This design comes from an exercise in tuning for small area on the open sky130 flow, not from production work.
Where RTL was checked, it was by simulation tests only, not by an equivalence proof against the original.
Some runs may be left out. An edit can pass the tests and still lose a function that they never use.
No functional check of the RTL was part of run 12.

--- flow/design.v: outline only ---
// module reset_synchronization: 19 lines
// module upsampler: 31 lines
// module csa_fa: 10 lines
// module coeff_memory: 15 lines
// module fir_filter: 6632 lines
// module TopModule: 44 lines
module TopModule(
    input clk,
    input rst_n,
    input wire [3:0] sample_rate,
    input [3:0] data_in,
    input coeff_write,
    input [7:0] coeff_in,
    input [6:0] coeff_addr,
    input wire new_symbol,
    output wire [11:0] data_out,
    output reg data_out_valid
);
  // ...
==> flow/run.sh <==
#!/bin/bash
# synth_recipe.tcl (not shown) runs the flow's synth.tcl, then flattens the netlist and writes it again
# the make line also repeats each setting of config.mk as NAME=value (left out here)
make -C /OpenROAD-flow-scripts/flow DESIGN_CONFIG=/design/flow/config.mk WORK_HOME=/design/flow/orfs CLKGATE_MAP_FILE= SYNTH_SCRIPT=/design/flow/synth_recipe.tcl finish
==> flow/config.mk <==
export PLATFORM = sky130hd
export DESIGN_NAME = TopModule
export DESIGN_NICKNAME = TopModule
export VERILOG_FILES = /design/flow/design.v
export SDC_FILE = /design/flow/constraint.sdc
export NUM_CORES = 4
export LEC_CHECK = 0
export CAP_MARGIN = 20
export CORE_MARGIN = 2
export CORE_UTILIZATION = 65
export CTS_BUF_LIST = sky130_fd_sc_hd__clkbuf_8 sky130_fd_sc_hd__clkbuf_16
export CTS_CLUSTER_DIAMETER = 60
export CTS_CLUSTER_SIZE = 20
export SLEW_MARGIN = 20
export SYNTH_HIERARCHICAL = 1
==> flow/constraint.sdc <==
create_clock -name core_clock -period 6.0 [get_ports {clk}]
set_input_delay 1.2000 -clock core_clock [delete_from_list [all_inputs] [get_ports {clk}]]
set_output_delay 1.2000 -clock core_clock [all_outputs]
set_load 0.01 [all_outputs]
Fig. 1: run 1, routed metal per tile
37 x 37 tiles, from dark purple (low) to yellow (high), scaled to the fullest tile. Values are wire area over tile area, all layers added.
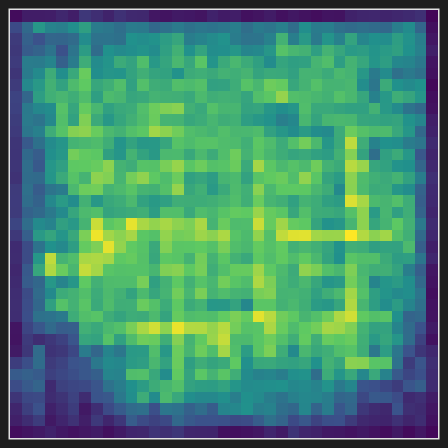
densest ninth of the die: center
fullest tile: 1.0
emptiest ninth of the die: lower left
mean over tiles: 0.52
Via Count: 56,257
routed len/inst: 44.0 um
post-detailed-routing wire length: 359,000 um
global routing usage summed across all routing layers: 0.549

Fig. 2: run 1, sequential cells colored by netlist name
Bar = 100 um. Other sequential cells in the stronger gray, the rest of the logic in the fainter gray.
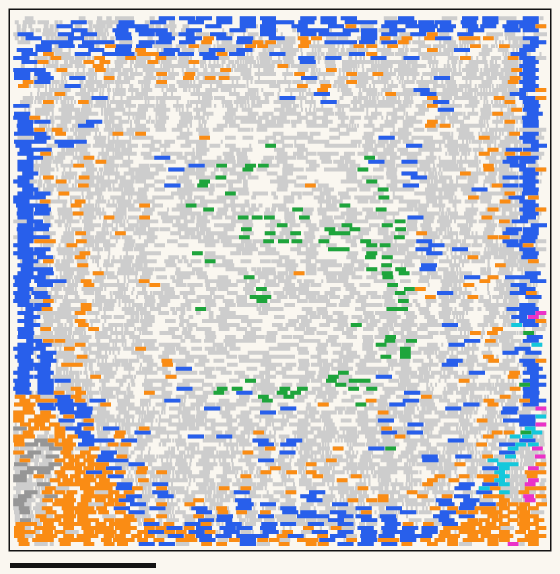
legend:
  u_fir_filter.st0:
    color: green
    flops: 102
  u_fir_filter.dl:
    color: orange
    flops: 564
    where: spread over the die
  u_fir_filter.fir_out:
    color: magenta
    flops: 12
    where: lower right
  u_fir_filter.st1:
    color: cyan
    flops: 21
    where: lower right
  u_fir_filter.u_coeff_memory.coeff_out:
    color: blue
    flops: 568
    where: spread over the die
not colored: 25
sequential cell area share: 0.341
utilization of the core after routing: 0.704

Fig. 3: run 1, cell density map
Bar = 100 um. 37 x 37 tiles, from dark purple (low) to yellow (high), 0 to 100% covered.
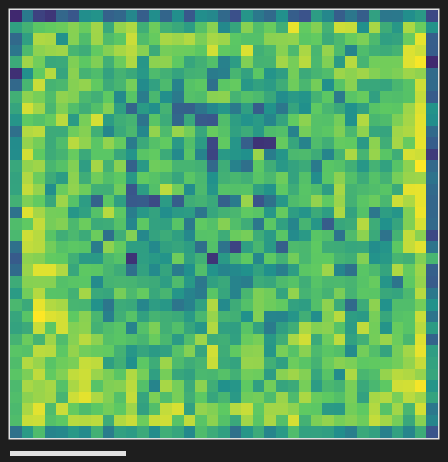
mean over tiles: 67%
fullest tile: 100%
tiles over 75% full: 34%

Fig. 4: run 1, I/O pins on the die edge
Bar = 100 um. Pins as bars across the die edge, other pins in gray.
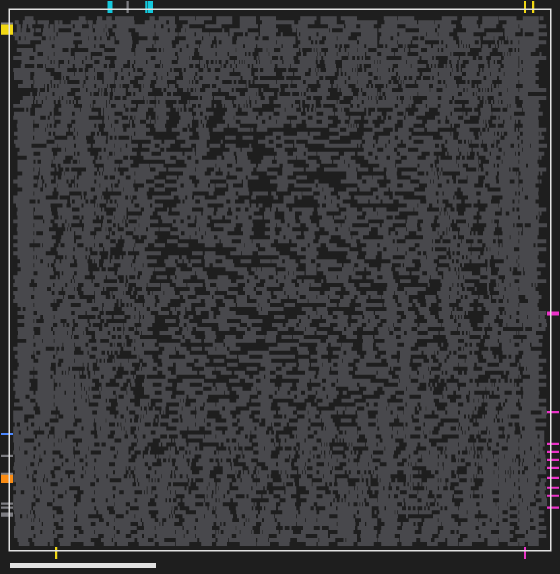
legend:
  data_out:
    color: magenta
    pins: 12
    direction: output
    edge: 11 right, 1 bottom
  coeff_addr:
    color: cyan
    pins: 7
    direction: input
    edge: top
  rst_n:
    color: blue
    pins: 1
    direction: input
    edge: left
  coeff_in:
    color: yellow
    pins: 8
    direction: input
    edge: 5 left, 2 top, 1 bottom
  data_in:
    color: orange
    pins: 4
    direction: input
    edge: left
all pins by edge: 17 left, 11 right, 10 top, 2 bottom
height of the die: 369 um
x dimension of the die: 369 um
count of buffers from port buffering: 39

==> parameters.txt, run 1 <==
Parameter                              Value

Yosys
  Cell with the most instances after synthesis    sky130_fd_sc_hd__nand2_1
  Top cell type by total area after synthesis    sky130_fd_sc_hd__fa_1
  Syn avg cell area    about 14 um2
  Cell types with the highest counts after synthesis    sky130_fd_sc_hd__nand2_1 (2,280), sky130_fd_sc_hd__fa_1 (2,126), sky130_fd_sc_hd__dfxtp_1 (703)
  Number of library cell types mapped by synthesis    40
  Post-synthesis sequential element count    1,292

CTS
  CTS Buffer Depth    3
  Worst-skew pair later-pin latency    just over 0.8 ns
  Sinks on Clock Net    approximately 1,300
  Clock-pin transition on the worst setup and hold timing paths    0.08 ns
  CTS root buf    sky130_fd_sc_hd__clkbuf_16
  Deepest level of the CTS H-tree    3

Timing
  Final setup violation count    0
  Clock skew    between 0.05 and 0.06 ns
  Max frequency    between 150 and 200 MHz
  Post-layout minimum cycle time    between 5 and 6 ns
  Worst-Margin Slew    1.25 ns
  Period utilization    0.952
  Final count of hold timing violations    0

Final layout
  Final sequential cell count    1,292
  Most frequent standard cell in the layout excluding fill and tap cells    sky130_fd_sc_hd__nand2_1
  Layout cell share with drive strength beyond 1    0.0494
  Multi-input logic area    53,600 um2
  Net count of the finished layout    roughly 8,500
  Share of cell area taken by multi-input logic gates    0.578

Critical path
  Crit start category    register
  Stages on the worst setup path    14
  Largest delay share family, worst path    adder cells
  Data arrival time at the worst-slack endpoint    roughly 6.4 ns
  Crit-path most repeated cell    sky130_fd_sc_hd__fa_1
  CP Max Fanout    4
  Worst R2R Setup Slack    0.29 ns
  Cells on worst reg2reg path    14
  Max stage delay cell, worst path    sky130_fd_sc_hd__fa_1

Status
  Result of the run    finished clean

Global routing
  Global-route met2 utilization    0.717
  Vias in the first global route    approximately 58,000

Floorplanning
  Starting Density    0.656
  N_taps    roughly 1,800

Routing
  Post-Route M1 WL    around 110,000 um
  Uppermost metal layer occupied by signal nets    met5
  Final antenna-violating net count    0
  Drt initial violations    between 10,000 and 15,000

Placed design
  Dpl cells    between 7,000 and 8,000
  Detailed-placement wirelength estimate    between 300,000 and 400,000 um

Worst hold path
  Worst hold path class    register to asynchronous set/reset pin
-- run 1: cell families after synthesis --
logic type      after synthesis  share of synthesized area
flops                      1292                      0.366
buf+inv                     346                     0.0151
mux                           1                   0.000116
simple gates               2393                      0.107
compound gates               23                    0.00205
fa+ha+maj                  2142                      0.494
other cells                   1                  0.0000434
xor+xnor                    150                     0.0154
-- run 1: per-stage QoR --
step | setup WS, ns | hold slack [ns] | area, um2
2_1_floorplan | 1.21 | 0.227 | 86500
3_3_place_gp | 0.329 | 0.307 | 88700
3_5_place_dp | 0.475 | 0.312 | 88700
4_1_cts | 0.472 | 0.312 | 92700
5_1_grt | 0.329 | 0.314 | 92700
6_report | 0.288 | 0.286 | 92700
==> run 2: changes to the inputs <==
--- a/flow/config.mk
+++ b/flow/config.mk
@@ -10,5 +10,5 @@
 export CORE_UTILIZATION = 65
-export CTS_BUF_LIST = sky130_fd_sc_hd__clkbuf_8 sky130_fd_sc_hd__clkbuf_16
-export CTS_CLUSTER_DIAMETER = 60
-export CTS_CLUSTER_SIZE = 20
+export CTS_BUF_LIST = sky130_fd_sc_hd__clkbuf_8
+export CTS_CLUSTER_DIAMETER = 50
+export CTS_CLUSTER_SIZE = 16
 export SLEW_MARGIN = 20
Fig. 5: run 2, cell density map
Bar = 100 um. 37 x 37 tiles, from dark purple (low) to yellow (high), 0 to 100% covered.
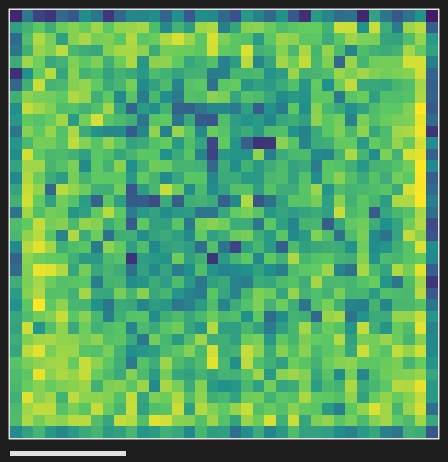
mean over tiles: 66%
tiles over 75% full: 33%
fullest tile: 100%
Starting Density: 0.656
utilization of the core after routing: 0.698
core box area: 132,000 um2

==> run 2 against run 1 <==
Still clean on timing, DRC and antenna. Setup slack lost 0.0036 ns. Synthesized cell count is the same. Count of clock-buffer cells in the layout grew 38. Via count shrank 0.46%. Utilization shrank 0.60 points. Sequential share of layout area grew 0.29 points. Critical path depth is the same. Hold slack gained 0.016 ns. Non-clock buffer count is the same. Critical endpoint unchanged.
==> parameters.txt, run 2 <==
Parameter                              Value

Critical path
  Max stage delay cell, worst path    sky130_fd_sc_hd__fa_1 (unchanged)
  CP Max Fanout    4 (unchanged)
  Crit-path most repeated cell    sky130_fd_sc_hd__fa_1 (unchanged)

Timing
  Slack of the critical path    0.284 ns (was 0.288 ns)
  Post-layout minimum cycle time    5.72 ns (was 5.71 ns)
  Final setup violation count    0 (unchanged)
  Period utilization    0.953 (was 0.952)
  Clock skew    0.0875 ns (was 0.0599 ns)
  Worst-Margin Slew    1.24 ns (was 1.25 ns)
  Final count of hold timing violations    0 (unchanged)
  Final hold slack    0.302 ns (was 0.286 ns)

CTS
  Worst-skew pair later-pin latency    0.95 ns (was 0.82 ns)
  Deepest level of the CTS H-tree    4 (was 3)
  CTS root buf    sky130_fd_sc_hd__clkbuf_8 (was sky130_fd_sc_hd__clkbuf_16)
  Clock-pin transition on the worst setup and hold timing paths    0.10 ns (was 0.08 ns)

Final layout
  Most frequent standard cell in the layout excluding fill and tap cells    sky130_fd_sc_hd__nand2_1 (unchanged)
  Net count of the finished layout    8,502 (was 8,468)
  Layout cell share with drive strength beyond 1    0.0564 (was 0.0494)

Yosys
  Main combinational cell family by area after synthesis    adder cells (unchanged)
  Adder and majority cell fraction of the synthesized area    0.494 (unchanged)
  Cell with the most instances after synthesis    sky130_fd_sc_hd__nand2_1 (unchanged)
  Number of library cell types mapped by synthesis    40 (unchanged)
  Post-synthesis sequential element count    1,292 (unchanged)
  Top cell type by total area after synthesis    sky130_fd_sc_hd__fa_1 (unchanged)
  Area fraction in compound gates after synthesis    0.00205 (unchanged)
  Syn avg cell area    13.6 um2 (unchanged)

Routing
  Routed len/inst    43.3 um (was 44.0 um)
  Post-detailed-routing wire length    356,000 um (was 359,000 um)
  Post-Route M1 WL    112,000 um (about the same)
  Drt initial violations    10,223 (was 10,118)
  Uppermost metal layer occupied by signal nets    met5 (unchanged)

Global routing
  Vias in the first global route    57,994 (was 58,199)
  Global routing usage summed across all routing layers    0.545 (was 0.549)

Placed design
  Placement-stage worst setup slack    0.475 ns (unchanged)
  Detailed-placement wirelength estimate    304,000 um (unchanged)
  Count of buffers from port buffering    39 (unchanged)

Status
  Result of the run    finished clean (unchanged)

Floorplanning
  Height of the die    369 um (unchanged)
Fig. 6: run 2, I/O pins on the die edge
Bar = 100 um. Pins as bars across the die edge, other pins in gray.
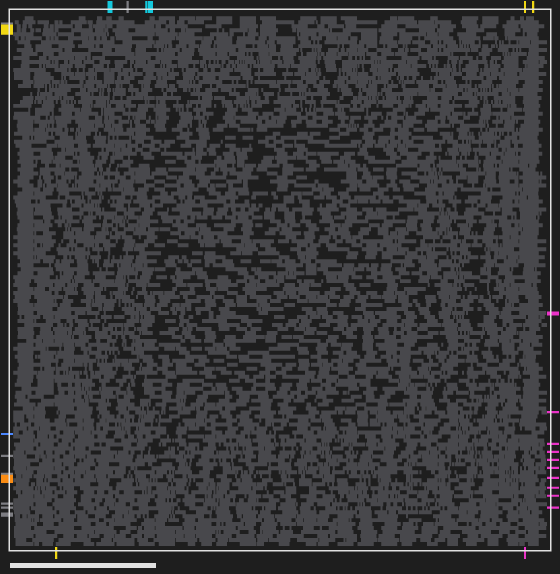
legend:
  coeff_in:
    color: yellow
    pins: 8
    direction: input
    edge: 5 left, 2 top, 1 bottom
  rst_n:
    color: blue
    pins: 1
    direction: input
    edge: left
  coeff_addr:
    color: cyan
    pins: 7
    direction: input
    edge: top
  data_out:
    color: magenta
    pins: 12
    direction: output
    edge: 11 right, 1 bottom
  data_in:
    color: orange
    pins: 4
    direction: input
    edge: left

-- run 2: cell type report --
class,instances,share of cell area
multi-input cells,4710,0.583
flip-flops and latches,1292,0.344
well taps,1755,0.0239
clock buffers,152,0.0228
repair buffers,140,0.0124
clock inverters,112,0.0118
inverters,45,0.00184
diodes,14,0.000381
-- run 2: stage by stage --
| step | cells | area [um2] |
|---|---|---|
| 6_report | 8220 | 91900 |
| 5_1_grt | 8208 | 91900 |
| 4_1_cts | 8206 | 91900 |
| 3_5_place_dp | 7942 | 88700 |
| 3_3_place_gp | 7942 | 88700 |
| 2_1_floorplan | 6348 | 86500 |
-- run 2: worst max-delay path: cells and delay by family, from the launching register on --
| kind | cells | cell delay [ns] |
|---|---|---|
| fa+ha+maj | 7 | 3.70 |
| xor+xnor | 6 | 1.02 |
| flops | 1 | 0.59 |
| simple gates | 1 | 0.24 |
==> run 3: changes to the inputs <==
--- a/flow/config.mk
+++ b/flow/config.mk
@@ -9,6 +9,3 @@
 export CORE_MARGIN = 2
-export CORE_UTILIZATION = 65
-export CTS_BUF_LIST = sky130_fd_sc_hd__clkbuf_8
-export CTS_CLUSTER_DIAMETER = 50
-export CTS_CLUSTER_SIZE = 16
+export CORE_UTILIZATION = 40
 export SLEW_MARGIN = 20
Fig. 7: run 3, routed metal per tile
23 x 23 tiles, from dark purple (low) to yellow (high), scaled to the fullest tile. Values are wire area over tile area, all layers added.
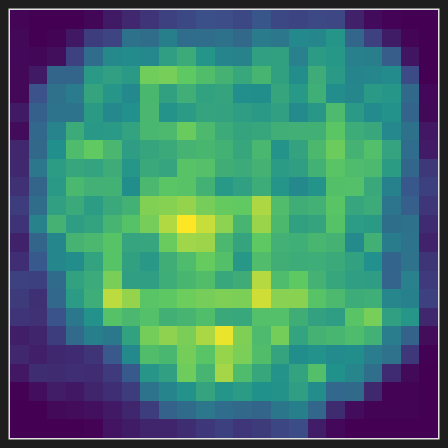
densest ninth of the die: center
emptiest ninth of the die: lower left
tiles over half the peak: 52%
nearly empty tiles: 7.0%
fullest tile: 0.73
routed len/inst: 43.8 um
Via Count: 53,859
global routing usage summed across all routing layers: 0.386
post-detailed-routing wire length: 414,000 um

==> run 3 against run 2 <==
Hold slack got worse by 0.024 ns. Critical path depth unchanged. Sequential cell count unchanged. Cell count increased by 15%. Die area increased by 62%. Critical endpoint unchanged. Largest cell class unchanged. Utilization decreased by 25 points. Sequential share of layout area decreased by 1.6 points. Global-route usage decreased by 16 points.
==> parameters.txt, run 3 <==
Parameter                              Value

Status
  Result of the run    finished clean (unchanged)

Routing
  Final antenna-violating net count    0 (unchanged)
  Drt initial violations    7,667 (was 10,223)

CTS
  Sinks on Clock Net    1,292 (unchanged)
  Clock-pin transition on the worst setup and hold timing paths    0.06 ns (was 0.10 ns)
  Deepest level of the CTS H-tree    4 (unchanged)
  CTS root buf    sky130_fd_sc_hd__clkbuf_16 (was sky130_fd_sc_hd__clkbuf_8)

Timing
  Clock skew    0.0885 ns (was 0.0875 ns)
  Max frequency    172 MHz (was 175 MHz)
  Worst-Margin Slew    1.39 ns (was 1.24 ns)
  Final hold slack    0.278 ns (was 0.302 ns)
  Final setup violation count    0 (unchanged)

Final layout
  Count of non-filler cells in the finished layout    9,449 (was 8,220)
  Most frequent standard cell in the layout excluding fill and tap cells    sky130_fd_sc_hd__nand2_1 (unchanged)
  Net count of the finished layout    8,625 (was 8,502)
  Final Instance Area    96,400 um2 (was 91,900 um2)

Critical path
  Crit-path most repeated cell    sky130_fd_sc_hd__fa_1 (unchanged)
  CP Max Fanout    9 (was 4)
  Crit start category    register (unchanged)
  Stages on the worst setup path    14 (unchanged)
  Max stage delay cell, worst path    sky130_fd_sc_hd__dfxtp_1 (was sky130_fd_sc_hd__fa_1)
  Worst R2R Setup Slack    0.20 ns (was 0.28 ns)
  WP buf/inv    0 (unchanged)

Floorplanning
  Height of the die    469 um (was 369 um)
  Starting Density    0.403 (was 0.656)

Yosys
  Post-synthesis sequential element count    1,292 (unchanged)
  Adder and majority cell fraction of the synthesized area    0.494 (unchanged)
  Number of library cell types mapped by synthesis    40 (unchanged)
  XOR/XNOR Fraction of Synth Area    0.0154 (unchanged)
  Syn avg cell area    13.6 um2 (unchanged)
  Top cell type by total area after synthesis    sky130_fd_sc_hd__fa_1 (unchanged)
  Cell types with the highest counts after synthesis    sky130_fd_sc_hd__nand2_1 (2,280), sky130_fd_sc_hd__fa_1 (2,126), sky130_fd_sc_hd__dfxtp_1 (703) (unchanged)

Placed design
  Placement-stage worst setup slack    0.266 ns (was 0.475 ns)
  Count of buffers from port buffering    39 (unchanged)
  Detailed-placement wirelength estimate    360,000 um (was 304,000 um)
Fig. 8: run 3, sequential cells colored by netlist name
Bar = 100 um. Other sequential cells in the stronger gray, the rest of the logic in the fainter gray.
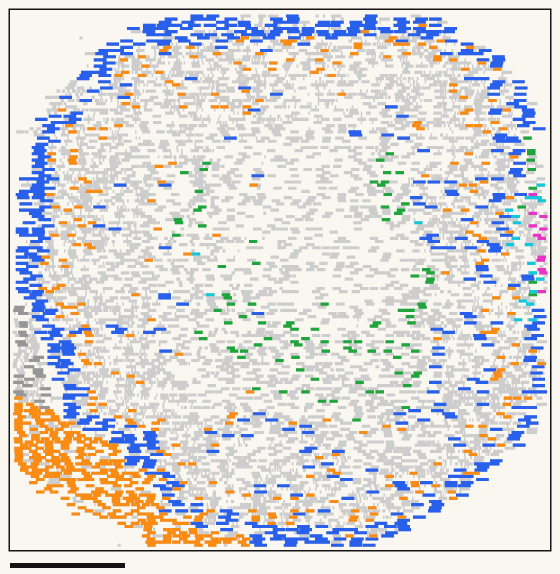
legend:
  u_fir_filter.st0:
    color: green
    flops: 102
  u_fir_filter.fir_out:
    color: magenta
    flops: 12
    where: middle right
  u_fir_filter.st1:
    color: cyan
    flops: 21
  u_fir_filter.dl:
    color: orange
    flops: 564
    where: spread over the die
  u_fir_filter.u_coeff_memory.coeff_out:
    color: blue
    flops: 568
    where: spread over the die
not colored: 25
register cell area after layout: 31,700 um2
sequential cell area share: 0.328
utilization of the core after routing: 0.449

==> run 3: cell types whose count changed in the layout (fill, tap and decap cells not counted), moves of 13 or more <==
| cell | delta |
|---|---|
| sky130_fd_sc_hd__clkbuf_16 | +154 |
| sky130_fd_sc_hd__clkbuf_8 | -138 |
| sky130_fd_sc_hd__buf_4 | +108 |
| sky130_fd_sc_hd__inv_1 | -31 |
| sky130_fd_sc_hd__clkbuf_1 | +30 |
| sky130_fd_sc_hd__clkinv_2 | +16 |
| sky130_fd_sc_hd__clkinv_16 | +14 |
| sky130_fd_sc_hd__inv_8 | -13 |
==> run 3: what timing repair did <==
| action | in CTS | in global routing |
|---|---|---|
| resized for setup | 0 | 1 |
| buffers inserted | 0 | 0 |
| endpoints found under the setup margin | 0 | 1 |
==> run 3: layer usage <==
layer  up-vias  GRT usage  share of wire
li1      19857          -              -
met1     29485      0.511           0.39
met2      3718      0.554           0.43
met3       769      0.133           0.11
met4        30      0.217          0.071
met5         -    0.00195        0.00053
==> run 3: cell type report <==
class	count	share of cell area
multi-input cells	4710	0.556
inverters	45	0.00175
clock buffers	198	0.0431
well taps	2838	0.0368
repair buffers	256	0.0214
clock inverters	85	0.0117
flip-flops and latches	1292	0.328
diodes	25	0.000649
==> run 4: changes to the inputs <==
--- a/flow/config.mk
+++ b/flow/config.mk
@@ -9,3 +9,6 @@
 export CORE_MARGIN = 2
-export CORE_UTILIZATION = 40
+export CORE_UTILIZATION = 60
+export CTS_BUF_LIST = sky130_fd_sc_hd__clkbuf_16
+export CTS_CLUSTER_DIAMETER = 70
+export CTS_CLUSTER_SIZE = 30
 export SLEW_MARGIN = 20
Fig. 9: run 4, routed metal per tile
38 x 38 tiles, from dark purple (low) to yellow (high), scaled to the fullest tile. Values are wire area over tile area, all layers added.
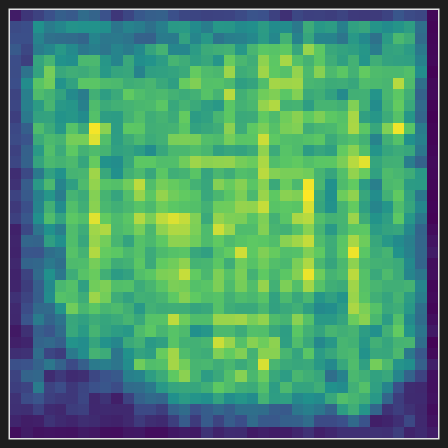
densest ninth of the die: center
tiles over half the peak: 67%
fullest tile: 0.87
global routing usage summed across all routing layers: 0.523
Via Count: 55,128

==> run 4 against run 3 <==
Largest cell class unchanged. Cell count down 12%. First-iteration DRC count up 22%. Setup slack better by 0.11 ns. Hold slack better by 0.013 ns. Die area down 33%. Count of clock-buffer cells in the layout down 105. Global-route usage up 14 points. Clock skew down 0.042 ns.
==> parameters.txt, run 4 <==
Parameter                              Value

Yosys
  Cell types with the highest counts after synthesis    sky130_fd_sc_hd__nand2_1 (2,280), sky130_fd_sc_hd__fa_1 (2,126), sky130_fd_sc_hd__dfxtp_1 (703) (unchanged)
  Post-synthesis sequential element count    1,292 (unchanged)
  Area fraction in compound gates after synthesis    0.00205 (unchanged)
  XOR/XNOR Fraction of Synth Area    0.0154 (unchanged)
  Top cell type by total area after synthesis    sky130_fd_sc_hd__fa_1 (unchanged)
  Main combinational cell family by area after synthesis    adder cells (unchanged)
  Syn avg cell area    13.6 um2 (unchanged)

Worst hold path
  Worst hold path class    register to asynchronous set/reset pin (unchanged)

CTS
  Worst-skew pair later-pin latency    0.78 ns (was 0.90 ns)
  Clock-pin transition on the worst setup and hold timing paths    0.10 ns (was 0.06 ns)
  Number of resized instances in the post-cts repair step    0 (unchanged)
  CTS Buffer Depth    3 (unchanged)
  Setup bufs post-CTS    0 (unchanged)

Final layout
  Count of non-filler cells in the finished layout    8,279 (was 9,449)
  Most frequent standard cell in the layout excluding fill and tap cells    sky130_fd_sc_hd__nand2_1 (unchanged)
  Layout cell share with drive strength beyond 1    0.0463 (was 0.0746)
  Net count of the finished layout    8,447 (was 8,625)

Critical path
  Worst R2R Setup Slack    0.31 ns (was 0.20 ns)
  WP buf/inv    0 (unchanged)
  Max stage delay cell, worst path    sky130_fd_sc_hd__fa_1 (was sky130_fd_sc_hd__dfxtp_1)
  Crit start category    register (unchanged)
  Cells on worst reg2reg path    14 (unchanged)

Status
  Result of the run    finished clean (unchanged)

Placed design
  Detailed-placement wirelength estimate    319,000 um (was 360,000 um)

Timing
  Worst-Margin Slew    1.29 ns (was 1.39 ns)
  Clock skew    0.0467 ns (was 0.0885 ns)

Floorplanning
  Height of the die    384 um (was 469 um)
Fig. 10: run 4, sequential cells colored by netlist name
Bar = 100 um. Other sequential cells in the stronger gray, the rest of the logic in the fainter gray.
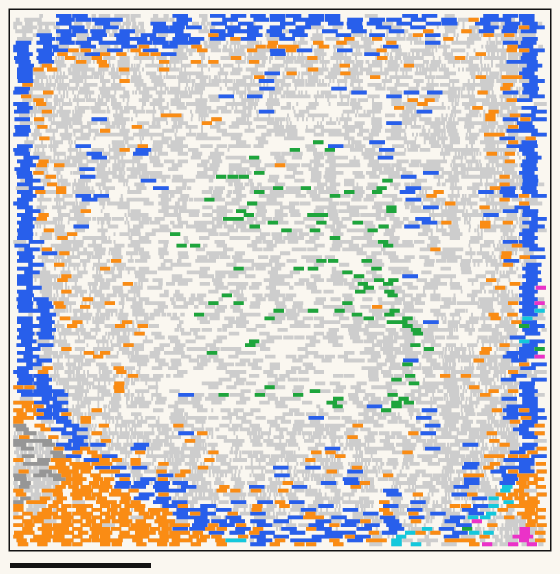
legend:
  u_fir_filter.dl:
    color: orange
    flops: 564
    where: spread over the die
  u_fir_filter.u_coeff_memory.coeff_out:
    color: blue
    flops: 568
    where: spread over the die
  u_fir_filter.st0:
    color: green
    flops: 102
  u_fir_filter.st1:
    color: cyan
    flops: 21
  u_fir_filter.fir_out:
    color: magenta
    flops: 12
not colored: 25
utilization of the core after routing: 0.646
sequential cell area share: 0.342

-- run 4: changes by cell type in the layout (fill, tap and decap cells not counted), sizes merged, moves of 8 or more --
| cell | previous run | this run |
|---|---|---|
| clkinv | 60 | 30 |
| inv | 50 | 93 |
| clkinvlp | 8 | 0 |
| clkbuf | 198 | 93 |
| bufinv | 12 | 2 |
| buf | 225 | 105 |
-- run 4: per-layer routing --
metal	routed length, um	vias to the layer above	global-route usage
met2	148000	5554	0.689
met1	124000	28943	0.675
met5	94	-	0.00260
met3	61600	1202	0.243
li1	-	19421	-
met4	37500	8	0.391
-- run 4: final cells by class --
class | instances | area [um2]
Clock inverter | 80 | 1300
Antenna cell | 20 | 50.0
Multi-Input combinational cell | 4710 | 53600
Clock buffer | 93 | 2330
Sequential cell | 1292 | 31700
Fill cell | 10524 | 50800
Timing Repair Buffer | 136 | 1100
Inverter | 45 | 169
Tap cell | 1903 | 2380
==> run 5: changes to the inputs <==
--- a/flow/config.mk
+++ b/flow/config.mk
@@ -11,4 +11,4 @@
 export CTS_BUF_LIST = sky130_fd_sc_hd__clkbuf_16
-export CTS_CLUSTER_DIAMETER = 70
-export CTS_CLUSTER_SIZE = 30
+export CTS_CLUSTER_DIAMETER = 80
+export CTS_CLUSTER_SIZE = 26
 export SLEW_MARGIN = 20
Fig. 11: run 5, I/O pins on the die edge
Bar = 100 um. Pins as bars across the die edge, other pins in gray.
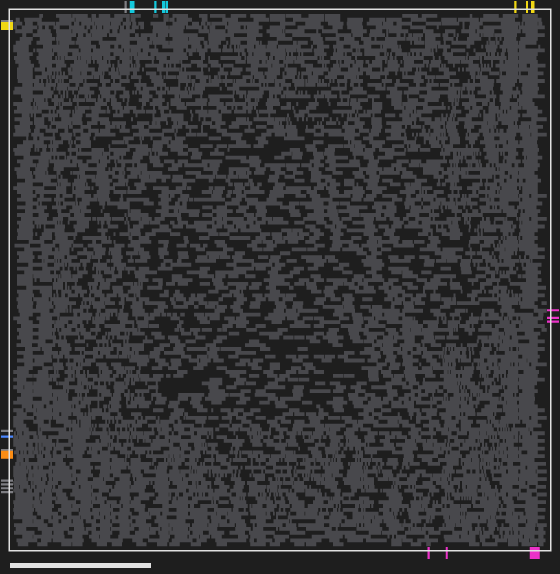
legend:
  rst_n:
    color: blue
    pins: 1
    direction: input
    edge: left
  data_out:
    color: magenta
    pins: 12
    direction: output
    edge: 9 bottom, 3 right
  coeff_in:
    color: yellow
    pins: 8
    direction: input
    edge: 4 top, 4 left
  data_in:
    color: orange
    pins: 4
    direction: input
    edge: left
  coeff_addr:
    color: cyan
    pins: 7
    direction: input
    edge: top

==> run 5 against run 4 <==
Critical endpoint is now u_fir_filter.st0[29]$_DFF_P_. Synthesized cell count unchanged. Die area unchanged. Global-route usage down 0.14 points. Final area down 0.60%. Hold slack worse by 0.0078 ns. Non-clock buffer count unchanged. Count of clock-buffer cells in the layout down 11. Utilization down 0.39 points.
==> parameters.txt, run 5 <==
Parameter                              Value

Timing
  Final hold slack    0.283 ns (was 0.291 ns)
  Final count of hold timing violations    0 (unchanged)
  Worst-Margin Slew    1.25 ns (was 1.29 ns)
  Final setup violation count    0 (unchanged)
  Period utilization    0.940 (was 0.948)
  Post-layout minimum cycle time    5.64 ns (was 5.69 ns)
  Slack of the critical path    0.363 ns (was 0.312 ns)
  Max frequency    177 MHz (was 176 MHz)
  Clock skew    0.0592 ns (was 0.0467 ns)

Critical path
  Data arrival time at the worst-slack endpoint    6.33 ns (was 6.36 ns)
  WP buf/inv    2 (was 0)
  Worst R2R Setup Slack    0.36 ns (was 0.31 ns)
  Cells on worst reg2reg path    14 (unchanged)
  Crit start category    register (unchanged)
  Largest delay share family, worst path    adder cells (unchanged)
  Stages on the worst setup path    14 (unchanged)

Floorplanning
  Core box area    143,000 um2 (unchanged)
  X dimension of the die    384 um (unchanged)
  Starting Density    0.603 (unchanged)

Final layout
  Utilization of the core after routing    0.642 (was 0.646)
  Final-layout fill cell count    10,645 (was 10,524)
  Most frequent standard cell in the layout excluding fill and tap cells    sky130_fd_sc_hd__nand2_1 (unchanged)
  Layout cell share with drive strength beyond 1    0.0412 (was 0.0463)
  Net count of the finished layout    8,436 (was 8,447)
  Count of non-filler cells in the finished layout    8,258 (was 8,279)

Routing
  Post-detailed-routing wire length    370,000 um (was 371,000 um)
  Drt initial violations    9,293 (was 9,321)

Placed design
  Detailed-placement wirelength estimate    319,000 um (unchanged)
  Dpl cells    8,086 (unchanged)
  Count of buffers from port buffering    39 (unchanged)

CTS
  CTS root buf    sky130_fd_sc_hd__clkbuf_16 (unchanged)
  Deepest level of the CTS H-tree    3 (unchanged)
  Number of resized instances in the post-cts repair step    0 (unchanged)
  Setup bufs post-CTS    0 (unchanged)
  Clock-pin transition on the worst setup and hold timing paths    0.10 ns (about the same)
  Sinks on Clock Net    1,292 (unchanged)

Yosys
  Cell types with the highest counts after synthesis    sky130_fd_sc_hd__nand2_1 (2,280), sky130_fd_sc_hd__fa_1 (2,126), sky130_fd_sc_hd__dfxtp_1 (703) (unchanged)
  Post-synthesis sequential element count    1,292 (unchanged)
  Syn avg cell area    13.6 um2 (unchanged)
  Cell with the most instances after synthesis    sky130_fd_sc_hd__nand2_1 (unchanged)

Status
  Result of the run    finished clean (unchanged)
Fig. 12: run 5, routed metal per tile
38 x 38 tiles, from dark purple (low) to yellow (high), scaled to the fullest tile. Values are wire area over tile area, all layers added.
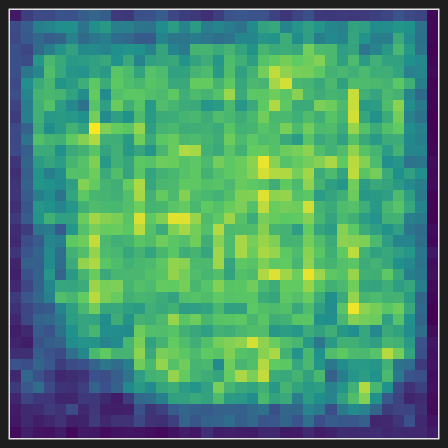
fullest tile: 0.88
tiles over half the peak: 66%
mean over tiles: 0.47
densest ninth of the die: center
nearly empty tiles: 1.1%
emptiest ninth of the die: lower left
global routing usage summed across all routing layers: 0.521
routed len/inst: 44.8 um
Via Count: 55,111

-- run 5: cell counts after synthesis --
No cell type changed its count.
-- run 5: kinds of logic (layout without fill, tap and decap cells) --
family,after synthesis,count (layout),synth area share
buf+inv,346,332,0.0151
other cells,1,22,0.0000434
fa+ha+maj,2142,2142,0.494
compound gates,23,23,0.00205
simple gates,2393,2393,0.107
mux,1,1,0.000116
xor+xnor,150,150,0.0154
flops,1292,1292,0.366
-- run 5: final cells by class --
class                   instances  area, um2  share of cell area
clock buffers                  82       2050              0.0223
well taps                    1903       2380              0.0259
repair buffers                136       1100              0.0119
clock inverters                69       1010              0.0110
multi-input cells            4710      53600               0.582
flip-flops and latches       1292      31700               0.344
inverters                      45        169             0.00184
diodes                         21       52.6            0.000571
-- run 5: routing by layer --
layer	wire length [um]	GRT usage
met4	37600	0.386
met3	61300	0.245
met2	146000	0.685
met5	175	0.00487
met1	125000	0.676
==> run 6: changes to the inputs <==
--- a/flow/config.mk
+++ b/flow/config.mk
@@ -9,3 +9,3 @@
 export CORE_MARGIN = 2
-export CORE_UTILIZATION = 60
+export CORE_UTILIZATION = 70
 export CTS_BUF_LIST = sky130_fd_sc_hd__clkbuf_16
Fig. 13: run 6, routed metal per tile
36 x 36 tiles, from dark purple (low) to yellow (high), scaled to the fullest tile. Values are wire area over tile area, all layers added.
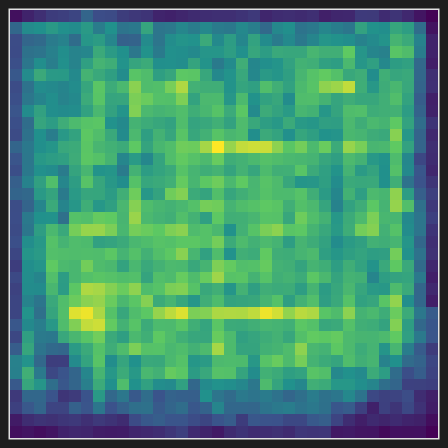
nearly empty tiles: 0.20%
mean over tiles: 0.57
tiles over half the peak: 64%
fullest tile: 1.1
densest ninth of the die: center

==> run 6 against run 5 <==
Synthesized cell count stayed put. Global-route usage is 7.5 points higher. Critical endpoint is now u_fir_filter.st0[100]$_DFF_P_. Sequential cell count stayed put. Routed wire length is 1.9% lower. Utilization is 10 points higher. Sequential share of layout area is 0.31 points higher. Count of clock-buffer cells in the layout is 7 lower. Maximum frequency is 0.86% higher. Critical path type unchanged. Clock skew is 0.0028 ns higher. Cell count is 3.7% lower.
==> parameters.txt, run 6 <==
Parameter                              Value

Global routing
  Global routing usage on met1    0.708 (was 0.676)
  Most congested layer reported by global routing    met2 (unchanged)

Yosys
  Post-synthesis sequential element count    1,292 (unchanged)
  Cell with the most instances after synthesis    sky130_fd_sc_hd__nand2_1 (unchanged)
  Number of library cell types mapped by synthesis    40 (unchanged)

CTS
  Setup bufs post-CTS    0 (unchanged)
  Worst-skew pair later-pin latency    0.78 ns (was 0.79 ns)
  Deepest level of the CTS H-tree    3 (unchanged)
  CTS Buffer Depth    3 (unchanged)
  Clock-pin transition on the worst setup and hold timing paths    0.11 ns (was 0.10 ns)

Routing
  Post-detailed-routing wire length    363,000 um (was 370,000 um)
  Routed len/inst    45.7 um (was 44.8 um)
  DR WL met2    141,000 um (was 146,000 um)
  Drt initial violations    11,429 (was 9,293)

Final layout
  Share of cell area taken by multi-input logic gates    0.588 (was 0.582)
  Final-layout fill cell count    7,371 (was 10,645)
  Final-layout clock-cell area share    0.0292 (was 0.0333)
  Net count of the finished layout    8,417 (was 8,436)
  Cell kind with the greatest summed area    multi-input gates (unchanged)
  N_diodes    17 (was 21)
  Non-Clock Inverter Count    45 (unchanged)

Critical path
  Worst R2R Setup Slack    0.41 ns (was 0.36 ns)

Timing
  Post-layout minimum cycle time    5.59 ns (was 5.64 ns)

Worst hold path
  Worst hold path class    register to asynchronous set/reset pin (unchanged)

Status
  Result of the run    finished clean (unchanged)
Fig. 14: run 6, sequential cells colored by netlist name
Bar = 100 um. Other sequential cells in the stronger gray, the rest of the logic in the fainter gray.
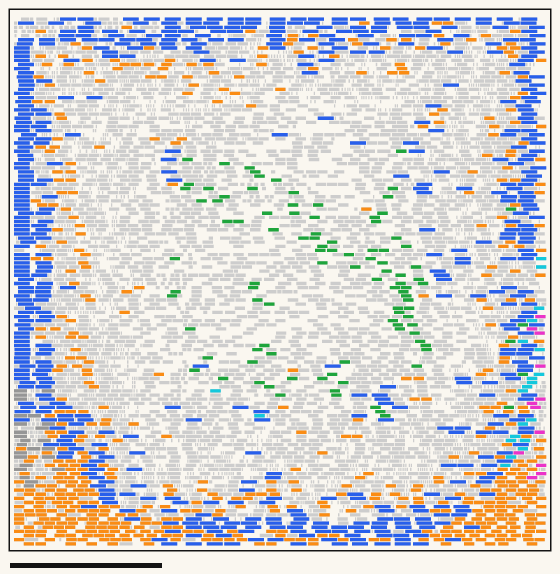
legend:
  u_fir_filter.fir_out:
    color: magenta
    flops: 12
    where: lower right
  u_fir_filter.u_coeff_memory.coeff_out:
    color: blue
    flops: 568
    where: spread over the die
  u_fir_filter.dl:
    color: orange
    flops: 564
    where: spread over the die
  u_fir_filter.st1:
    color: cyan
    flops: 21
  u_fir_filter.st0:
    color: green
    flops: 102
sequential cell area share: 0.347
utilization of the core after routing: 0.746

[run 6: stage by stage]
step | utilization | cells | worst slack (ns) | hold WS [ns]
after global routing | 0.746 | 7940 | 0.320 | 0.337
final | 0.746 | 7951 | 0.411 | 0.325
after CTS | 0.746 | 7933 | 0.577 | 0.322
after global placement | 0.724 | 7793 | 0.609 | 0.305
after detailed placement | 0.724 | 7795 | 0.557 | 0.312
after floorplan | - | 6348 | 1.21 | 0.227
[run 6: logic make-up after synthesis]
| group | share of synthesized area |
|---|---|
| buffers and inverters | 0.0151 |
| flip-flops | 0.366 |
| other | 0.0000434 |
| XOR/XNOR | 0.0154 |
| adder cells (fa/ha/maj) | 0.494 |
| multiplexers | 0.000116 |
| AND/OR/NAND/NOR | 0.107 |
| AO/OA/AOI/OAI | 0.00205 |
==> run 7: changes to the inputs <==
--- a/flow/config.mk
+++ b/flow/config.mk
@@ -13,2 +13,3 @@
 export CTS_CLUSTER_SIZE = 26
+export PLACE_DENSITY = 0.75
 export SLEW_MARGIN = 20
Fig. 15: run 7, sequential cells colored by netlist name
Bar = 100 um. Other sequential cells in the stronger gray, the rest of the logic in the fainter gray.
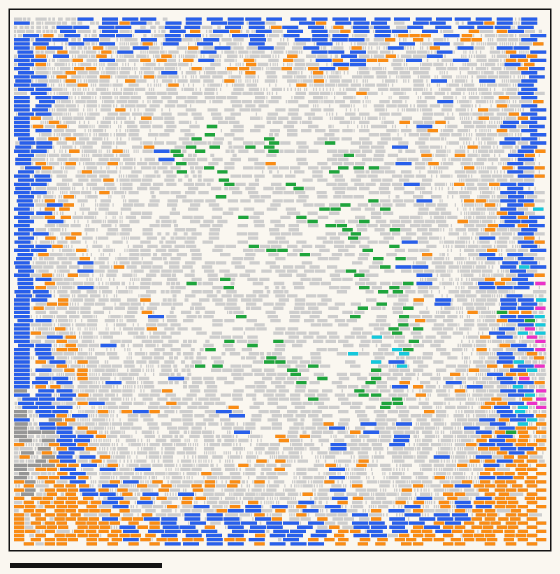
legend:
  u_fir_filter.dl:
    color: orange
    flops: 564
    where: spread over the die
  u_fir_filter.fir_out:
    color: magenta
    flops: 12
  u_fir_filter.st1:
    color: cyan
    flops: 21
  u_fir_filter.u_coeff_memory.coeff_out:
    color: blue
    flops: 568
    where: spread over the die
  u_fir_filter.st0:
    color: green
    flops: 102
sequential cell area share: 0.348
utilization of the core after routing: 0.744

==> run 7 against run 6 <==
Non-clock buffer count is 19 lower. Sequential cell count stayed put. Critical path depth is 2 lower. Critical path type unchanged. Hold slack worse by 0.011 ns. Setup slack worse by 0.29 ns. Die area stayed put.
==> parameters.txt, run 7 <==
Parameter                              Value

Critical path
  Cells on worst reg2reg path    13 (was 15)
  Worst R2R Setup Slack    0.12 ns (was 0.41 ns)
  Largest delay share family, worst path    adder cells (unchanged)
  Crit start category    register (unchanged)
  Crit-path most repeated cell    sky130_fd_sc_hd__fa_1 (unchanged)

Floorplanning
  Height of the die    355 um (unchanged)
  X dimension of the die    355 um (unchanged)

Yosys
  Post-synthesis sequential element count    1,292 (unchanged)
  Mux contribution to synthesized area    0.000116 (unchanged)
  Cell types with the highest counts after synthesis    sky130_fd_sc_hd__nand2_1 (2,280), sky130_fd_sc_hd__fa_1 (2,126), sky130_fd_sc_hd__dfxtp_1 (703) (unchanged)
  Simple-gate share of the synthesized area    0.107 (unchanged)

Final layout
  Layout cell share with drive strength beyond 1    0.0334 (was 0.0365)
  Most frequent standard cell in the layout excluding fill and tap cells    sky130_fd_sc_hd__nand2_1 (unchanged)
  Final Instance Area    90,900 um2 (was 91,200 um2)

Routing
  Routed len/inst    46.4 um (was 45.7 um)
  Post-detailed-routing wire length    368,000 um (was 363,000 um)

Status
  Result of the run    finished clean (unchanged)

Placed design
  Count of buffers from port buffering    39 (unchanged)

Timing
  Clock skew    0.0422 ns (was 0.0619 ns)
  Worst-Margin Slew    1.28 ns (was 1.26 ns)
  Final count of hold timing violations    0 (unchanged)

CTS
  Deepest level of the CTS H-tree    3 (unchanged)
  Number of resized instances in the post-cts repair step    0 (unchanged)
  Sinks on Clock Net    1,292 (unchanged)
  Setup bufs post-CTS    0 (unchanged)

Global routing
  Global routing usage summed across all routing layers    0.607 (was 0.596)
Fig. 16: run 7, I/O pins on the die edge
Bar = 100 um. Pins as bars across the die edge, other pins in gray.
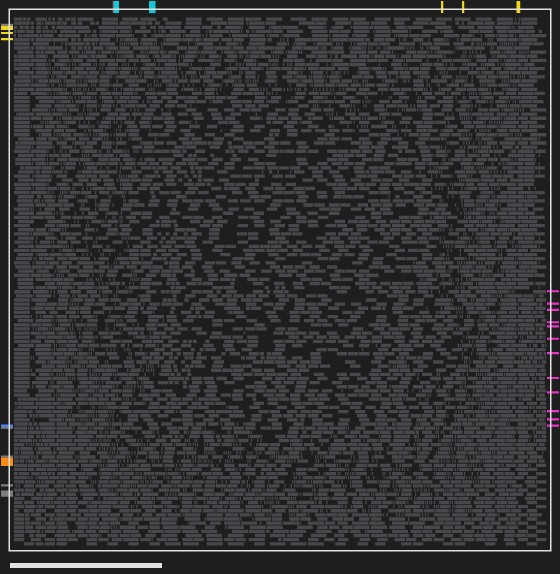
legend:
  data_in:
    color: orange
    pins: 4
    direction: input
    edge: left
  rst_n:
    color: blue
    pins: 1
    direction: input
    edge: left
  coeff_in:
    color: yellow
    pins: 8
    direction: input
    edge: 4 top, 4 left
  coeff_addr:
    color: cyan
    pins: 7
    direction: input
    edge: top
  data_out:
    color: magenta
    pins: 12
    direction: output
    edge: right
all pins by edge: 16 left, 12 top, 12 right

-- run 7: cell families (layout without fill, tap and decap cells) --
kind of cell             Yosys count  after routing
flip-flops                      1292           1292
buffers and inverters            346            286
AO/OA/AOI/OAI                     23             23
multiplexers                       1              1
XOR/XNOR                         150            150
AND/OR/NAND/NOR                 2393           2393
other                              1             19
adder cells (fa/ha/maj)         2142           2142
-- run 7: layout make-up --
class	count	area (um2)
Multi-Input combinational cell	4710	53600
Sequential cell	1292	31700
Fill cell	7426	31300
Tap cell	1625	2030
Clock buffer	75	1880
Timing Repair Buffer	105	888
Clock inverter	61	672
Inverter	45	169
Antenna cell	18	45.0
-- run 7: per-stage QoR --
step	hold slack [ns]	utilization	setup WS, ns	instances
2_1_floorplan	0.227	-	1.21	6348
3_3_place_gp	0.304	0.723	0.421	7777
3_5_place_dp	0.305	0.723	0.385	7777
4_1_cts	0.318	0.744	0.369	7913
5_1_grt	0.326	0.744	0.157	7915
6_report	0.314	0.744	0.118	7931
-- run 7: layer usage --
layer	vias up	global-route usage	part of all wire
li1	19296	-	-
met1	29083	0.715	0.29
met2	7470	0.785	0.39
met3	2044	0.382	0.20
met4	24	0.480	0.11
met5	-	0.0370	0.0017
==> run 8: changes to the inputs <==
--- a/flow/config.mk
+++ b/flow/config.mk
@@ -7,5 +7,5 @@
 export LEC_CHECK = 0
-export CAP_MARGIN = 20
+export CAP_MARGIN = 10
 export CORE_MARGIN = 2
-export CORE_UTILIZATION = 70
+export CORE_UTILIZATION = 60
 export CTS_BUF_LIST = sky130_fd_sc_hd__clkbuf_16
@@ -13,4 +13,4 @@
 export CTS_CLUSTER_SIZE = 26
-export PLACE_DENSITY = 0.75
-export SLEW_MARGIN = 20
+export GPL_TIMING_DRIVEN = 0
+export SLEW_MARGIN = 10
 export SYNTH_HIERARCHICAL = 1
Fig. 17: run 8, sequential cells colored by netlist name
Bar = 100 um. Other sequential cells in the stronger gray, the rest of the logic in the fainter gray.
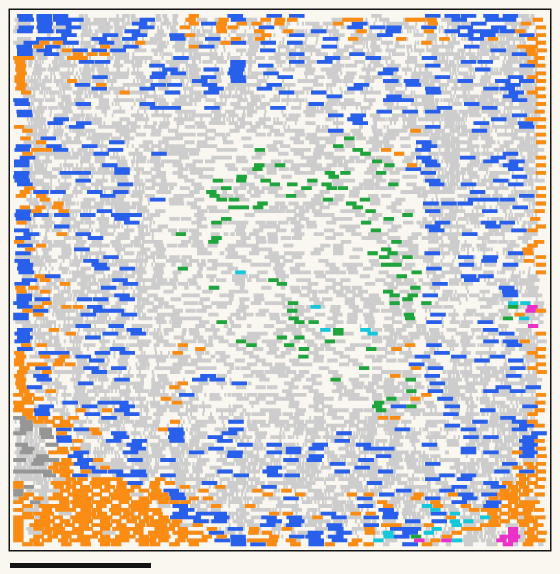
legend:
  u_fir_filter.st1:
    color: cyan
    flops: 21
  u_fir_filter.u_coeff_memory.coeff_out:
    color: blue
    flops: 568
    where: spread over the die
  u_fir_filter.dl:
    color: orange
    flops: 564
    where: spread over the die
  u_fir_filter.fir_out:
    color: magenta
    flops: 12
  u_fir_filter.st0:
    color: green
    flops: 102
not colored: 25

==> run 8 against run 7 <==
The layout now fails its checks (negative setup slack). Global-route usage is 11 points lower. Cell count increased by 6.9%. Critical endpoint is now u_fir_filter.st0[100]$_DFF_P_. Die area rose by 16%. Register-to-register slack worse by 0.23 ns. Synthesized cell count unchanged. Via count decreased by 6.0%. Setup slack worse by 0.23 ns.
==> parameters.txt, run 8 <==
Parameter                              Value

CTS
  CTS root buf    sky130_fd_sc_hd__clkbuf_16 (unchanged)
  Clock-pin transition on the worst setup and hold timing paths    0.10 ns (about the same)
  Sinks on Clock Net    1,292 (unchanged)
  Setup bufs post-CTS    0 (unchanged)

Placed design
  Count of buffers from port buffering    38 (was 39)
  Detailed-placement wirelength estimate    308,000 um (was 306,000 um)
  Dpl cells    8,312 (was 7,777)

Status
  Result of the run    failed layout checks (was finished clean)
  Layout checks that failed      negative setup slack

Final layout
  Clk_buf instances    88 (was 75)
  Share of cell area taken by multi-input logic gates    0.577 (was 0.589)
  Multi-input logic area    53,600 um2 (about the same)
  Non-Clock Inverter Count    45 (unchanged)
  Multi-In Gates    4,710 (unchanged)
  Non-clock buffer share    0.0205 (was 0.00977)
  Register cell area after layout    31,700 um2 (about the same)
  Final-layout clock-cell area share    0.0338 (was 0.0280)
  Utilization of the core after routing    0.648 (was 0.744)
  N_diodes    11 (was 18)
  Final sequential cell count    1,292 (unchanged)
  Most frequent standard cell in the layout excluding fill and tap cells    sky130_fd_sc_hd__nand2_1 (unchanged)
  Count of non-filler cells in the finished layout    8,479 (was 7,931)

Timing
  Post-layout minimum cycle time    6.11 ns (was 5.88 ns)
  Final setup violation count    1 (was 0)
  Slack of the critical path    -0.107 ns (was 0.118 ns)
  Final hold slack    0.283 ns (was 0.314 ns)
  Clock skew    0.0763 ns (was 0.0422 ns)
  Period utilization    1.02 (was 0.980)

Yosys
  Syn avg cell area    13.6 um2 (unchanged)
  Number of library cell types mapped by synthesis    40 (unchanged)
  Cell with the most instances after synthesis    sky130_fd_sc_hd__nand2_1 (unchanged)

Floorplanning
  N_taps    1,903 (was 1,625)
  Core box area    143,000 um2 (was 122,000 um2)
  Starting Density    0.603 (was 0.708)

Critical path
  Worst R2R Setup Slack    -0.11 ns (was 0.12 ns)
  Crit-path most repeated cell    sky130_fd_sc_hd__fa_1 (unchanged)
  Data arrival time at the worst-slack endpoint    6.71 ns (was 6.56 ns)
  Max stage delay cell, worst path    sky130_fd_sc_hd__fa_1 (was sky130_fd_sc_hd__dfxtp_1)
  Crit start category    register (unchanged)

Routing
  Uppermost metal layer occupied by signal nets    met5 (unchanged)
  Drt initial violations    8,202 (was 11,678)
  Post-Route M1 WL    121,000 um (was 107,000 um)

Global routing
  Global-route met2 utilization    0.684 (was 0.785)
  Vias in the first global route    57,610 (was 59,946)
  Most congested layer reported by global routing    met2 (unchanged)
Fig. 18: run 8, routed metal per tile
38 x 38 tiles, from dark purple (low) to yellow (high), scaled to the fullest tile. Values are wire area over tile area, all layers added.
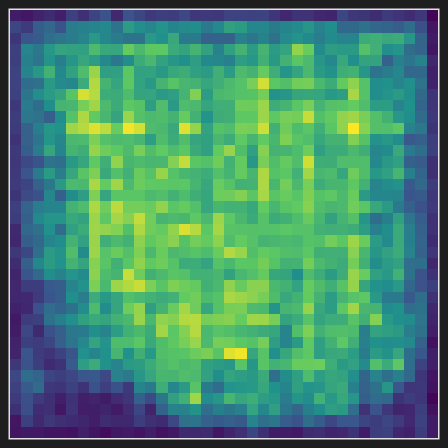
emptiest ninth of the die: lower left
fullest tile: 0.85
nearly empty tiles: 0.10%
mean over tiles: 0.45
tiles over half the peak: 61%
densest ninth of the die: center
routed len/inst: 41.8 um
post-detailed-routing wire length: 354,000 um
Via Count: 54,451

==> run 8: worst max-delay path, delay by kind of cell, from the launching register on <==
kind | cells | cell delay (ns)
xor+xnor | 6 | 1.17
fa+ha+maj | 7 | 3.68
buf+inv | 1 | 0.36
flops | 1 | 0.59
simple gates | 1 | 0.11
==> run 8: cells by family after synthesis <==
| family | after synthesis | share of synthesized area |
|---|---|---|
| other | 1 | 0.0000434 |
| XOR/XNOR | 150 | 0.0154 |
| adder cells (fa/ha/maj) | 2142 | 0.494 |
| flip-flops | 1292 | 0.366 |
| multiplexers | 1 | 0.000116 |
| AO/OA/AOI/OAI | 23 | 0.00205 |
| AND/OR/NAND/NOR | 2393 | 0.107 |
| buffers and inverters | 346 | 0.0151 |
==> run 8: repair_timing <==
action,CTS,global route
resized for setup,18,15
pin swaps,0,0
hold buffers,0,0
endpoints found under the setup margin,1,2
==> run 9: changes to the inputs <==
==> flow/config.mk (replaced) <==
export PLATFORM = sky130hd
export DESIGN_NAME = TopModule
export DESIGN_NICKNAME = TopModule
export VERILOG_FILES = /design/flow/design.v
export SDC_FILE = /design/flow/constraint.sdc
export NUM_CORES = 4
export LEC_CHECK = 0
export CAP_MARGIN = 20
export CORE_MARGIN = 2
export CORE_UTILIZATION = 70
export CTS_BUF_LIST = sky130_fd_sc_hd__clkbuf_16
export CTS_CLUSTER_DIAMETER = 90
export CTS_CLUSTER_SIZE = 30
export PLACE_DENSITY = 0.8
export SLEW_MARGIN = 20
export SYNTH_HIERARCHICAL = 1
Fig. 19: run 9, cell density map
Bar = 100 um. 36 x 36 tiles, from dark purple (low) to yellow (high), 0 to 100% covered.
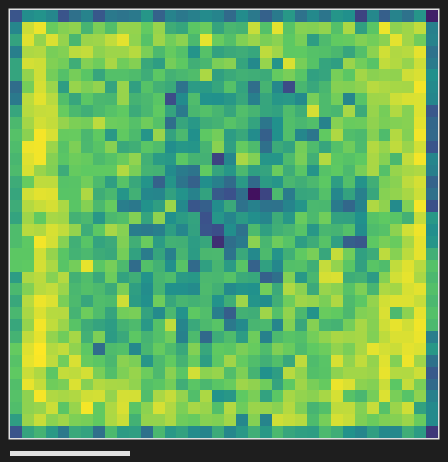
tiles over 75% full: 43%
fullest tile: 100%
mean over tiles: 70%
utilization of the core after routing: 0.740
core box area: 122,000 um2

==> run 9 against run 8 <==
Maximum frequency grew 7.3%. Via count grew 5.2%. Sequential cell count is the same. Now clean on timing, DRC and antenna. Area after synthesis is the same. Sequential share of layout area grew 0.93 points. Setup slack gained 0.42 ns. Routed wire length grew 1.2%. Critical endpoint is now u_fir_filter.st0[25]$_DFF_P_. Critical path type unchanged. Global-route usage grew 8.9 points. Non-clock buffer count shrank 268.
==> parameters.txt, run 9 <==
Parameter                              Value

CTS
  Clock-pin transition on the worst setup and hold timing paths    0.12 ns (was 0.10 ns)
  CTS root buf    sky130_fd_sc_hd__clkbuf_16 (unchanged)
  Setup bufs post-CTS    0 (unchanged)
  CTS Buffer Depth    3 (unchanged)
  Worst-skew pair later-pin latency    0.80 ns (was 0.79 ns)
  Number of resized instances in the post-cts repair step    0 (was 18)
  Sinks on Clock Net    1,292 (unchanged)

Yosys
  Top cell type by total area after synthesis    sky130_fd_sc_hd__fa_1 (unchanged)
  Cell with the most instances after synthesis    sky130_fd_sc_hd__nand2_1 (unchanged)
  Post-synthesis sequential element count    1,292 (unchanged)
  Cell types with the highest counts after synthesis    sky130_fd_sc_hd__nand2_1 (2,280), sky130_fd_sc_hd__fa_1 (2,126), sky130_fd_sc_hd__dfxtp_1 (703) (unchanged)
  Syn avg cell area    13.6 um2 (unchanged)

Routing
  Via Count    57,277 (was 54,451)
  Drt initial violations    11,106 (was 8,202)
  Post-detailed-routing wire length    359,000 um (was 354,000 um)

Global routing
  Vias in the first global route    58,554 (was 57,610)

Final layout
  Final sequential cell count    1,292 (unchanged)
  Multi-In Gates    4,710 (unchanged)
  Non-Clock Inverter Count    45 (unchanged)
  Multi-input logic area    53,600 um2 (about the same)
  Share of cell area taken by multi-input logic gates    0.593 (was 0.577)
  Count of non-filler cells in the finished layout    7,899 (was 8,479)
  Final-layout fill cell count    7,518 (was 10,659)
  Non-clock buffer share    0.00844 (was 0.0205)
  Buffers outside the clock class    94 (was 362)
  Net count of the finished layout    8,371 (was 8,665)
  Most frequent standard cell in the layout excluding fill and tap cells    sky130_fd_sc_hd__nand2_1 (unchanged)
  Final-layout clock-cell area share    0.0233 (was 0.0338)
  Final Instance Area    90,400 um2 (was 92,800 um2)
  Clk_buf instances    61 (was 88)

Status
  Result of the run    finished clean (was failed layout checks)

Timing
  Max frequency    176 MHz (was 164 MHz)
  Period utilization    0.948 (was 1.02)
  Final count of hold timing violations    0 (unchanged)
  Slack of the critical path    0.309 ns (was -0.107 ns)
  Final hold slack    0.314 ns (was 0.283 ns)

Floorplanning
  Starting Density    0.708 (was 0.603)
  Height of the die    355 um (was 384 um)

Critical path
  Max stage delay cell, worst path    sky130_fd_sc_hd__fa_1 (unchanged)
  Data arrival time at the worst-slack endpoint    6.32 ns (was 6.71 ns)
  Worst R2R Setup Slack    0.31 ns (was -0.11 ns)
  CP Max Fanout    9 (was 8)
  Cells on worst reg2reg path    9 (was 15)
  Crit-path most repeated cell    sky130_fd_sc_hd__fa_1 (unchanged)

Worst hold path
  Worst hold path class    register to register (was register to asynchronous set/reset pin)

Placed design
  Detailed-placement wirelength estimate    300,000 um (was 308,000 um)
  Standard cell area after detailed placement    88,200 um2 (was 89,600 um2)
  Count of buffers from port buffering    39 (was 38)
  Placement-stage worst setup slack    0.311 ns (was -0.293 ns)
Fig. 20: run 9, sequential cells colored by netlist name
Bar = 100 um. Other sequential cells in the stronger gray, the rest of the logic in the fainter gray.
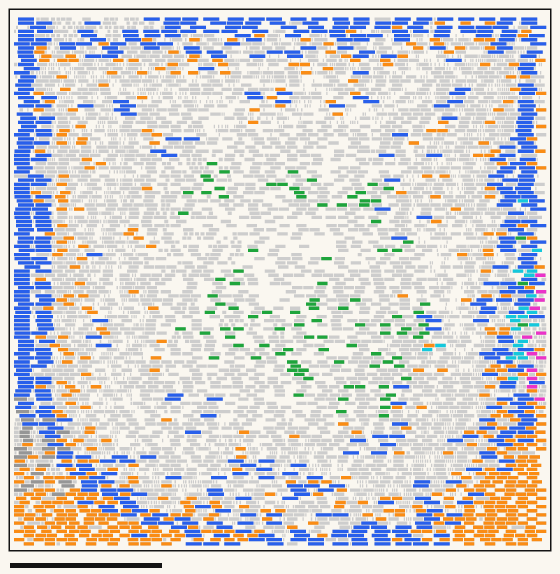
legend:
  u_fir_filter.dl:
    color: orange
    flops: 564
    where: spread over the die
  u_fir_filter.fir_out:
    color: magenta
    flops: 12
  u_fir_filter.u_coeff_memory.coeff_out:
    color: blue
    flops: 568
    where: spread over the die
  u_fir_filter.st1:
    color: cyan
    flops: 21
    where: middle right
  u_fir_filter.st0:
    color: green
    flops: 102
register cell area after layout: 31,700 um2
sequential cell area share: 0.350

[run 9: cell count changes in the layout (fill, tap and decap cells not counted), sizes merged]
cell | previous run | this run
bufinv | 0 | 2
diode | 11 | 24
buf | 35 | 63
clkinv | 20 | 10
clkdlybuf4s50 | 30 | 31
clkbuf | 385 | 61
inv | 93 | 81
[run 9: per-layer routing]
metal	track usage	up-vias	share of wire	wire [um]
met5	0.0343	-	0.0016	557
met4	0.462	20	0.11	40800
met3	0.355	1829	0.20	72200
met2	0.760	7271	0.39	138000
met1	0.712	28911	0.30	107000
li1	-	19246	-	-
[run 9: cells by family after synthesis]
family / after synthesis / synth area share
AND/OR/NAND/NOR: 2393 / 0.107
multiplexers: 1 / 0.000116
flip-flops: 1292 / 0.366
AO/OA/AOI/OAI: 23 / 0.00205
other: 1 / 0.0000434
XOR/XNOR: 150 / 0.0154
adder cells (fa/ha/maj): 2142 / 0.494
buffers and inverters: 346 / 0.0151
[run 9: critical path: cells and delay by family, from the launching register on]
| family | cells | cell delay (ns) |
|---|---|---|
| flip-flops | 1 | 0.60 |
| AND/OR/NAND/NOR | 1 | 0.14 |
| adder cells (fa/ha/maj) | 8 | 4.77 |
==> run 10: changes to the inputs <==
--- a/flow/config.mk
+++ b/flow/config.mk
@@ -12,4 +12,4 @@
 export CTS_CLUSTER_DIAMETER = 90
-export CTS_CLUSTER_SIZE = 30
-export PLACE_DENSITY = 0.8
+export CTS_CLUSTER_SIZE = 28
+export PLACE_DENSITY = 0.75
 export SLEW_MARGIN = 20
Fig. 21: run 10, cell density map
Bar = 100 um. 36 x 36 tiles, from dark purple (low) to yellow (high), 0 to 100% covered.
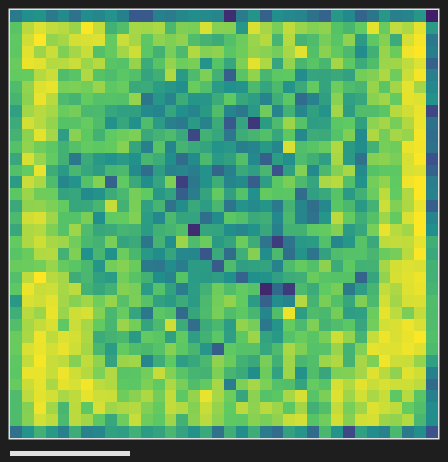
fullest tile: 100%
mean over tiles: 70%
tiles over 75% full: 43%

==> run 10 against run 9 <==
First-iteration DRC count decreased by 0.38%. Utilization about the same. Count of clock-buffer cells in the layout unchanged. Critical path depth up 4. Cell count is 0.22% higher. Synthesized cell count is the same. Routed wire length increased by 2.2%. Highest routed layer unchanged. Sequential cell count is the same. Final area hardly changed. Largest cell class unchanged. Via count is 0.85% higher.
==> parameters.txt, run 10 <==
Parameter                              Value

Critical path
  Crit-path most repeated cell    sky130_fd_sc_hd__fa_1 (unchanged)
  Worst R2R Setup Slack    0.18 ns (was 0.31 ns)
  CP Max Fanout    6 (was 9)
  Data arrival time at the worst-slack endpoint    6.51 ns (was 6.32 ns)
  Cells on worst reg2reg path    13 (was 9)
  WP buf/inv    1 (was 0)
  Crit start category    register (unchanged)
  Largest delay share family, worst path    adder cells (unchanged)

Global routing
  Vias in the first global route    59,511 (was 58,554)
  Global-route met2 utilization    0.784 (was 0.760)
  Global-route wire length before repair    494,000 um (was 483,000 um)
  Most congested layer reported by global routing    met2 (unchanged)
  Global routing usage on met1    0.722 (was 0.712)
  GR Layer Usage met3    0.372 (was 0.355)
  Global routing usage summed across all routing layers    0.604 (was 0.589)

Timing
  Final hold slack    0.301 ns (was 0.314 ns)
  Clock skew    0.0397 ns (was 0.0785 ns)
  Slack of the critical path    0.179 ns (was 0.309 ns)
  Worst-Margin Slew    1.28 ns (was 1.30 ns)
  Max frequency    172 MHz (was 176 MHz)
  Relative slew slack    0.148 (was 0.124)
  Period utilization    0.970 (was 0.948)
  Post-layout minimum cycle time    5.82 ns (was 5.69 ns)
  Final count of hold timing violations    0 (unchanged)
  Final setup violation count    0 (unchanged)

Routing
  Drt initial violations    11,064 (was 11,106)
  Final antenna-violating net count    0 (unchanged)
  DR WL met2    142,000 um (was 138,000 um)
  Routed len/inst    46.3 um (was 45.4 um)
  Uppermost metal layer occupied by signal nets    met5 (unchanged)
  Post-Route M1 WL    109,000 um (was 107,000 um)
  Via Count    57,761 (was 57,277)
  Post-detailed-routing wire length    366,000 um (was 359,000 um)

Yosys
  Cell with the most instances after synthesis    sky130_fd_sc_hd__nand2_1 (unchanged)
  Cell types with the highest counts after synthesis    sky130_fd_sc_hd__nand2_1 (2,280), sky130_fd_sc_hd__fa_1 (2,126), sky130_fd_sc_hd__dfxtp_1 (703) (unchanged)
  Top post-synthesis cells by area    sky130_fd_sc_hd__fa_1 (49%), sky130_fd_sc_hd__edfxtp_1 (20%), sky130_fd_sc_hd__dfxtp_1 (16%) (unchanged)
  Top cell type by total area after synthesis    sky130_fd_sc_hd__fa_1 (unchanged)
  Number of library cell types mapped by synthesis    40 (unchanged)
  Top-area cell type share of the netlist area    0.492 (unchanged)
  Post-synthesis sequential element count    1,292 (unchanged)
  Net count after synthesis    8,517 (unchanged)
  Syn avg cell area    13.6 um2 (unchanged)

Placed design
  Count of buffers from port buffering    39 (unchanged)

CTS
  Deepest level of the CTS H-tree    2 (unchanged)
  Hold-fix buffers, CTS    0 (unchanged)
  Clock-pin transition on the worst setup and hold timing paths    0.12 ns (about the same)
  Sinks on Clock Net    1,292 (unchanged)
  CTS root buf    sky130_fd_sc_hd__clkbuf_16 (unchanged)
  CTS Buffer Depth    3 (unchanged)
  Setup bufs post-CTS    0 (unchanged)

Status
  Result of the run    finished clean (unchanged)

Floorplanning
  Starting Density    0.708 (unchanged)
  Core box area    122,000 um2 (unchanged)

Worst hold path
  Worst hold path class    register to asynchronous set/reset pin (was register to register)

Final layout
  Layout cell share with drive strength beyond 1    0.0291 (was 0.0280)
  Net count of the finished layout    8,383 (was 8,371)
  Most frequent standard cell in the layout excluding fill and tap cells    sky130_fd_sc_hd__nand2_1 (unchanged)
Fig. 22: run 10, I/O pins on the die edge
Bar = 100 um. Pins as bars across the die edge, other pins in gray.
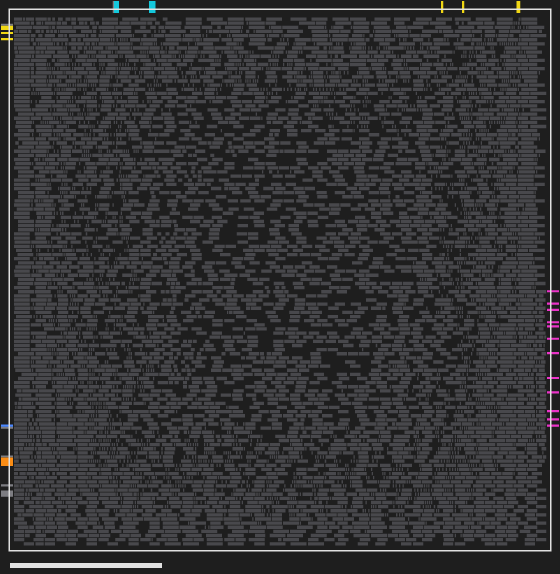
legend:
  coeff_addr:
    color: cyan
    pins: 7
    direction: input
    edge: top
  data_in:
    color: orange
    pins: 4
    direction: input
    edge: left
  data_out:
    color: magenta
    pins: 12
    direction: output
    edge: right
  coeff_in:
    color: yellow
    pins: 8
    direction: input
    edge: 4 top, 4 left
  rst_n:
    color: blue
    pins: 1
    direction: input
    edge: left
all pins by edge: 16 left, 12 top, 12 right
height of the die: 355 um
x dimension of the die: 355 um

run 10: cell type report:
class	instances	area, um2
clock buffers	61	1530
well taps	1625	2030
repair buffers	105	891
flip-flops and latches	1292	31700
multi-input cells	4710	53600
inverters	45	169
clock inverters	52	455
fillers	7498	31800
diodes	26	65.1
run 10: logic make-up after synthesis:
| group | count (synthesis) | synth area share |
|---|---|---|
| and+or+nand+nor | 2393 | 0.107 |
| adders and majority gates | 2142 | 0.494 |
| DFF | 1292 | 0.366 |
| buffers and inverters | 346 | 0.0151 |
| xor gates and xnor gates | 150 | 0.0154 |
| AOI/OAI and AO/OA | 23 | 0.00205 |
| other | 1 | 0.0000434 |
| muxes | 1 | 0.000116 |
run 10: per-stage QoR:
step	instances	utilization	cell area (um2)
finish	7916	0.740	90400
global route	7893	0.739	90300
CTS	7890	0.739	90300
detailed placement	7777	0.723	88300
global placement	7777	0.723	88300
floorplan	6348	-	86500
==> run 11: changes to the inputs <==
--- a/flow/config.mk
+++ b/flow/config.mk
@@ -9,3 +9,3 @@
 export CORE_MARGIN = 2
-export CORE_UTILIZATION = 70
+export CORE_UTILIZATION = 75
 export CTS_BUF_LIST = sky130_fd_sc_hd__clkbuf_16
Fig. 23: run 11, I/O pins on the die edge
Bar = 100 um. Pins as bars across the die edge, other pins in gray.
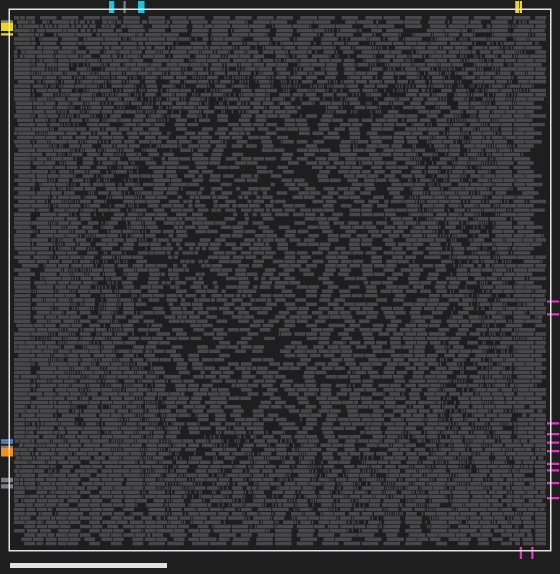
legend:
  coeff_in:
    color: yellow
    pins: 8
    direction: input
    edge: 5 left, 3 top
  coeff_addr:
    color: cyan
    pins: 7
    direction: input
    edge: top
  data_out:
    color: magenta
    pins: 12
    direction: output
    edge: 10 right, 2 bottom
  data_in:
    color: orange
    pins: 4
    direction: input
    edge: left
  rst_n:
    color: blue
    pins: 1
    direction: input
    edge: left
all pins by edge: 17 left, 11 top, 10 right, 2 bottom
x dimension of the die: 344 um
height of the die: 344 um

==> run 11 against run 10 <==
Still clean. Routed wire length is 2.7% lower. Via count is 1.6% higher. Sequential share of layout area is 0.098 points higher. Synthesized cell count stayed put. Hold slack better by 0.016 ns. First-iteration DRC count is 3.7% higher. Die area is 6.6% lower. Area after synthesis stayed put. Highest routed layer unchanged.
==> parameters.txt, run 11 <==
Parameter                              Value

Final layout
  Count of non-filler cells in the finished layout    7,787 (was 7,916)
  Register cell area after layout    31,700 um2 (unchanged)
  Net count of the finished layout    8,362 (was 8,383)
  Final-layout fill cell count    6,204 (was 7,498)
  Final Instance Area    90,100 um2 (was 90,400 um2)
  Multi-input logic area    53,600 um2 (about the same)
  Most frequent standard cell in the layout excluding fill and tap cells    sky130_fd_sc_hd__nand2_1 (unchanged)
  Utilization of the core after routing    0.788 (was 0.740)

CTS
  Clock-pin transition on the worst setup and hold timing paths    0.11 ns (was 0.12 ns)
  Deepest level of the CTS H-tree    2 (unchanged)
  Worst-skew pair later-pin latency    0.80 ns (was 0.77 ns)
  CTS root buf    sky130_fd_sc_hd__clkbuf_16 (unchanged)
  Number of resized instances in the post-cts repair step    0 (unchanged)

Placed design
  Count of buffers from port buffering    39 (unchanged)
  Dpl cells    7,640 (was 7,777)
  Standard cell area after detailed placement    87,900 um2 (was 88,300 um2)
  Detailed-placement wirelength estimate    294,000 um (was 306,000 um)
  Placement-stage worst setup slack    0.591 ns (was 0.385 ns)

Critical path
  Crit-path most repeated cell    sky130_fd_sc_hd__fa_1 (unchanged)
  Worst R2R Setup Slack    0.37 ns (was 0.18 ns)
  Stages on the worst setup path    9 (was 13)
  WP buf/inv    0 (was 1)
  Largest delay share family, worst path    adder cells (unchanged)
  Max stage delay cell, worst path    sky130_fd_sc_hd__dfxtp_1 (unchanged)

Routing
  Uppermost metal layer occupied by signal nets    met5 (unchanged)
  Post-detailed-routing wire length    357,000 um (was 366,000 um)
  Final antenna-violating net count    0 (unchanged)
  Via Count    58,674 (was 57,761)
  DR WL met2    136,000 um (was 142,000 um)

Yosys
  Cell types with the highest counts after synthesis    sky130_fd_sc_hd__nand2_1 (2,280), sky130_fd_sc_hd__fa_1 (2,126), sky130_fd_sc_hd__dfxtp_1 (703) (unchanged)
  Net count after synthesis    8,517 (unchanged)
  Top post-synthesis cells by area    sky130_fd_sc_hd__fa_1 (49%), sky130_fd_sc_hd__edfxtp_1 (20%), sky130_fd_sc_hd__dfxtp_1 (16%) (unchanged)
  Post-synthesis sequential element count    1,292 (unchanged)
  Cell with the most instances after synthesis    sky130_fd_sc_hd__nand2_1 (unchanged)

Global routing
  Most congested layer reported by global routing    met2 (unchanged)
  Global routing usage summed across all routing layers    0.633 (was 0.604)
  Global-route wire length before repair    483,000 um (was 494,000 um)
  Global routing usage on met1    0.727 (was 0.722)

Floorplanning
  Starting Density    0.756 (was 0.708)
  Core box area    114,000 um2 (was 122,000 um2)

Timing
  Max frequency    178 MHz (was 172 MHz)
  Final setup violation count    0 (unchanged)
  Final count of hold timing violations    0 (unchanged)
  Worst-Margin Slew    1.35 ns (was 1.28 ns)
  Relative slew slack    0.0945 (was 0.148)
  Clock skew    0.0357 ns (was 0.0397 ns)

Status
  Result of the run    finished clean (unchanged)
Fig. 24: run 11, sequential cells colored by netlist name
Bar = 100 um. Other sequential cells in the stronger gray, the rest of the logic in the fainter gray.
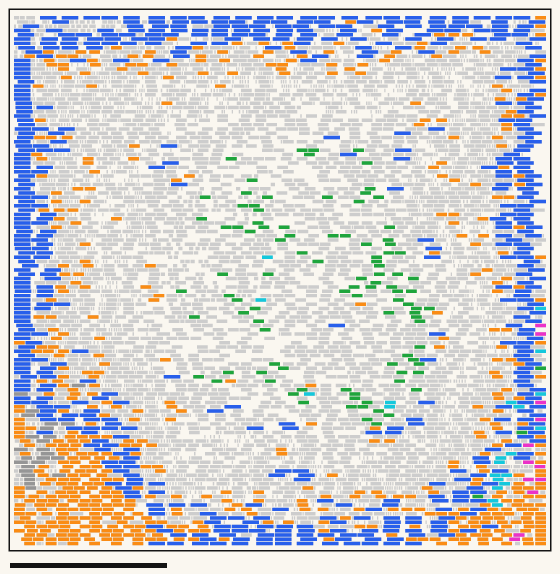
legend:
  u_fir_filter.u_coeff_memory.coeff_out:
    color: blue
    flops: 568
    where: spread over the die
  u_fir_filter.st1:
    color: cyan
    flops: 21
  u_fir_filter.fir_out:
    color: magenta
    flops: 12
    where: lower right
  u_fir_filter.dl:
    color: orange
    flops: 564
    where: spread over the die
  u_fir_filter.st0:
    color: green
    flops: 102
not colored: 25

run 11: changes by cell type in the layout (fill, tap and decap cells not counted), sizes merged:
| cell | previous run | this run |
|---|---|---|
| clkinv | 7 | 15 |
| buf | 74 | 52 |
| clkinvlp | 1 | 0 |
| bufinv | 0 | 1 |
| inv | 89 | 80 |
| diode | 26 | 33 |
run 11: logic make-up after synthesis:
group	count (synthesis)	share of synthesized area
flip-flops	1292	0.366
XOR/XNOR	150	0.0154
adder cells (fa/ha/maj)	2142	0.494
other	1	0.0000434
multiplexers	1	0.000116
AND/OR/NAND/NOR	2393	0.107
AO/OA/AOI/OAI	23	0.00205
buffers and inverters	346	0.0151
run 11: final cells by class:
class,count,area share
timing repair buffer,83,0.00772
antenna,33,0.000916
clock inverter,51,0.00586
tap,1512,0.0210
inverter,45,0.00187
multi-input combinational,4710,0.594
sequential,1292,0.351
clock buffer,61,0.0169
--- run 12: outline of the changes from run 11 ---
flow/design.v: 6757 -> 6821 lines; modules unchanged: 5
  fir_filter: edited, 6632 -> 6696 lines
--- a/flow/config.mk
+++ b/flow/config.mk
@@ -8,9 +8,8 @@
 export CAP_MARGIN = 20
 export CORE_MARGIN = 2
-export CORE_UTILIZATION = 75
+export CORE_UTILIZATION = 60
 export CTS_BUF_LIST = sky130_fd_sc_hd__clkbuf_16
-export CTS_CLUSTER_DIAMETER = 90
-export CTS_CLUSTER_SIZE = 28
-export PLACE_DENSITY = 0.75
+export CTS_CLUSTER_DIAMETER = 80
+export CTS_CLUSTER_SIZE = 26
 export SLEW_MARGIN = 20
 export SYNTH_HIERARCHICAL = 1
Fig. 25: run 12, I/O pins on the die edge
Bar = 100 um. Pins as bars across the die edge, other pins in gray.
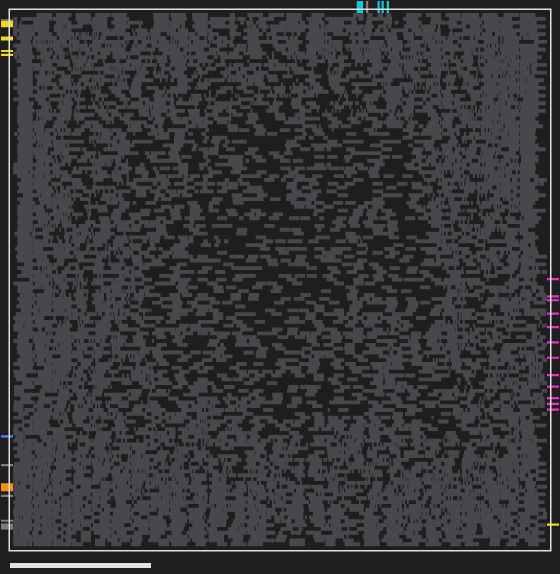
legend:
  data_in:
    color: orange
    pins: 4
    direction: input
    edge: left
  coeff_in:
    color: yellow
    pins: 8
    direction: input
    edge: 7 left, 1 right
  coeff_addr:
    color: cyan
    pins: 7
    direction: input
    edge: top
  rst_n:
    color: blue
    pins: 1
    direction: input
    edge: left
  data_out:
    color: magenta
    pins: 12
    direction: output
    edge: right

==> run 12 against run 11 <==
The layout now fails its checks (negative setup slack). Setup slack got worse by 0.45 ns. Sequential share of layout area fell by 1.2 points. Critical path type unchanged. Critical path depth rose by 2.
==> parameters.txt, run 12 <==
Parameter                              Value

CTS
  CTS root buf    sky130_fd_sc_hd__clkbuf_16 (unchanged)
  CTS Buffer Depth    3 (unchanged)
  Number of resized instances in the post-cts repair step    1 (was 0)

Global routing
  Global-route wire length before repair    506,000 um (was 483,000 um)
  Global routing usage summed across all routing layers    0.535 (was 0.633)
  GR Layer Usage met3    0.240 (was 0.418)
  Global-route met2 utilization    0.716 (was 0.814)
  Most congested layer reported by global routing    met2 (unchanged)
  Global routing usage on met1    0.689 (was 0.727)

Critical path
  Crit start category    register (unchanged)
  Max stage delay cell, worst path    sky130_fd_sc_hd__fa_1 (was sky130_fd_sc_hd__dfxtp_1)
  WP buf/inv    0 (unchanged)
  Stages on the worst setup path    11 (was 9)
  Data arrival time at the worst-slack endpoint    6.69 ns (was 6.29 ns)
  Crit-path most repeated cell    sky130_fd_sc_hd__fa_1 (unchanged)
  Cells on worst reg2reg path    11 (was 9)

Yosys
  Adder and majority cell fraction of the synthesized area    0.496 (was 0.494)
  Number of library cell types mapped by synthesis    41 (was 40)
  Area fraction in compound gates after synthesis    0.00210 (was 0.00205)
  Post-synthesis sequential element count    1,277 (was 1,292)
  Top-area cell type share of the netlist area    0.494 (was 0.492)
  Simple-gate share of the synthesized area    0.107 (about the same)
  Cell with the most instances after synthesis    sky130_fd_sc_hd__nand2_1 (unchanged)
  Main combinational cell family by area after synthesis    adder cells (unchanged)
  Cell types with the highest counts after synthesis    sky130_fd_sc_hd__nand2_1 (2,280), sky130_fd_sc_hd__fa_1 (2,126), sky130_fd_sc_hd__dfxtp_1 (688) (was sky130_fd_sc_hd__nand2_1 (2,280), sky130_fd_sc_hd__fa_1 (2,126), sky130_fd_sc_hd__dfxtp_1 (703))

Timing
  Post-layout minimum cycle time    6.08 ns (was 5.63 ns)
  Period utilization    1.01 (was 0.938)
  Final count of hold timing violations    0 (unchanged)
  Final setup violation count    1 (was 0)
  Worst-Margin Slew    1.30 ns (was 1.35 ns)
  Relative slew slack    0.134 (was 0.0945)
  Slack of the critical path    -0.0830 ns (was 0.372 ns)

Placed design
  Standard cell area after detailed placement    89,400 um2 (was 87,900 um2)

Routing
  DR WL met2    152,000 um (was 136,000 um)
  Uppermost metal layer occupied by signal nets    met5 (unchanged)
  Post-detailed-routing wire length    379,000 um (was 357,000 um)
  Post-Route M1 WL    127,000 um (was 99,800 um)
  Drt initial violations    9,464 (was 11,472)

Floorplanning
  X dimension of the die    383 um (was 344 um)
  Core box area    143,000 um2 (was 114,000 um2)

Final layout
  Register cell area after layout    31,400 um2 (was 31,700 um2)
  Multi-input logic area    53,600 um2 (about the same)
  Layout cell share with drive strength beyond 1    0.0565 (was 0.0266)
  Most frequent standard cell in the layout excluding fill and tap cells    sky130_fd_sc_hd__nand2_1 (unchanged)
  Final-layout fill cell count    10,238 (was 6,204)

Status
  Layout checks that failed      negative setup slack
  Result of the run    failed layout checks (was finished clean)
Fig. 26: run 12, cell density map
Bar = 100 um. 38 x 38 tiles, from dark purple (low) to yellow (high), 0 to 100% covered.
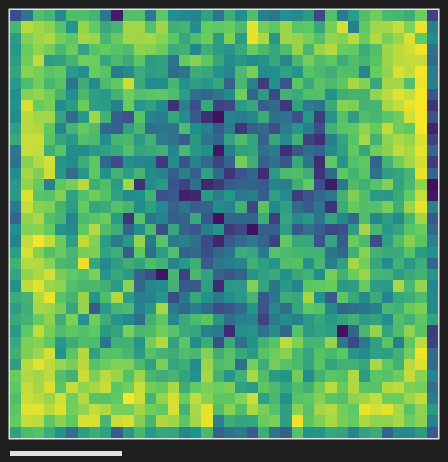
tiles over 75% full: 28%
emptiest ninth of the die: center
mean over tiles: 61%
fullest tile: 99%

run 12: changes by cell type after synthesis:
cell	change
sky130_fd_sc_hd__dfxtp_1	-15
sky130_fd_sc_hd__xor2_1	-6
sky130_fd_sc_hd__xnor2_1	+5
sky130_fd_sc_hd__a21oi_1	+1
sky130_fd_sc_hd__inv_1	-1
sky130_fd_sc_hd__nand2b_1	-1
sky130_fd_sc_hd__nand3_1	+1
sky130_fd_sc_hd__nor2b_1	+1
sky130_fd_sc_hd__nor3b_1	+1
sky130_fd_sc_hd__o21ai_0	+1
sky130_fd_sc_hd__o22ai_1	-1
sky130_fd_sc_hd__or4_1	+1
run 12: through the flow:
stage,std cells
finish,8348
global route,8331
CTS,8327
detailed placement,8175
global placement,8175
floorplan,6335
run 12: layout make-up:
| class | instances | share of cell area |
|---|---|---|
| flip-flops and latches | 1277 | 0.339 |
| inverters | 44 | 0.00179 |
| repair buffers | 238 | 0.0203 |
| diodes | 21 | 0.000569 |
| clock buffers | 82 | 0.0222 |
| multi-input cells | 4713 | 0.580 |
| clock inverters | 70 | 0.0101 |
| well taps | 1903 | 0.0258 |

==> screenshots <==
Cell density map.
Plate I
Bar = 100 um. 36 x 36 tiles, from dark purple (low) to yellow (high), 0 to 100% covered.
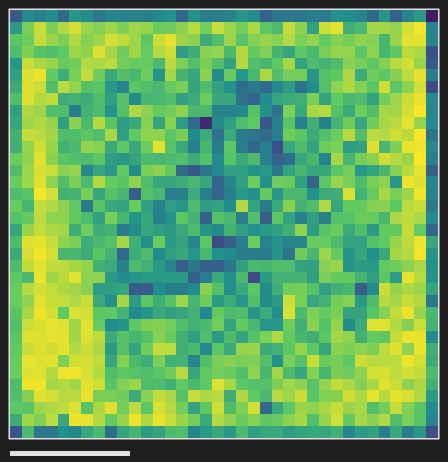
Plate II
Bar = 100 um. 23 x 23 tiles, from dark purple (low) to yellow (high), 0 to 100% covered.
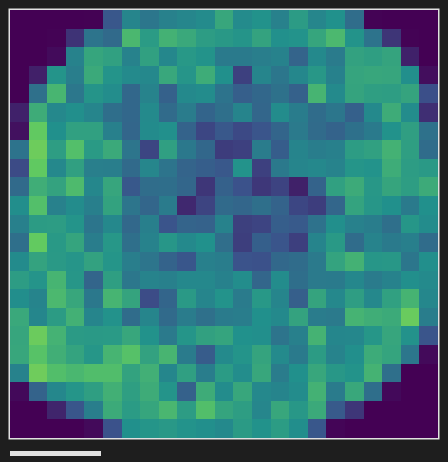
Plate III
Bar = 100 um. 38 x 38 tiles, from dark purple (low) to yellow (high), 0 to 100% covered.
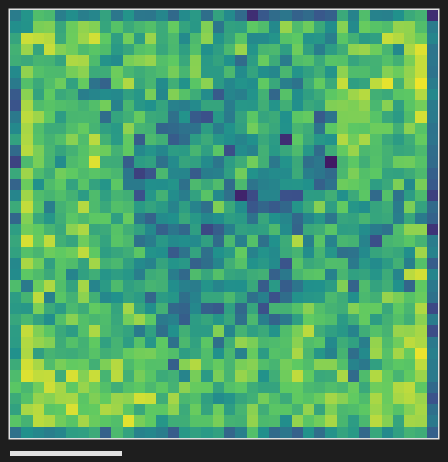
Plate IV
Bar = 100 um. 38 x 38 tiles, from dark purple (low) to yellow (high), 0 to 100% covered.
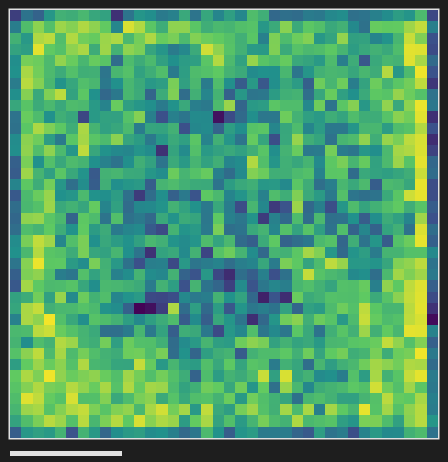
run 8: Plate III
run 5: Plate IV
run 3: Plate II
run 6: Plate I


## Gallery

I/O pins on the die edge.
Bar = 100 um. Pins as bars across the die edge, other pins in gray.
panel A
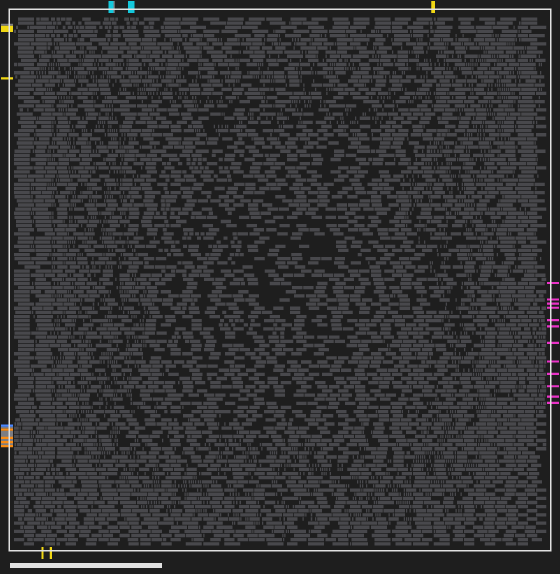
panel B
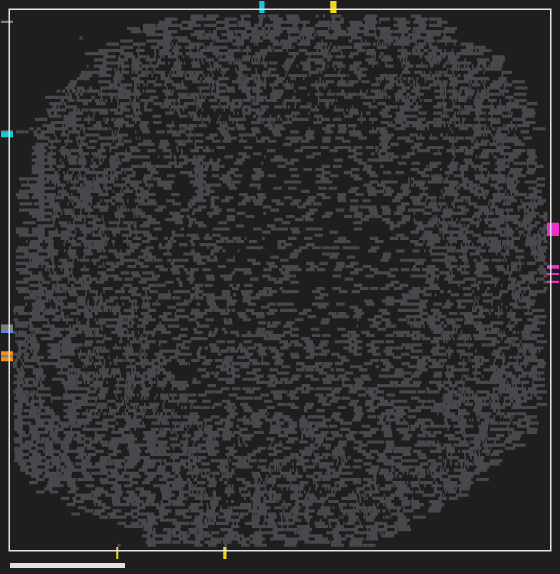
panel C
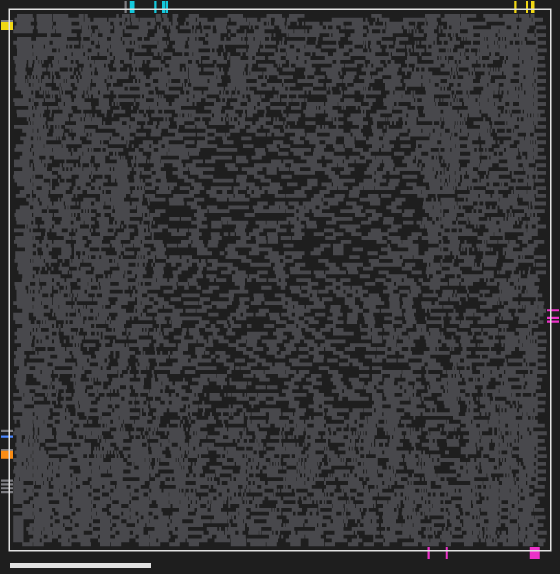
Of these, smallest die: panel A
Of these, largest die: panel B
Panel C is run 8.
Panel A is run 9.
Panel B is run 3.

## separate check: timing with driven ports
Ports are ideal in the flow. The routed layouts listed here were re-timed in OpenROAD.
Step 1 assumes that a clkbuf_16 drives the clock port and a buf_2 every other input.
Step 2 moves the port delays by t, midway between the first and last clock arrival at a register: inputs arrive t later, outputs are due t later. That takes back most of the time a late clock gives input paths.
Slacks: no drivers / after step 1 / after step 2; pairs: no drivers / after step 1.
run | shift t [ns] | setup WS [ns] | latest minus earliest clock arrival (ns) | cell pins on the clock port's net
run 1 | 0.875 | 0.288 / 0.288 / 0.288 | 0.061 / 0.061 | 1
run 2 | 0.996 | 0.284 / 0.284 / 0.284 | 0.088 / 0.087 | 1
run 3 | 0.950 | 0.201 / 0.201 / 0.201 | 0.089 / 0.089 | 1
run 4 | 0.845 | 0.312 / 0.312 / 0.312 | 0.047 / 0.047 | 1
run 5 | 0.847 | 0.363 / 0.363 / 0.363 | 0.059 / 0.059 | 1
run 6 | 0.839 | 0.411 / 0.411 / 0.411 | 0.063 / 0.062 | 1
run 7 | 0.825 | 0.118 / 0.118 / 0.118 | 0.043 / 0.043 | 1
run 8 | 0.840 | -0.107 / -0.107 / -0.107 | 0.077 / 0.076 | 1
run 9 | 0.844 | 0.309 / 0.309 / 0.309 | 0.078 / 0.078 | 1
run 10 | 0.835 | 0.179 / 0.179 / 0.179 | 0.040 / 0.040 | 1
run 11 | 0.873 | 0.372 / 0.372 / 0.372 | 0.036 / 0.036 | 1
run 12 | 0.827 | -0.083 / -0.083 / -0.083 | 0.071 / 0.071 | 1
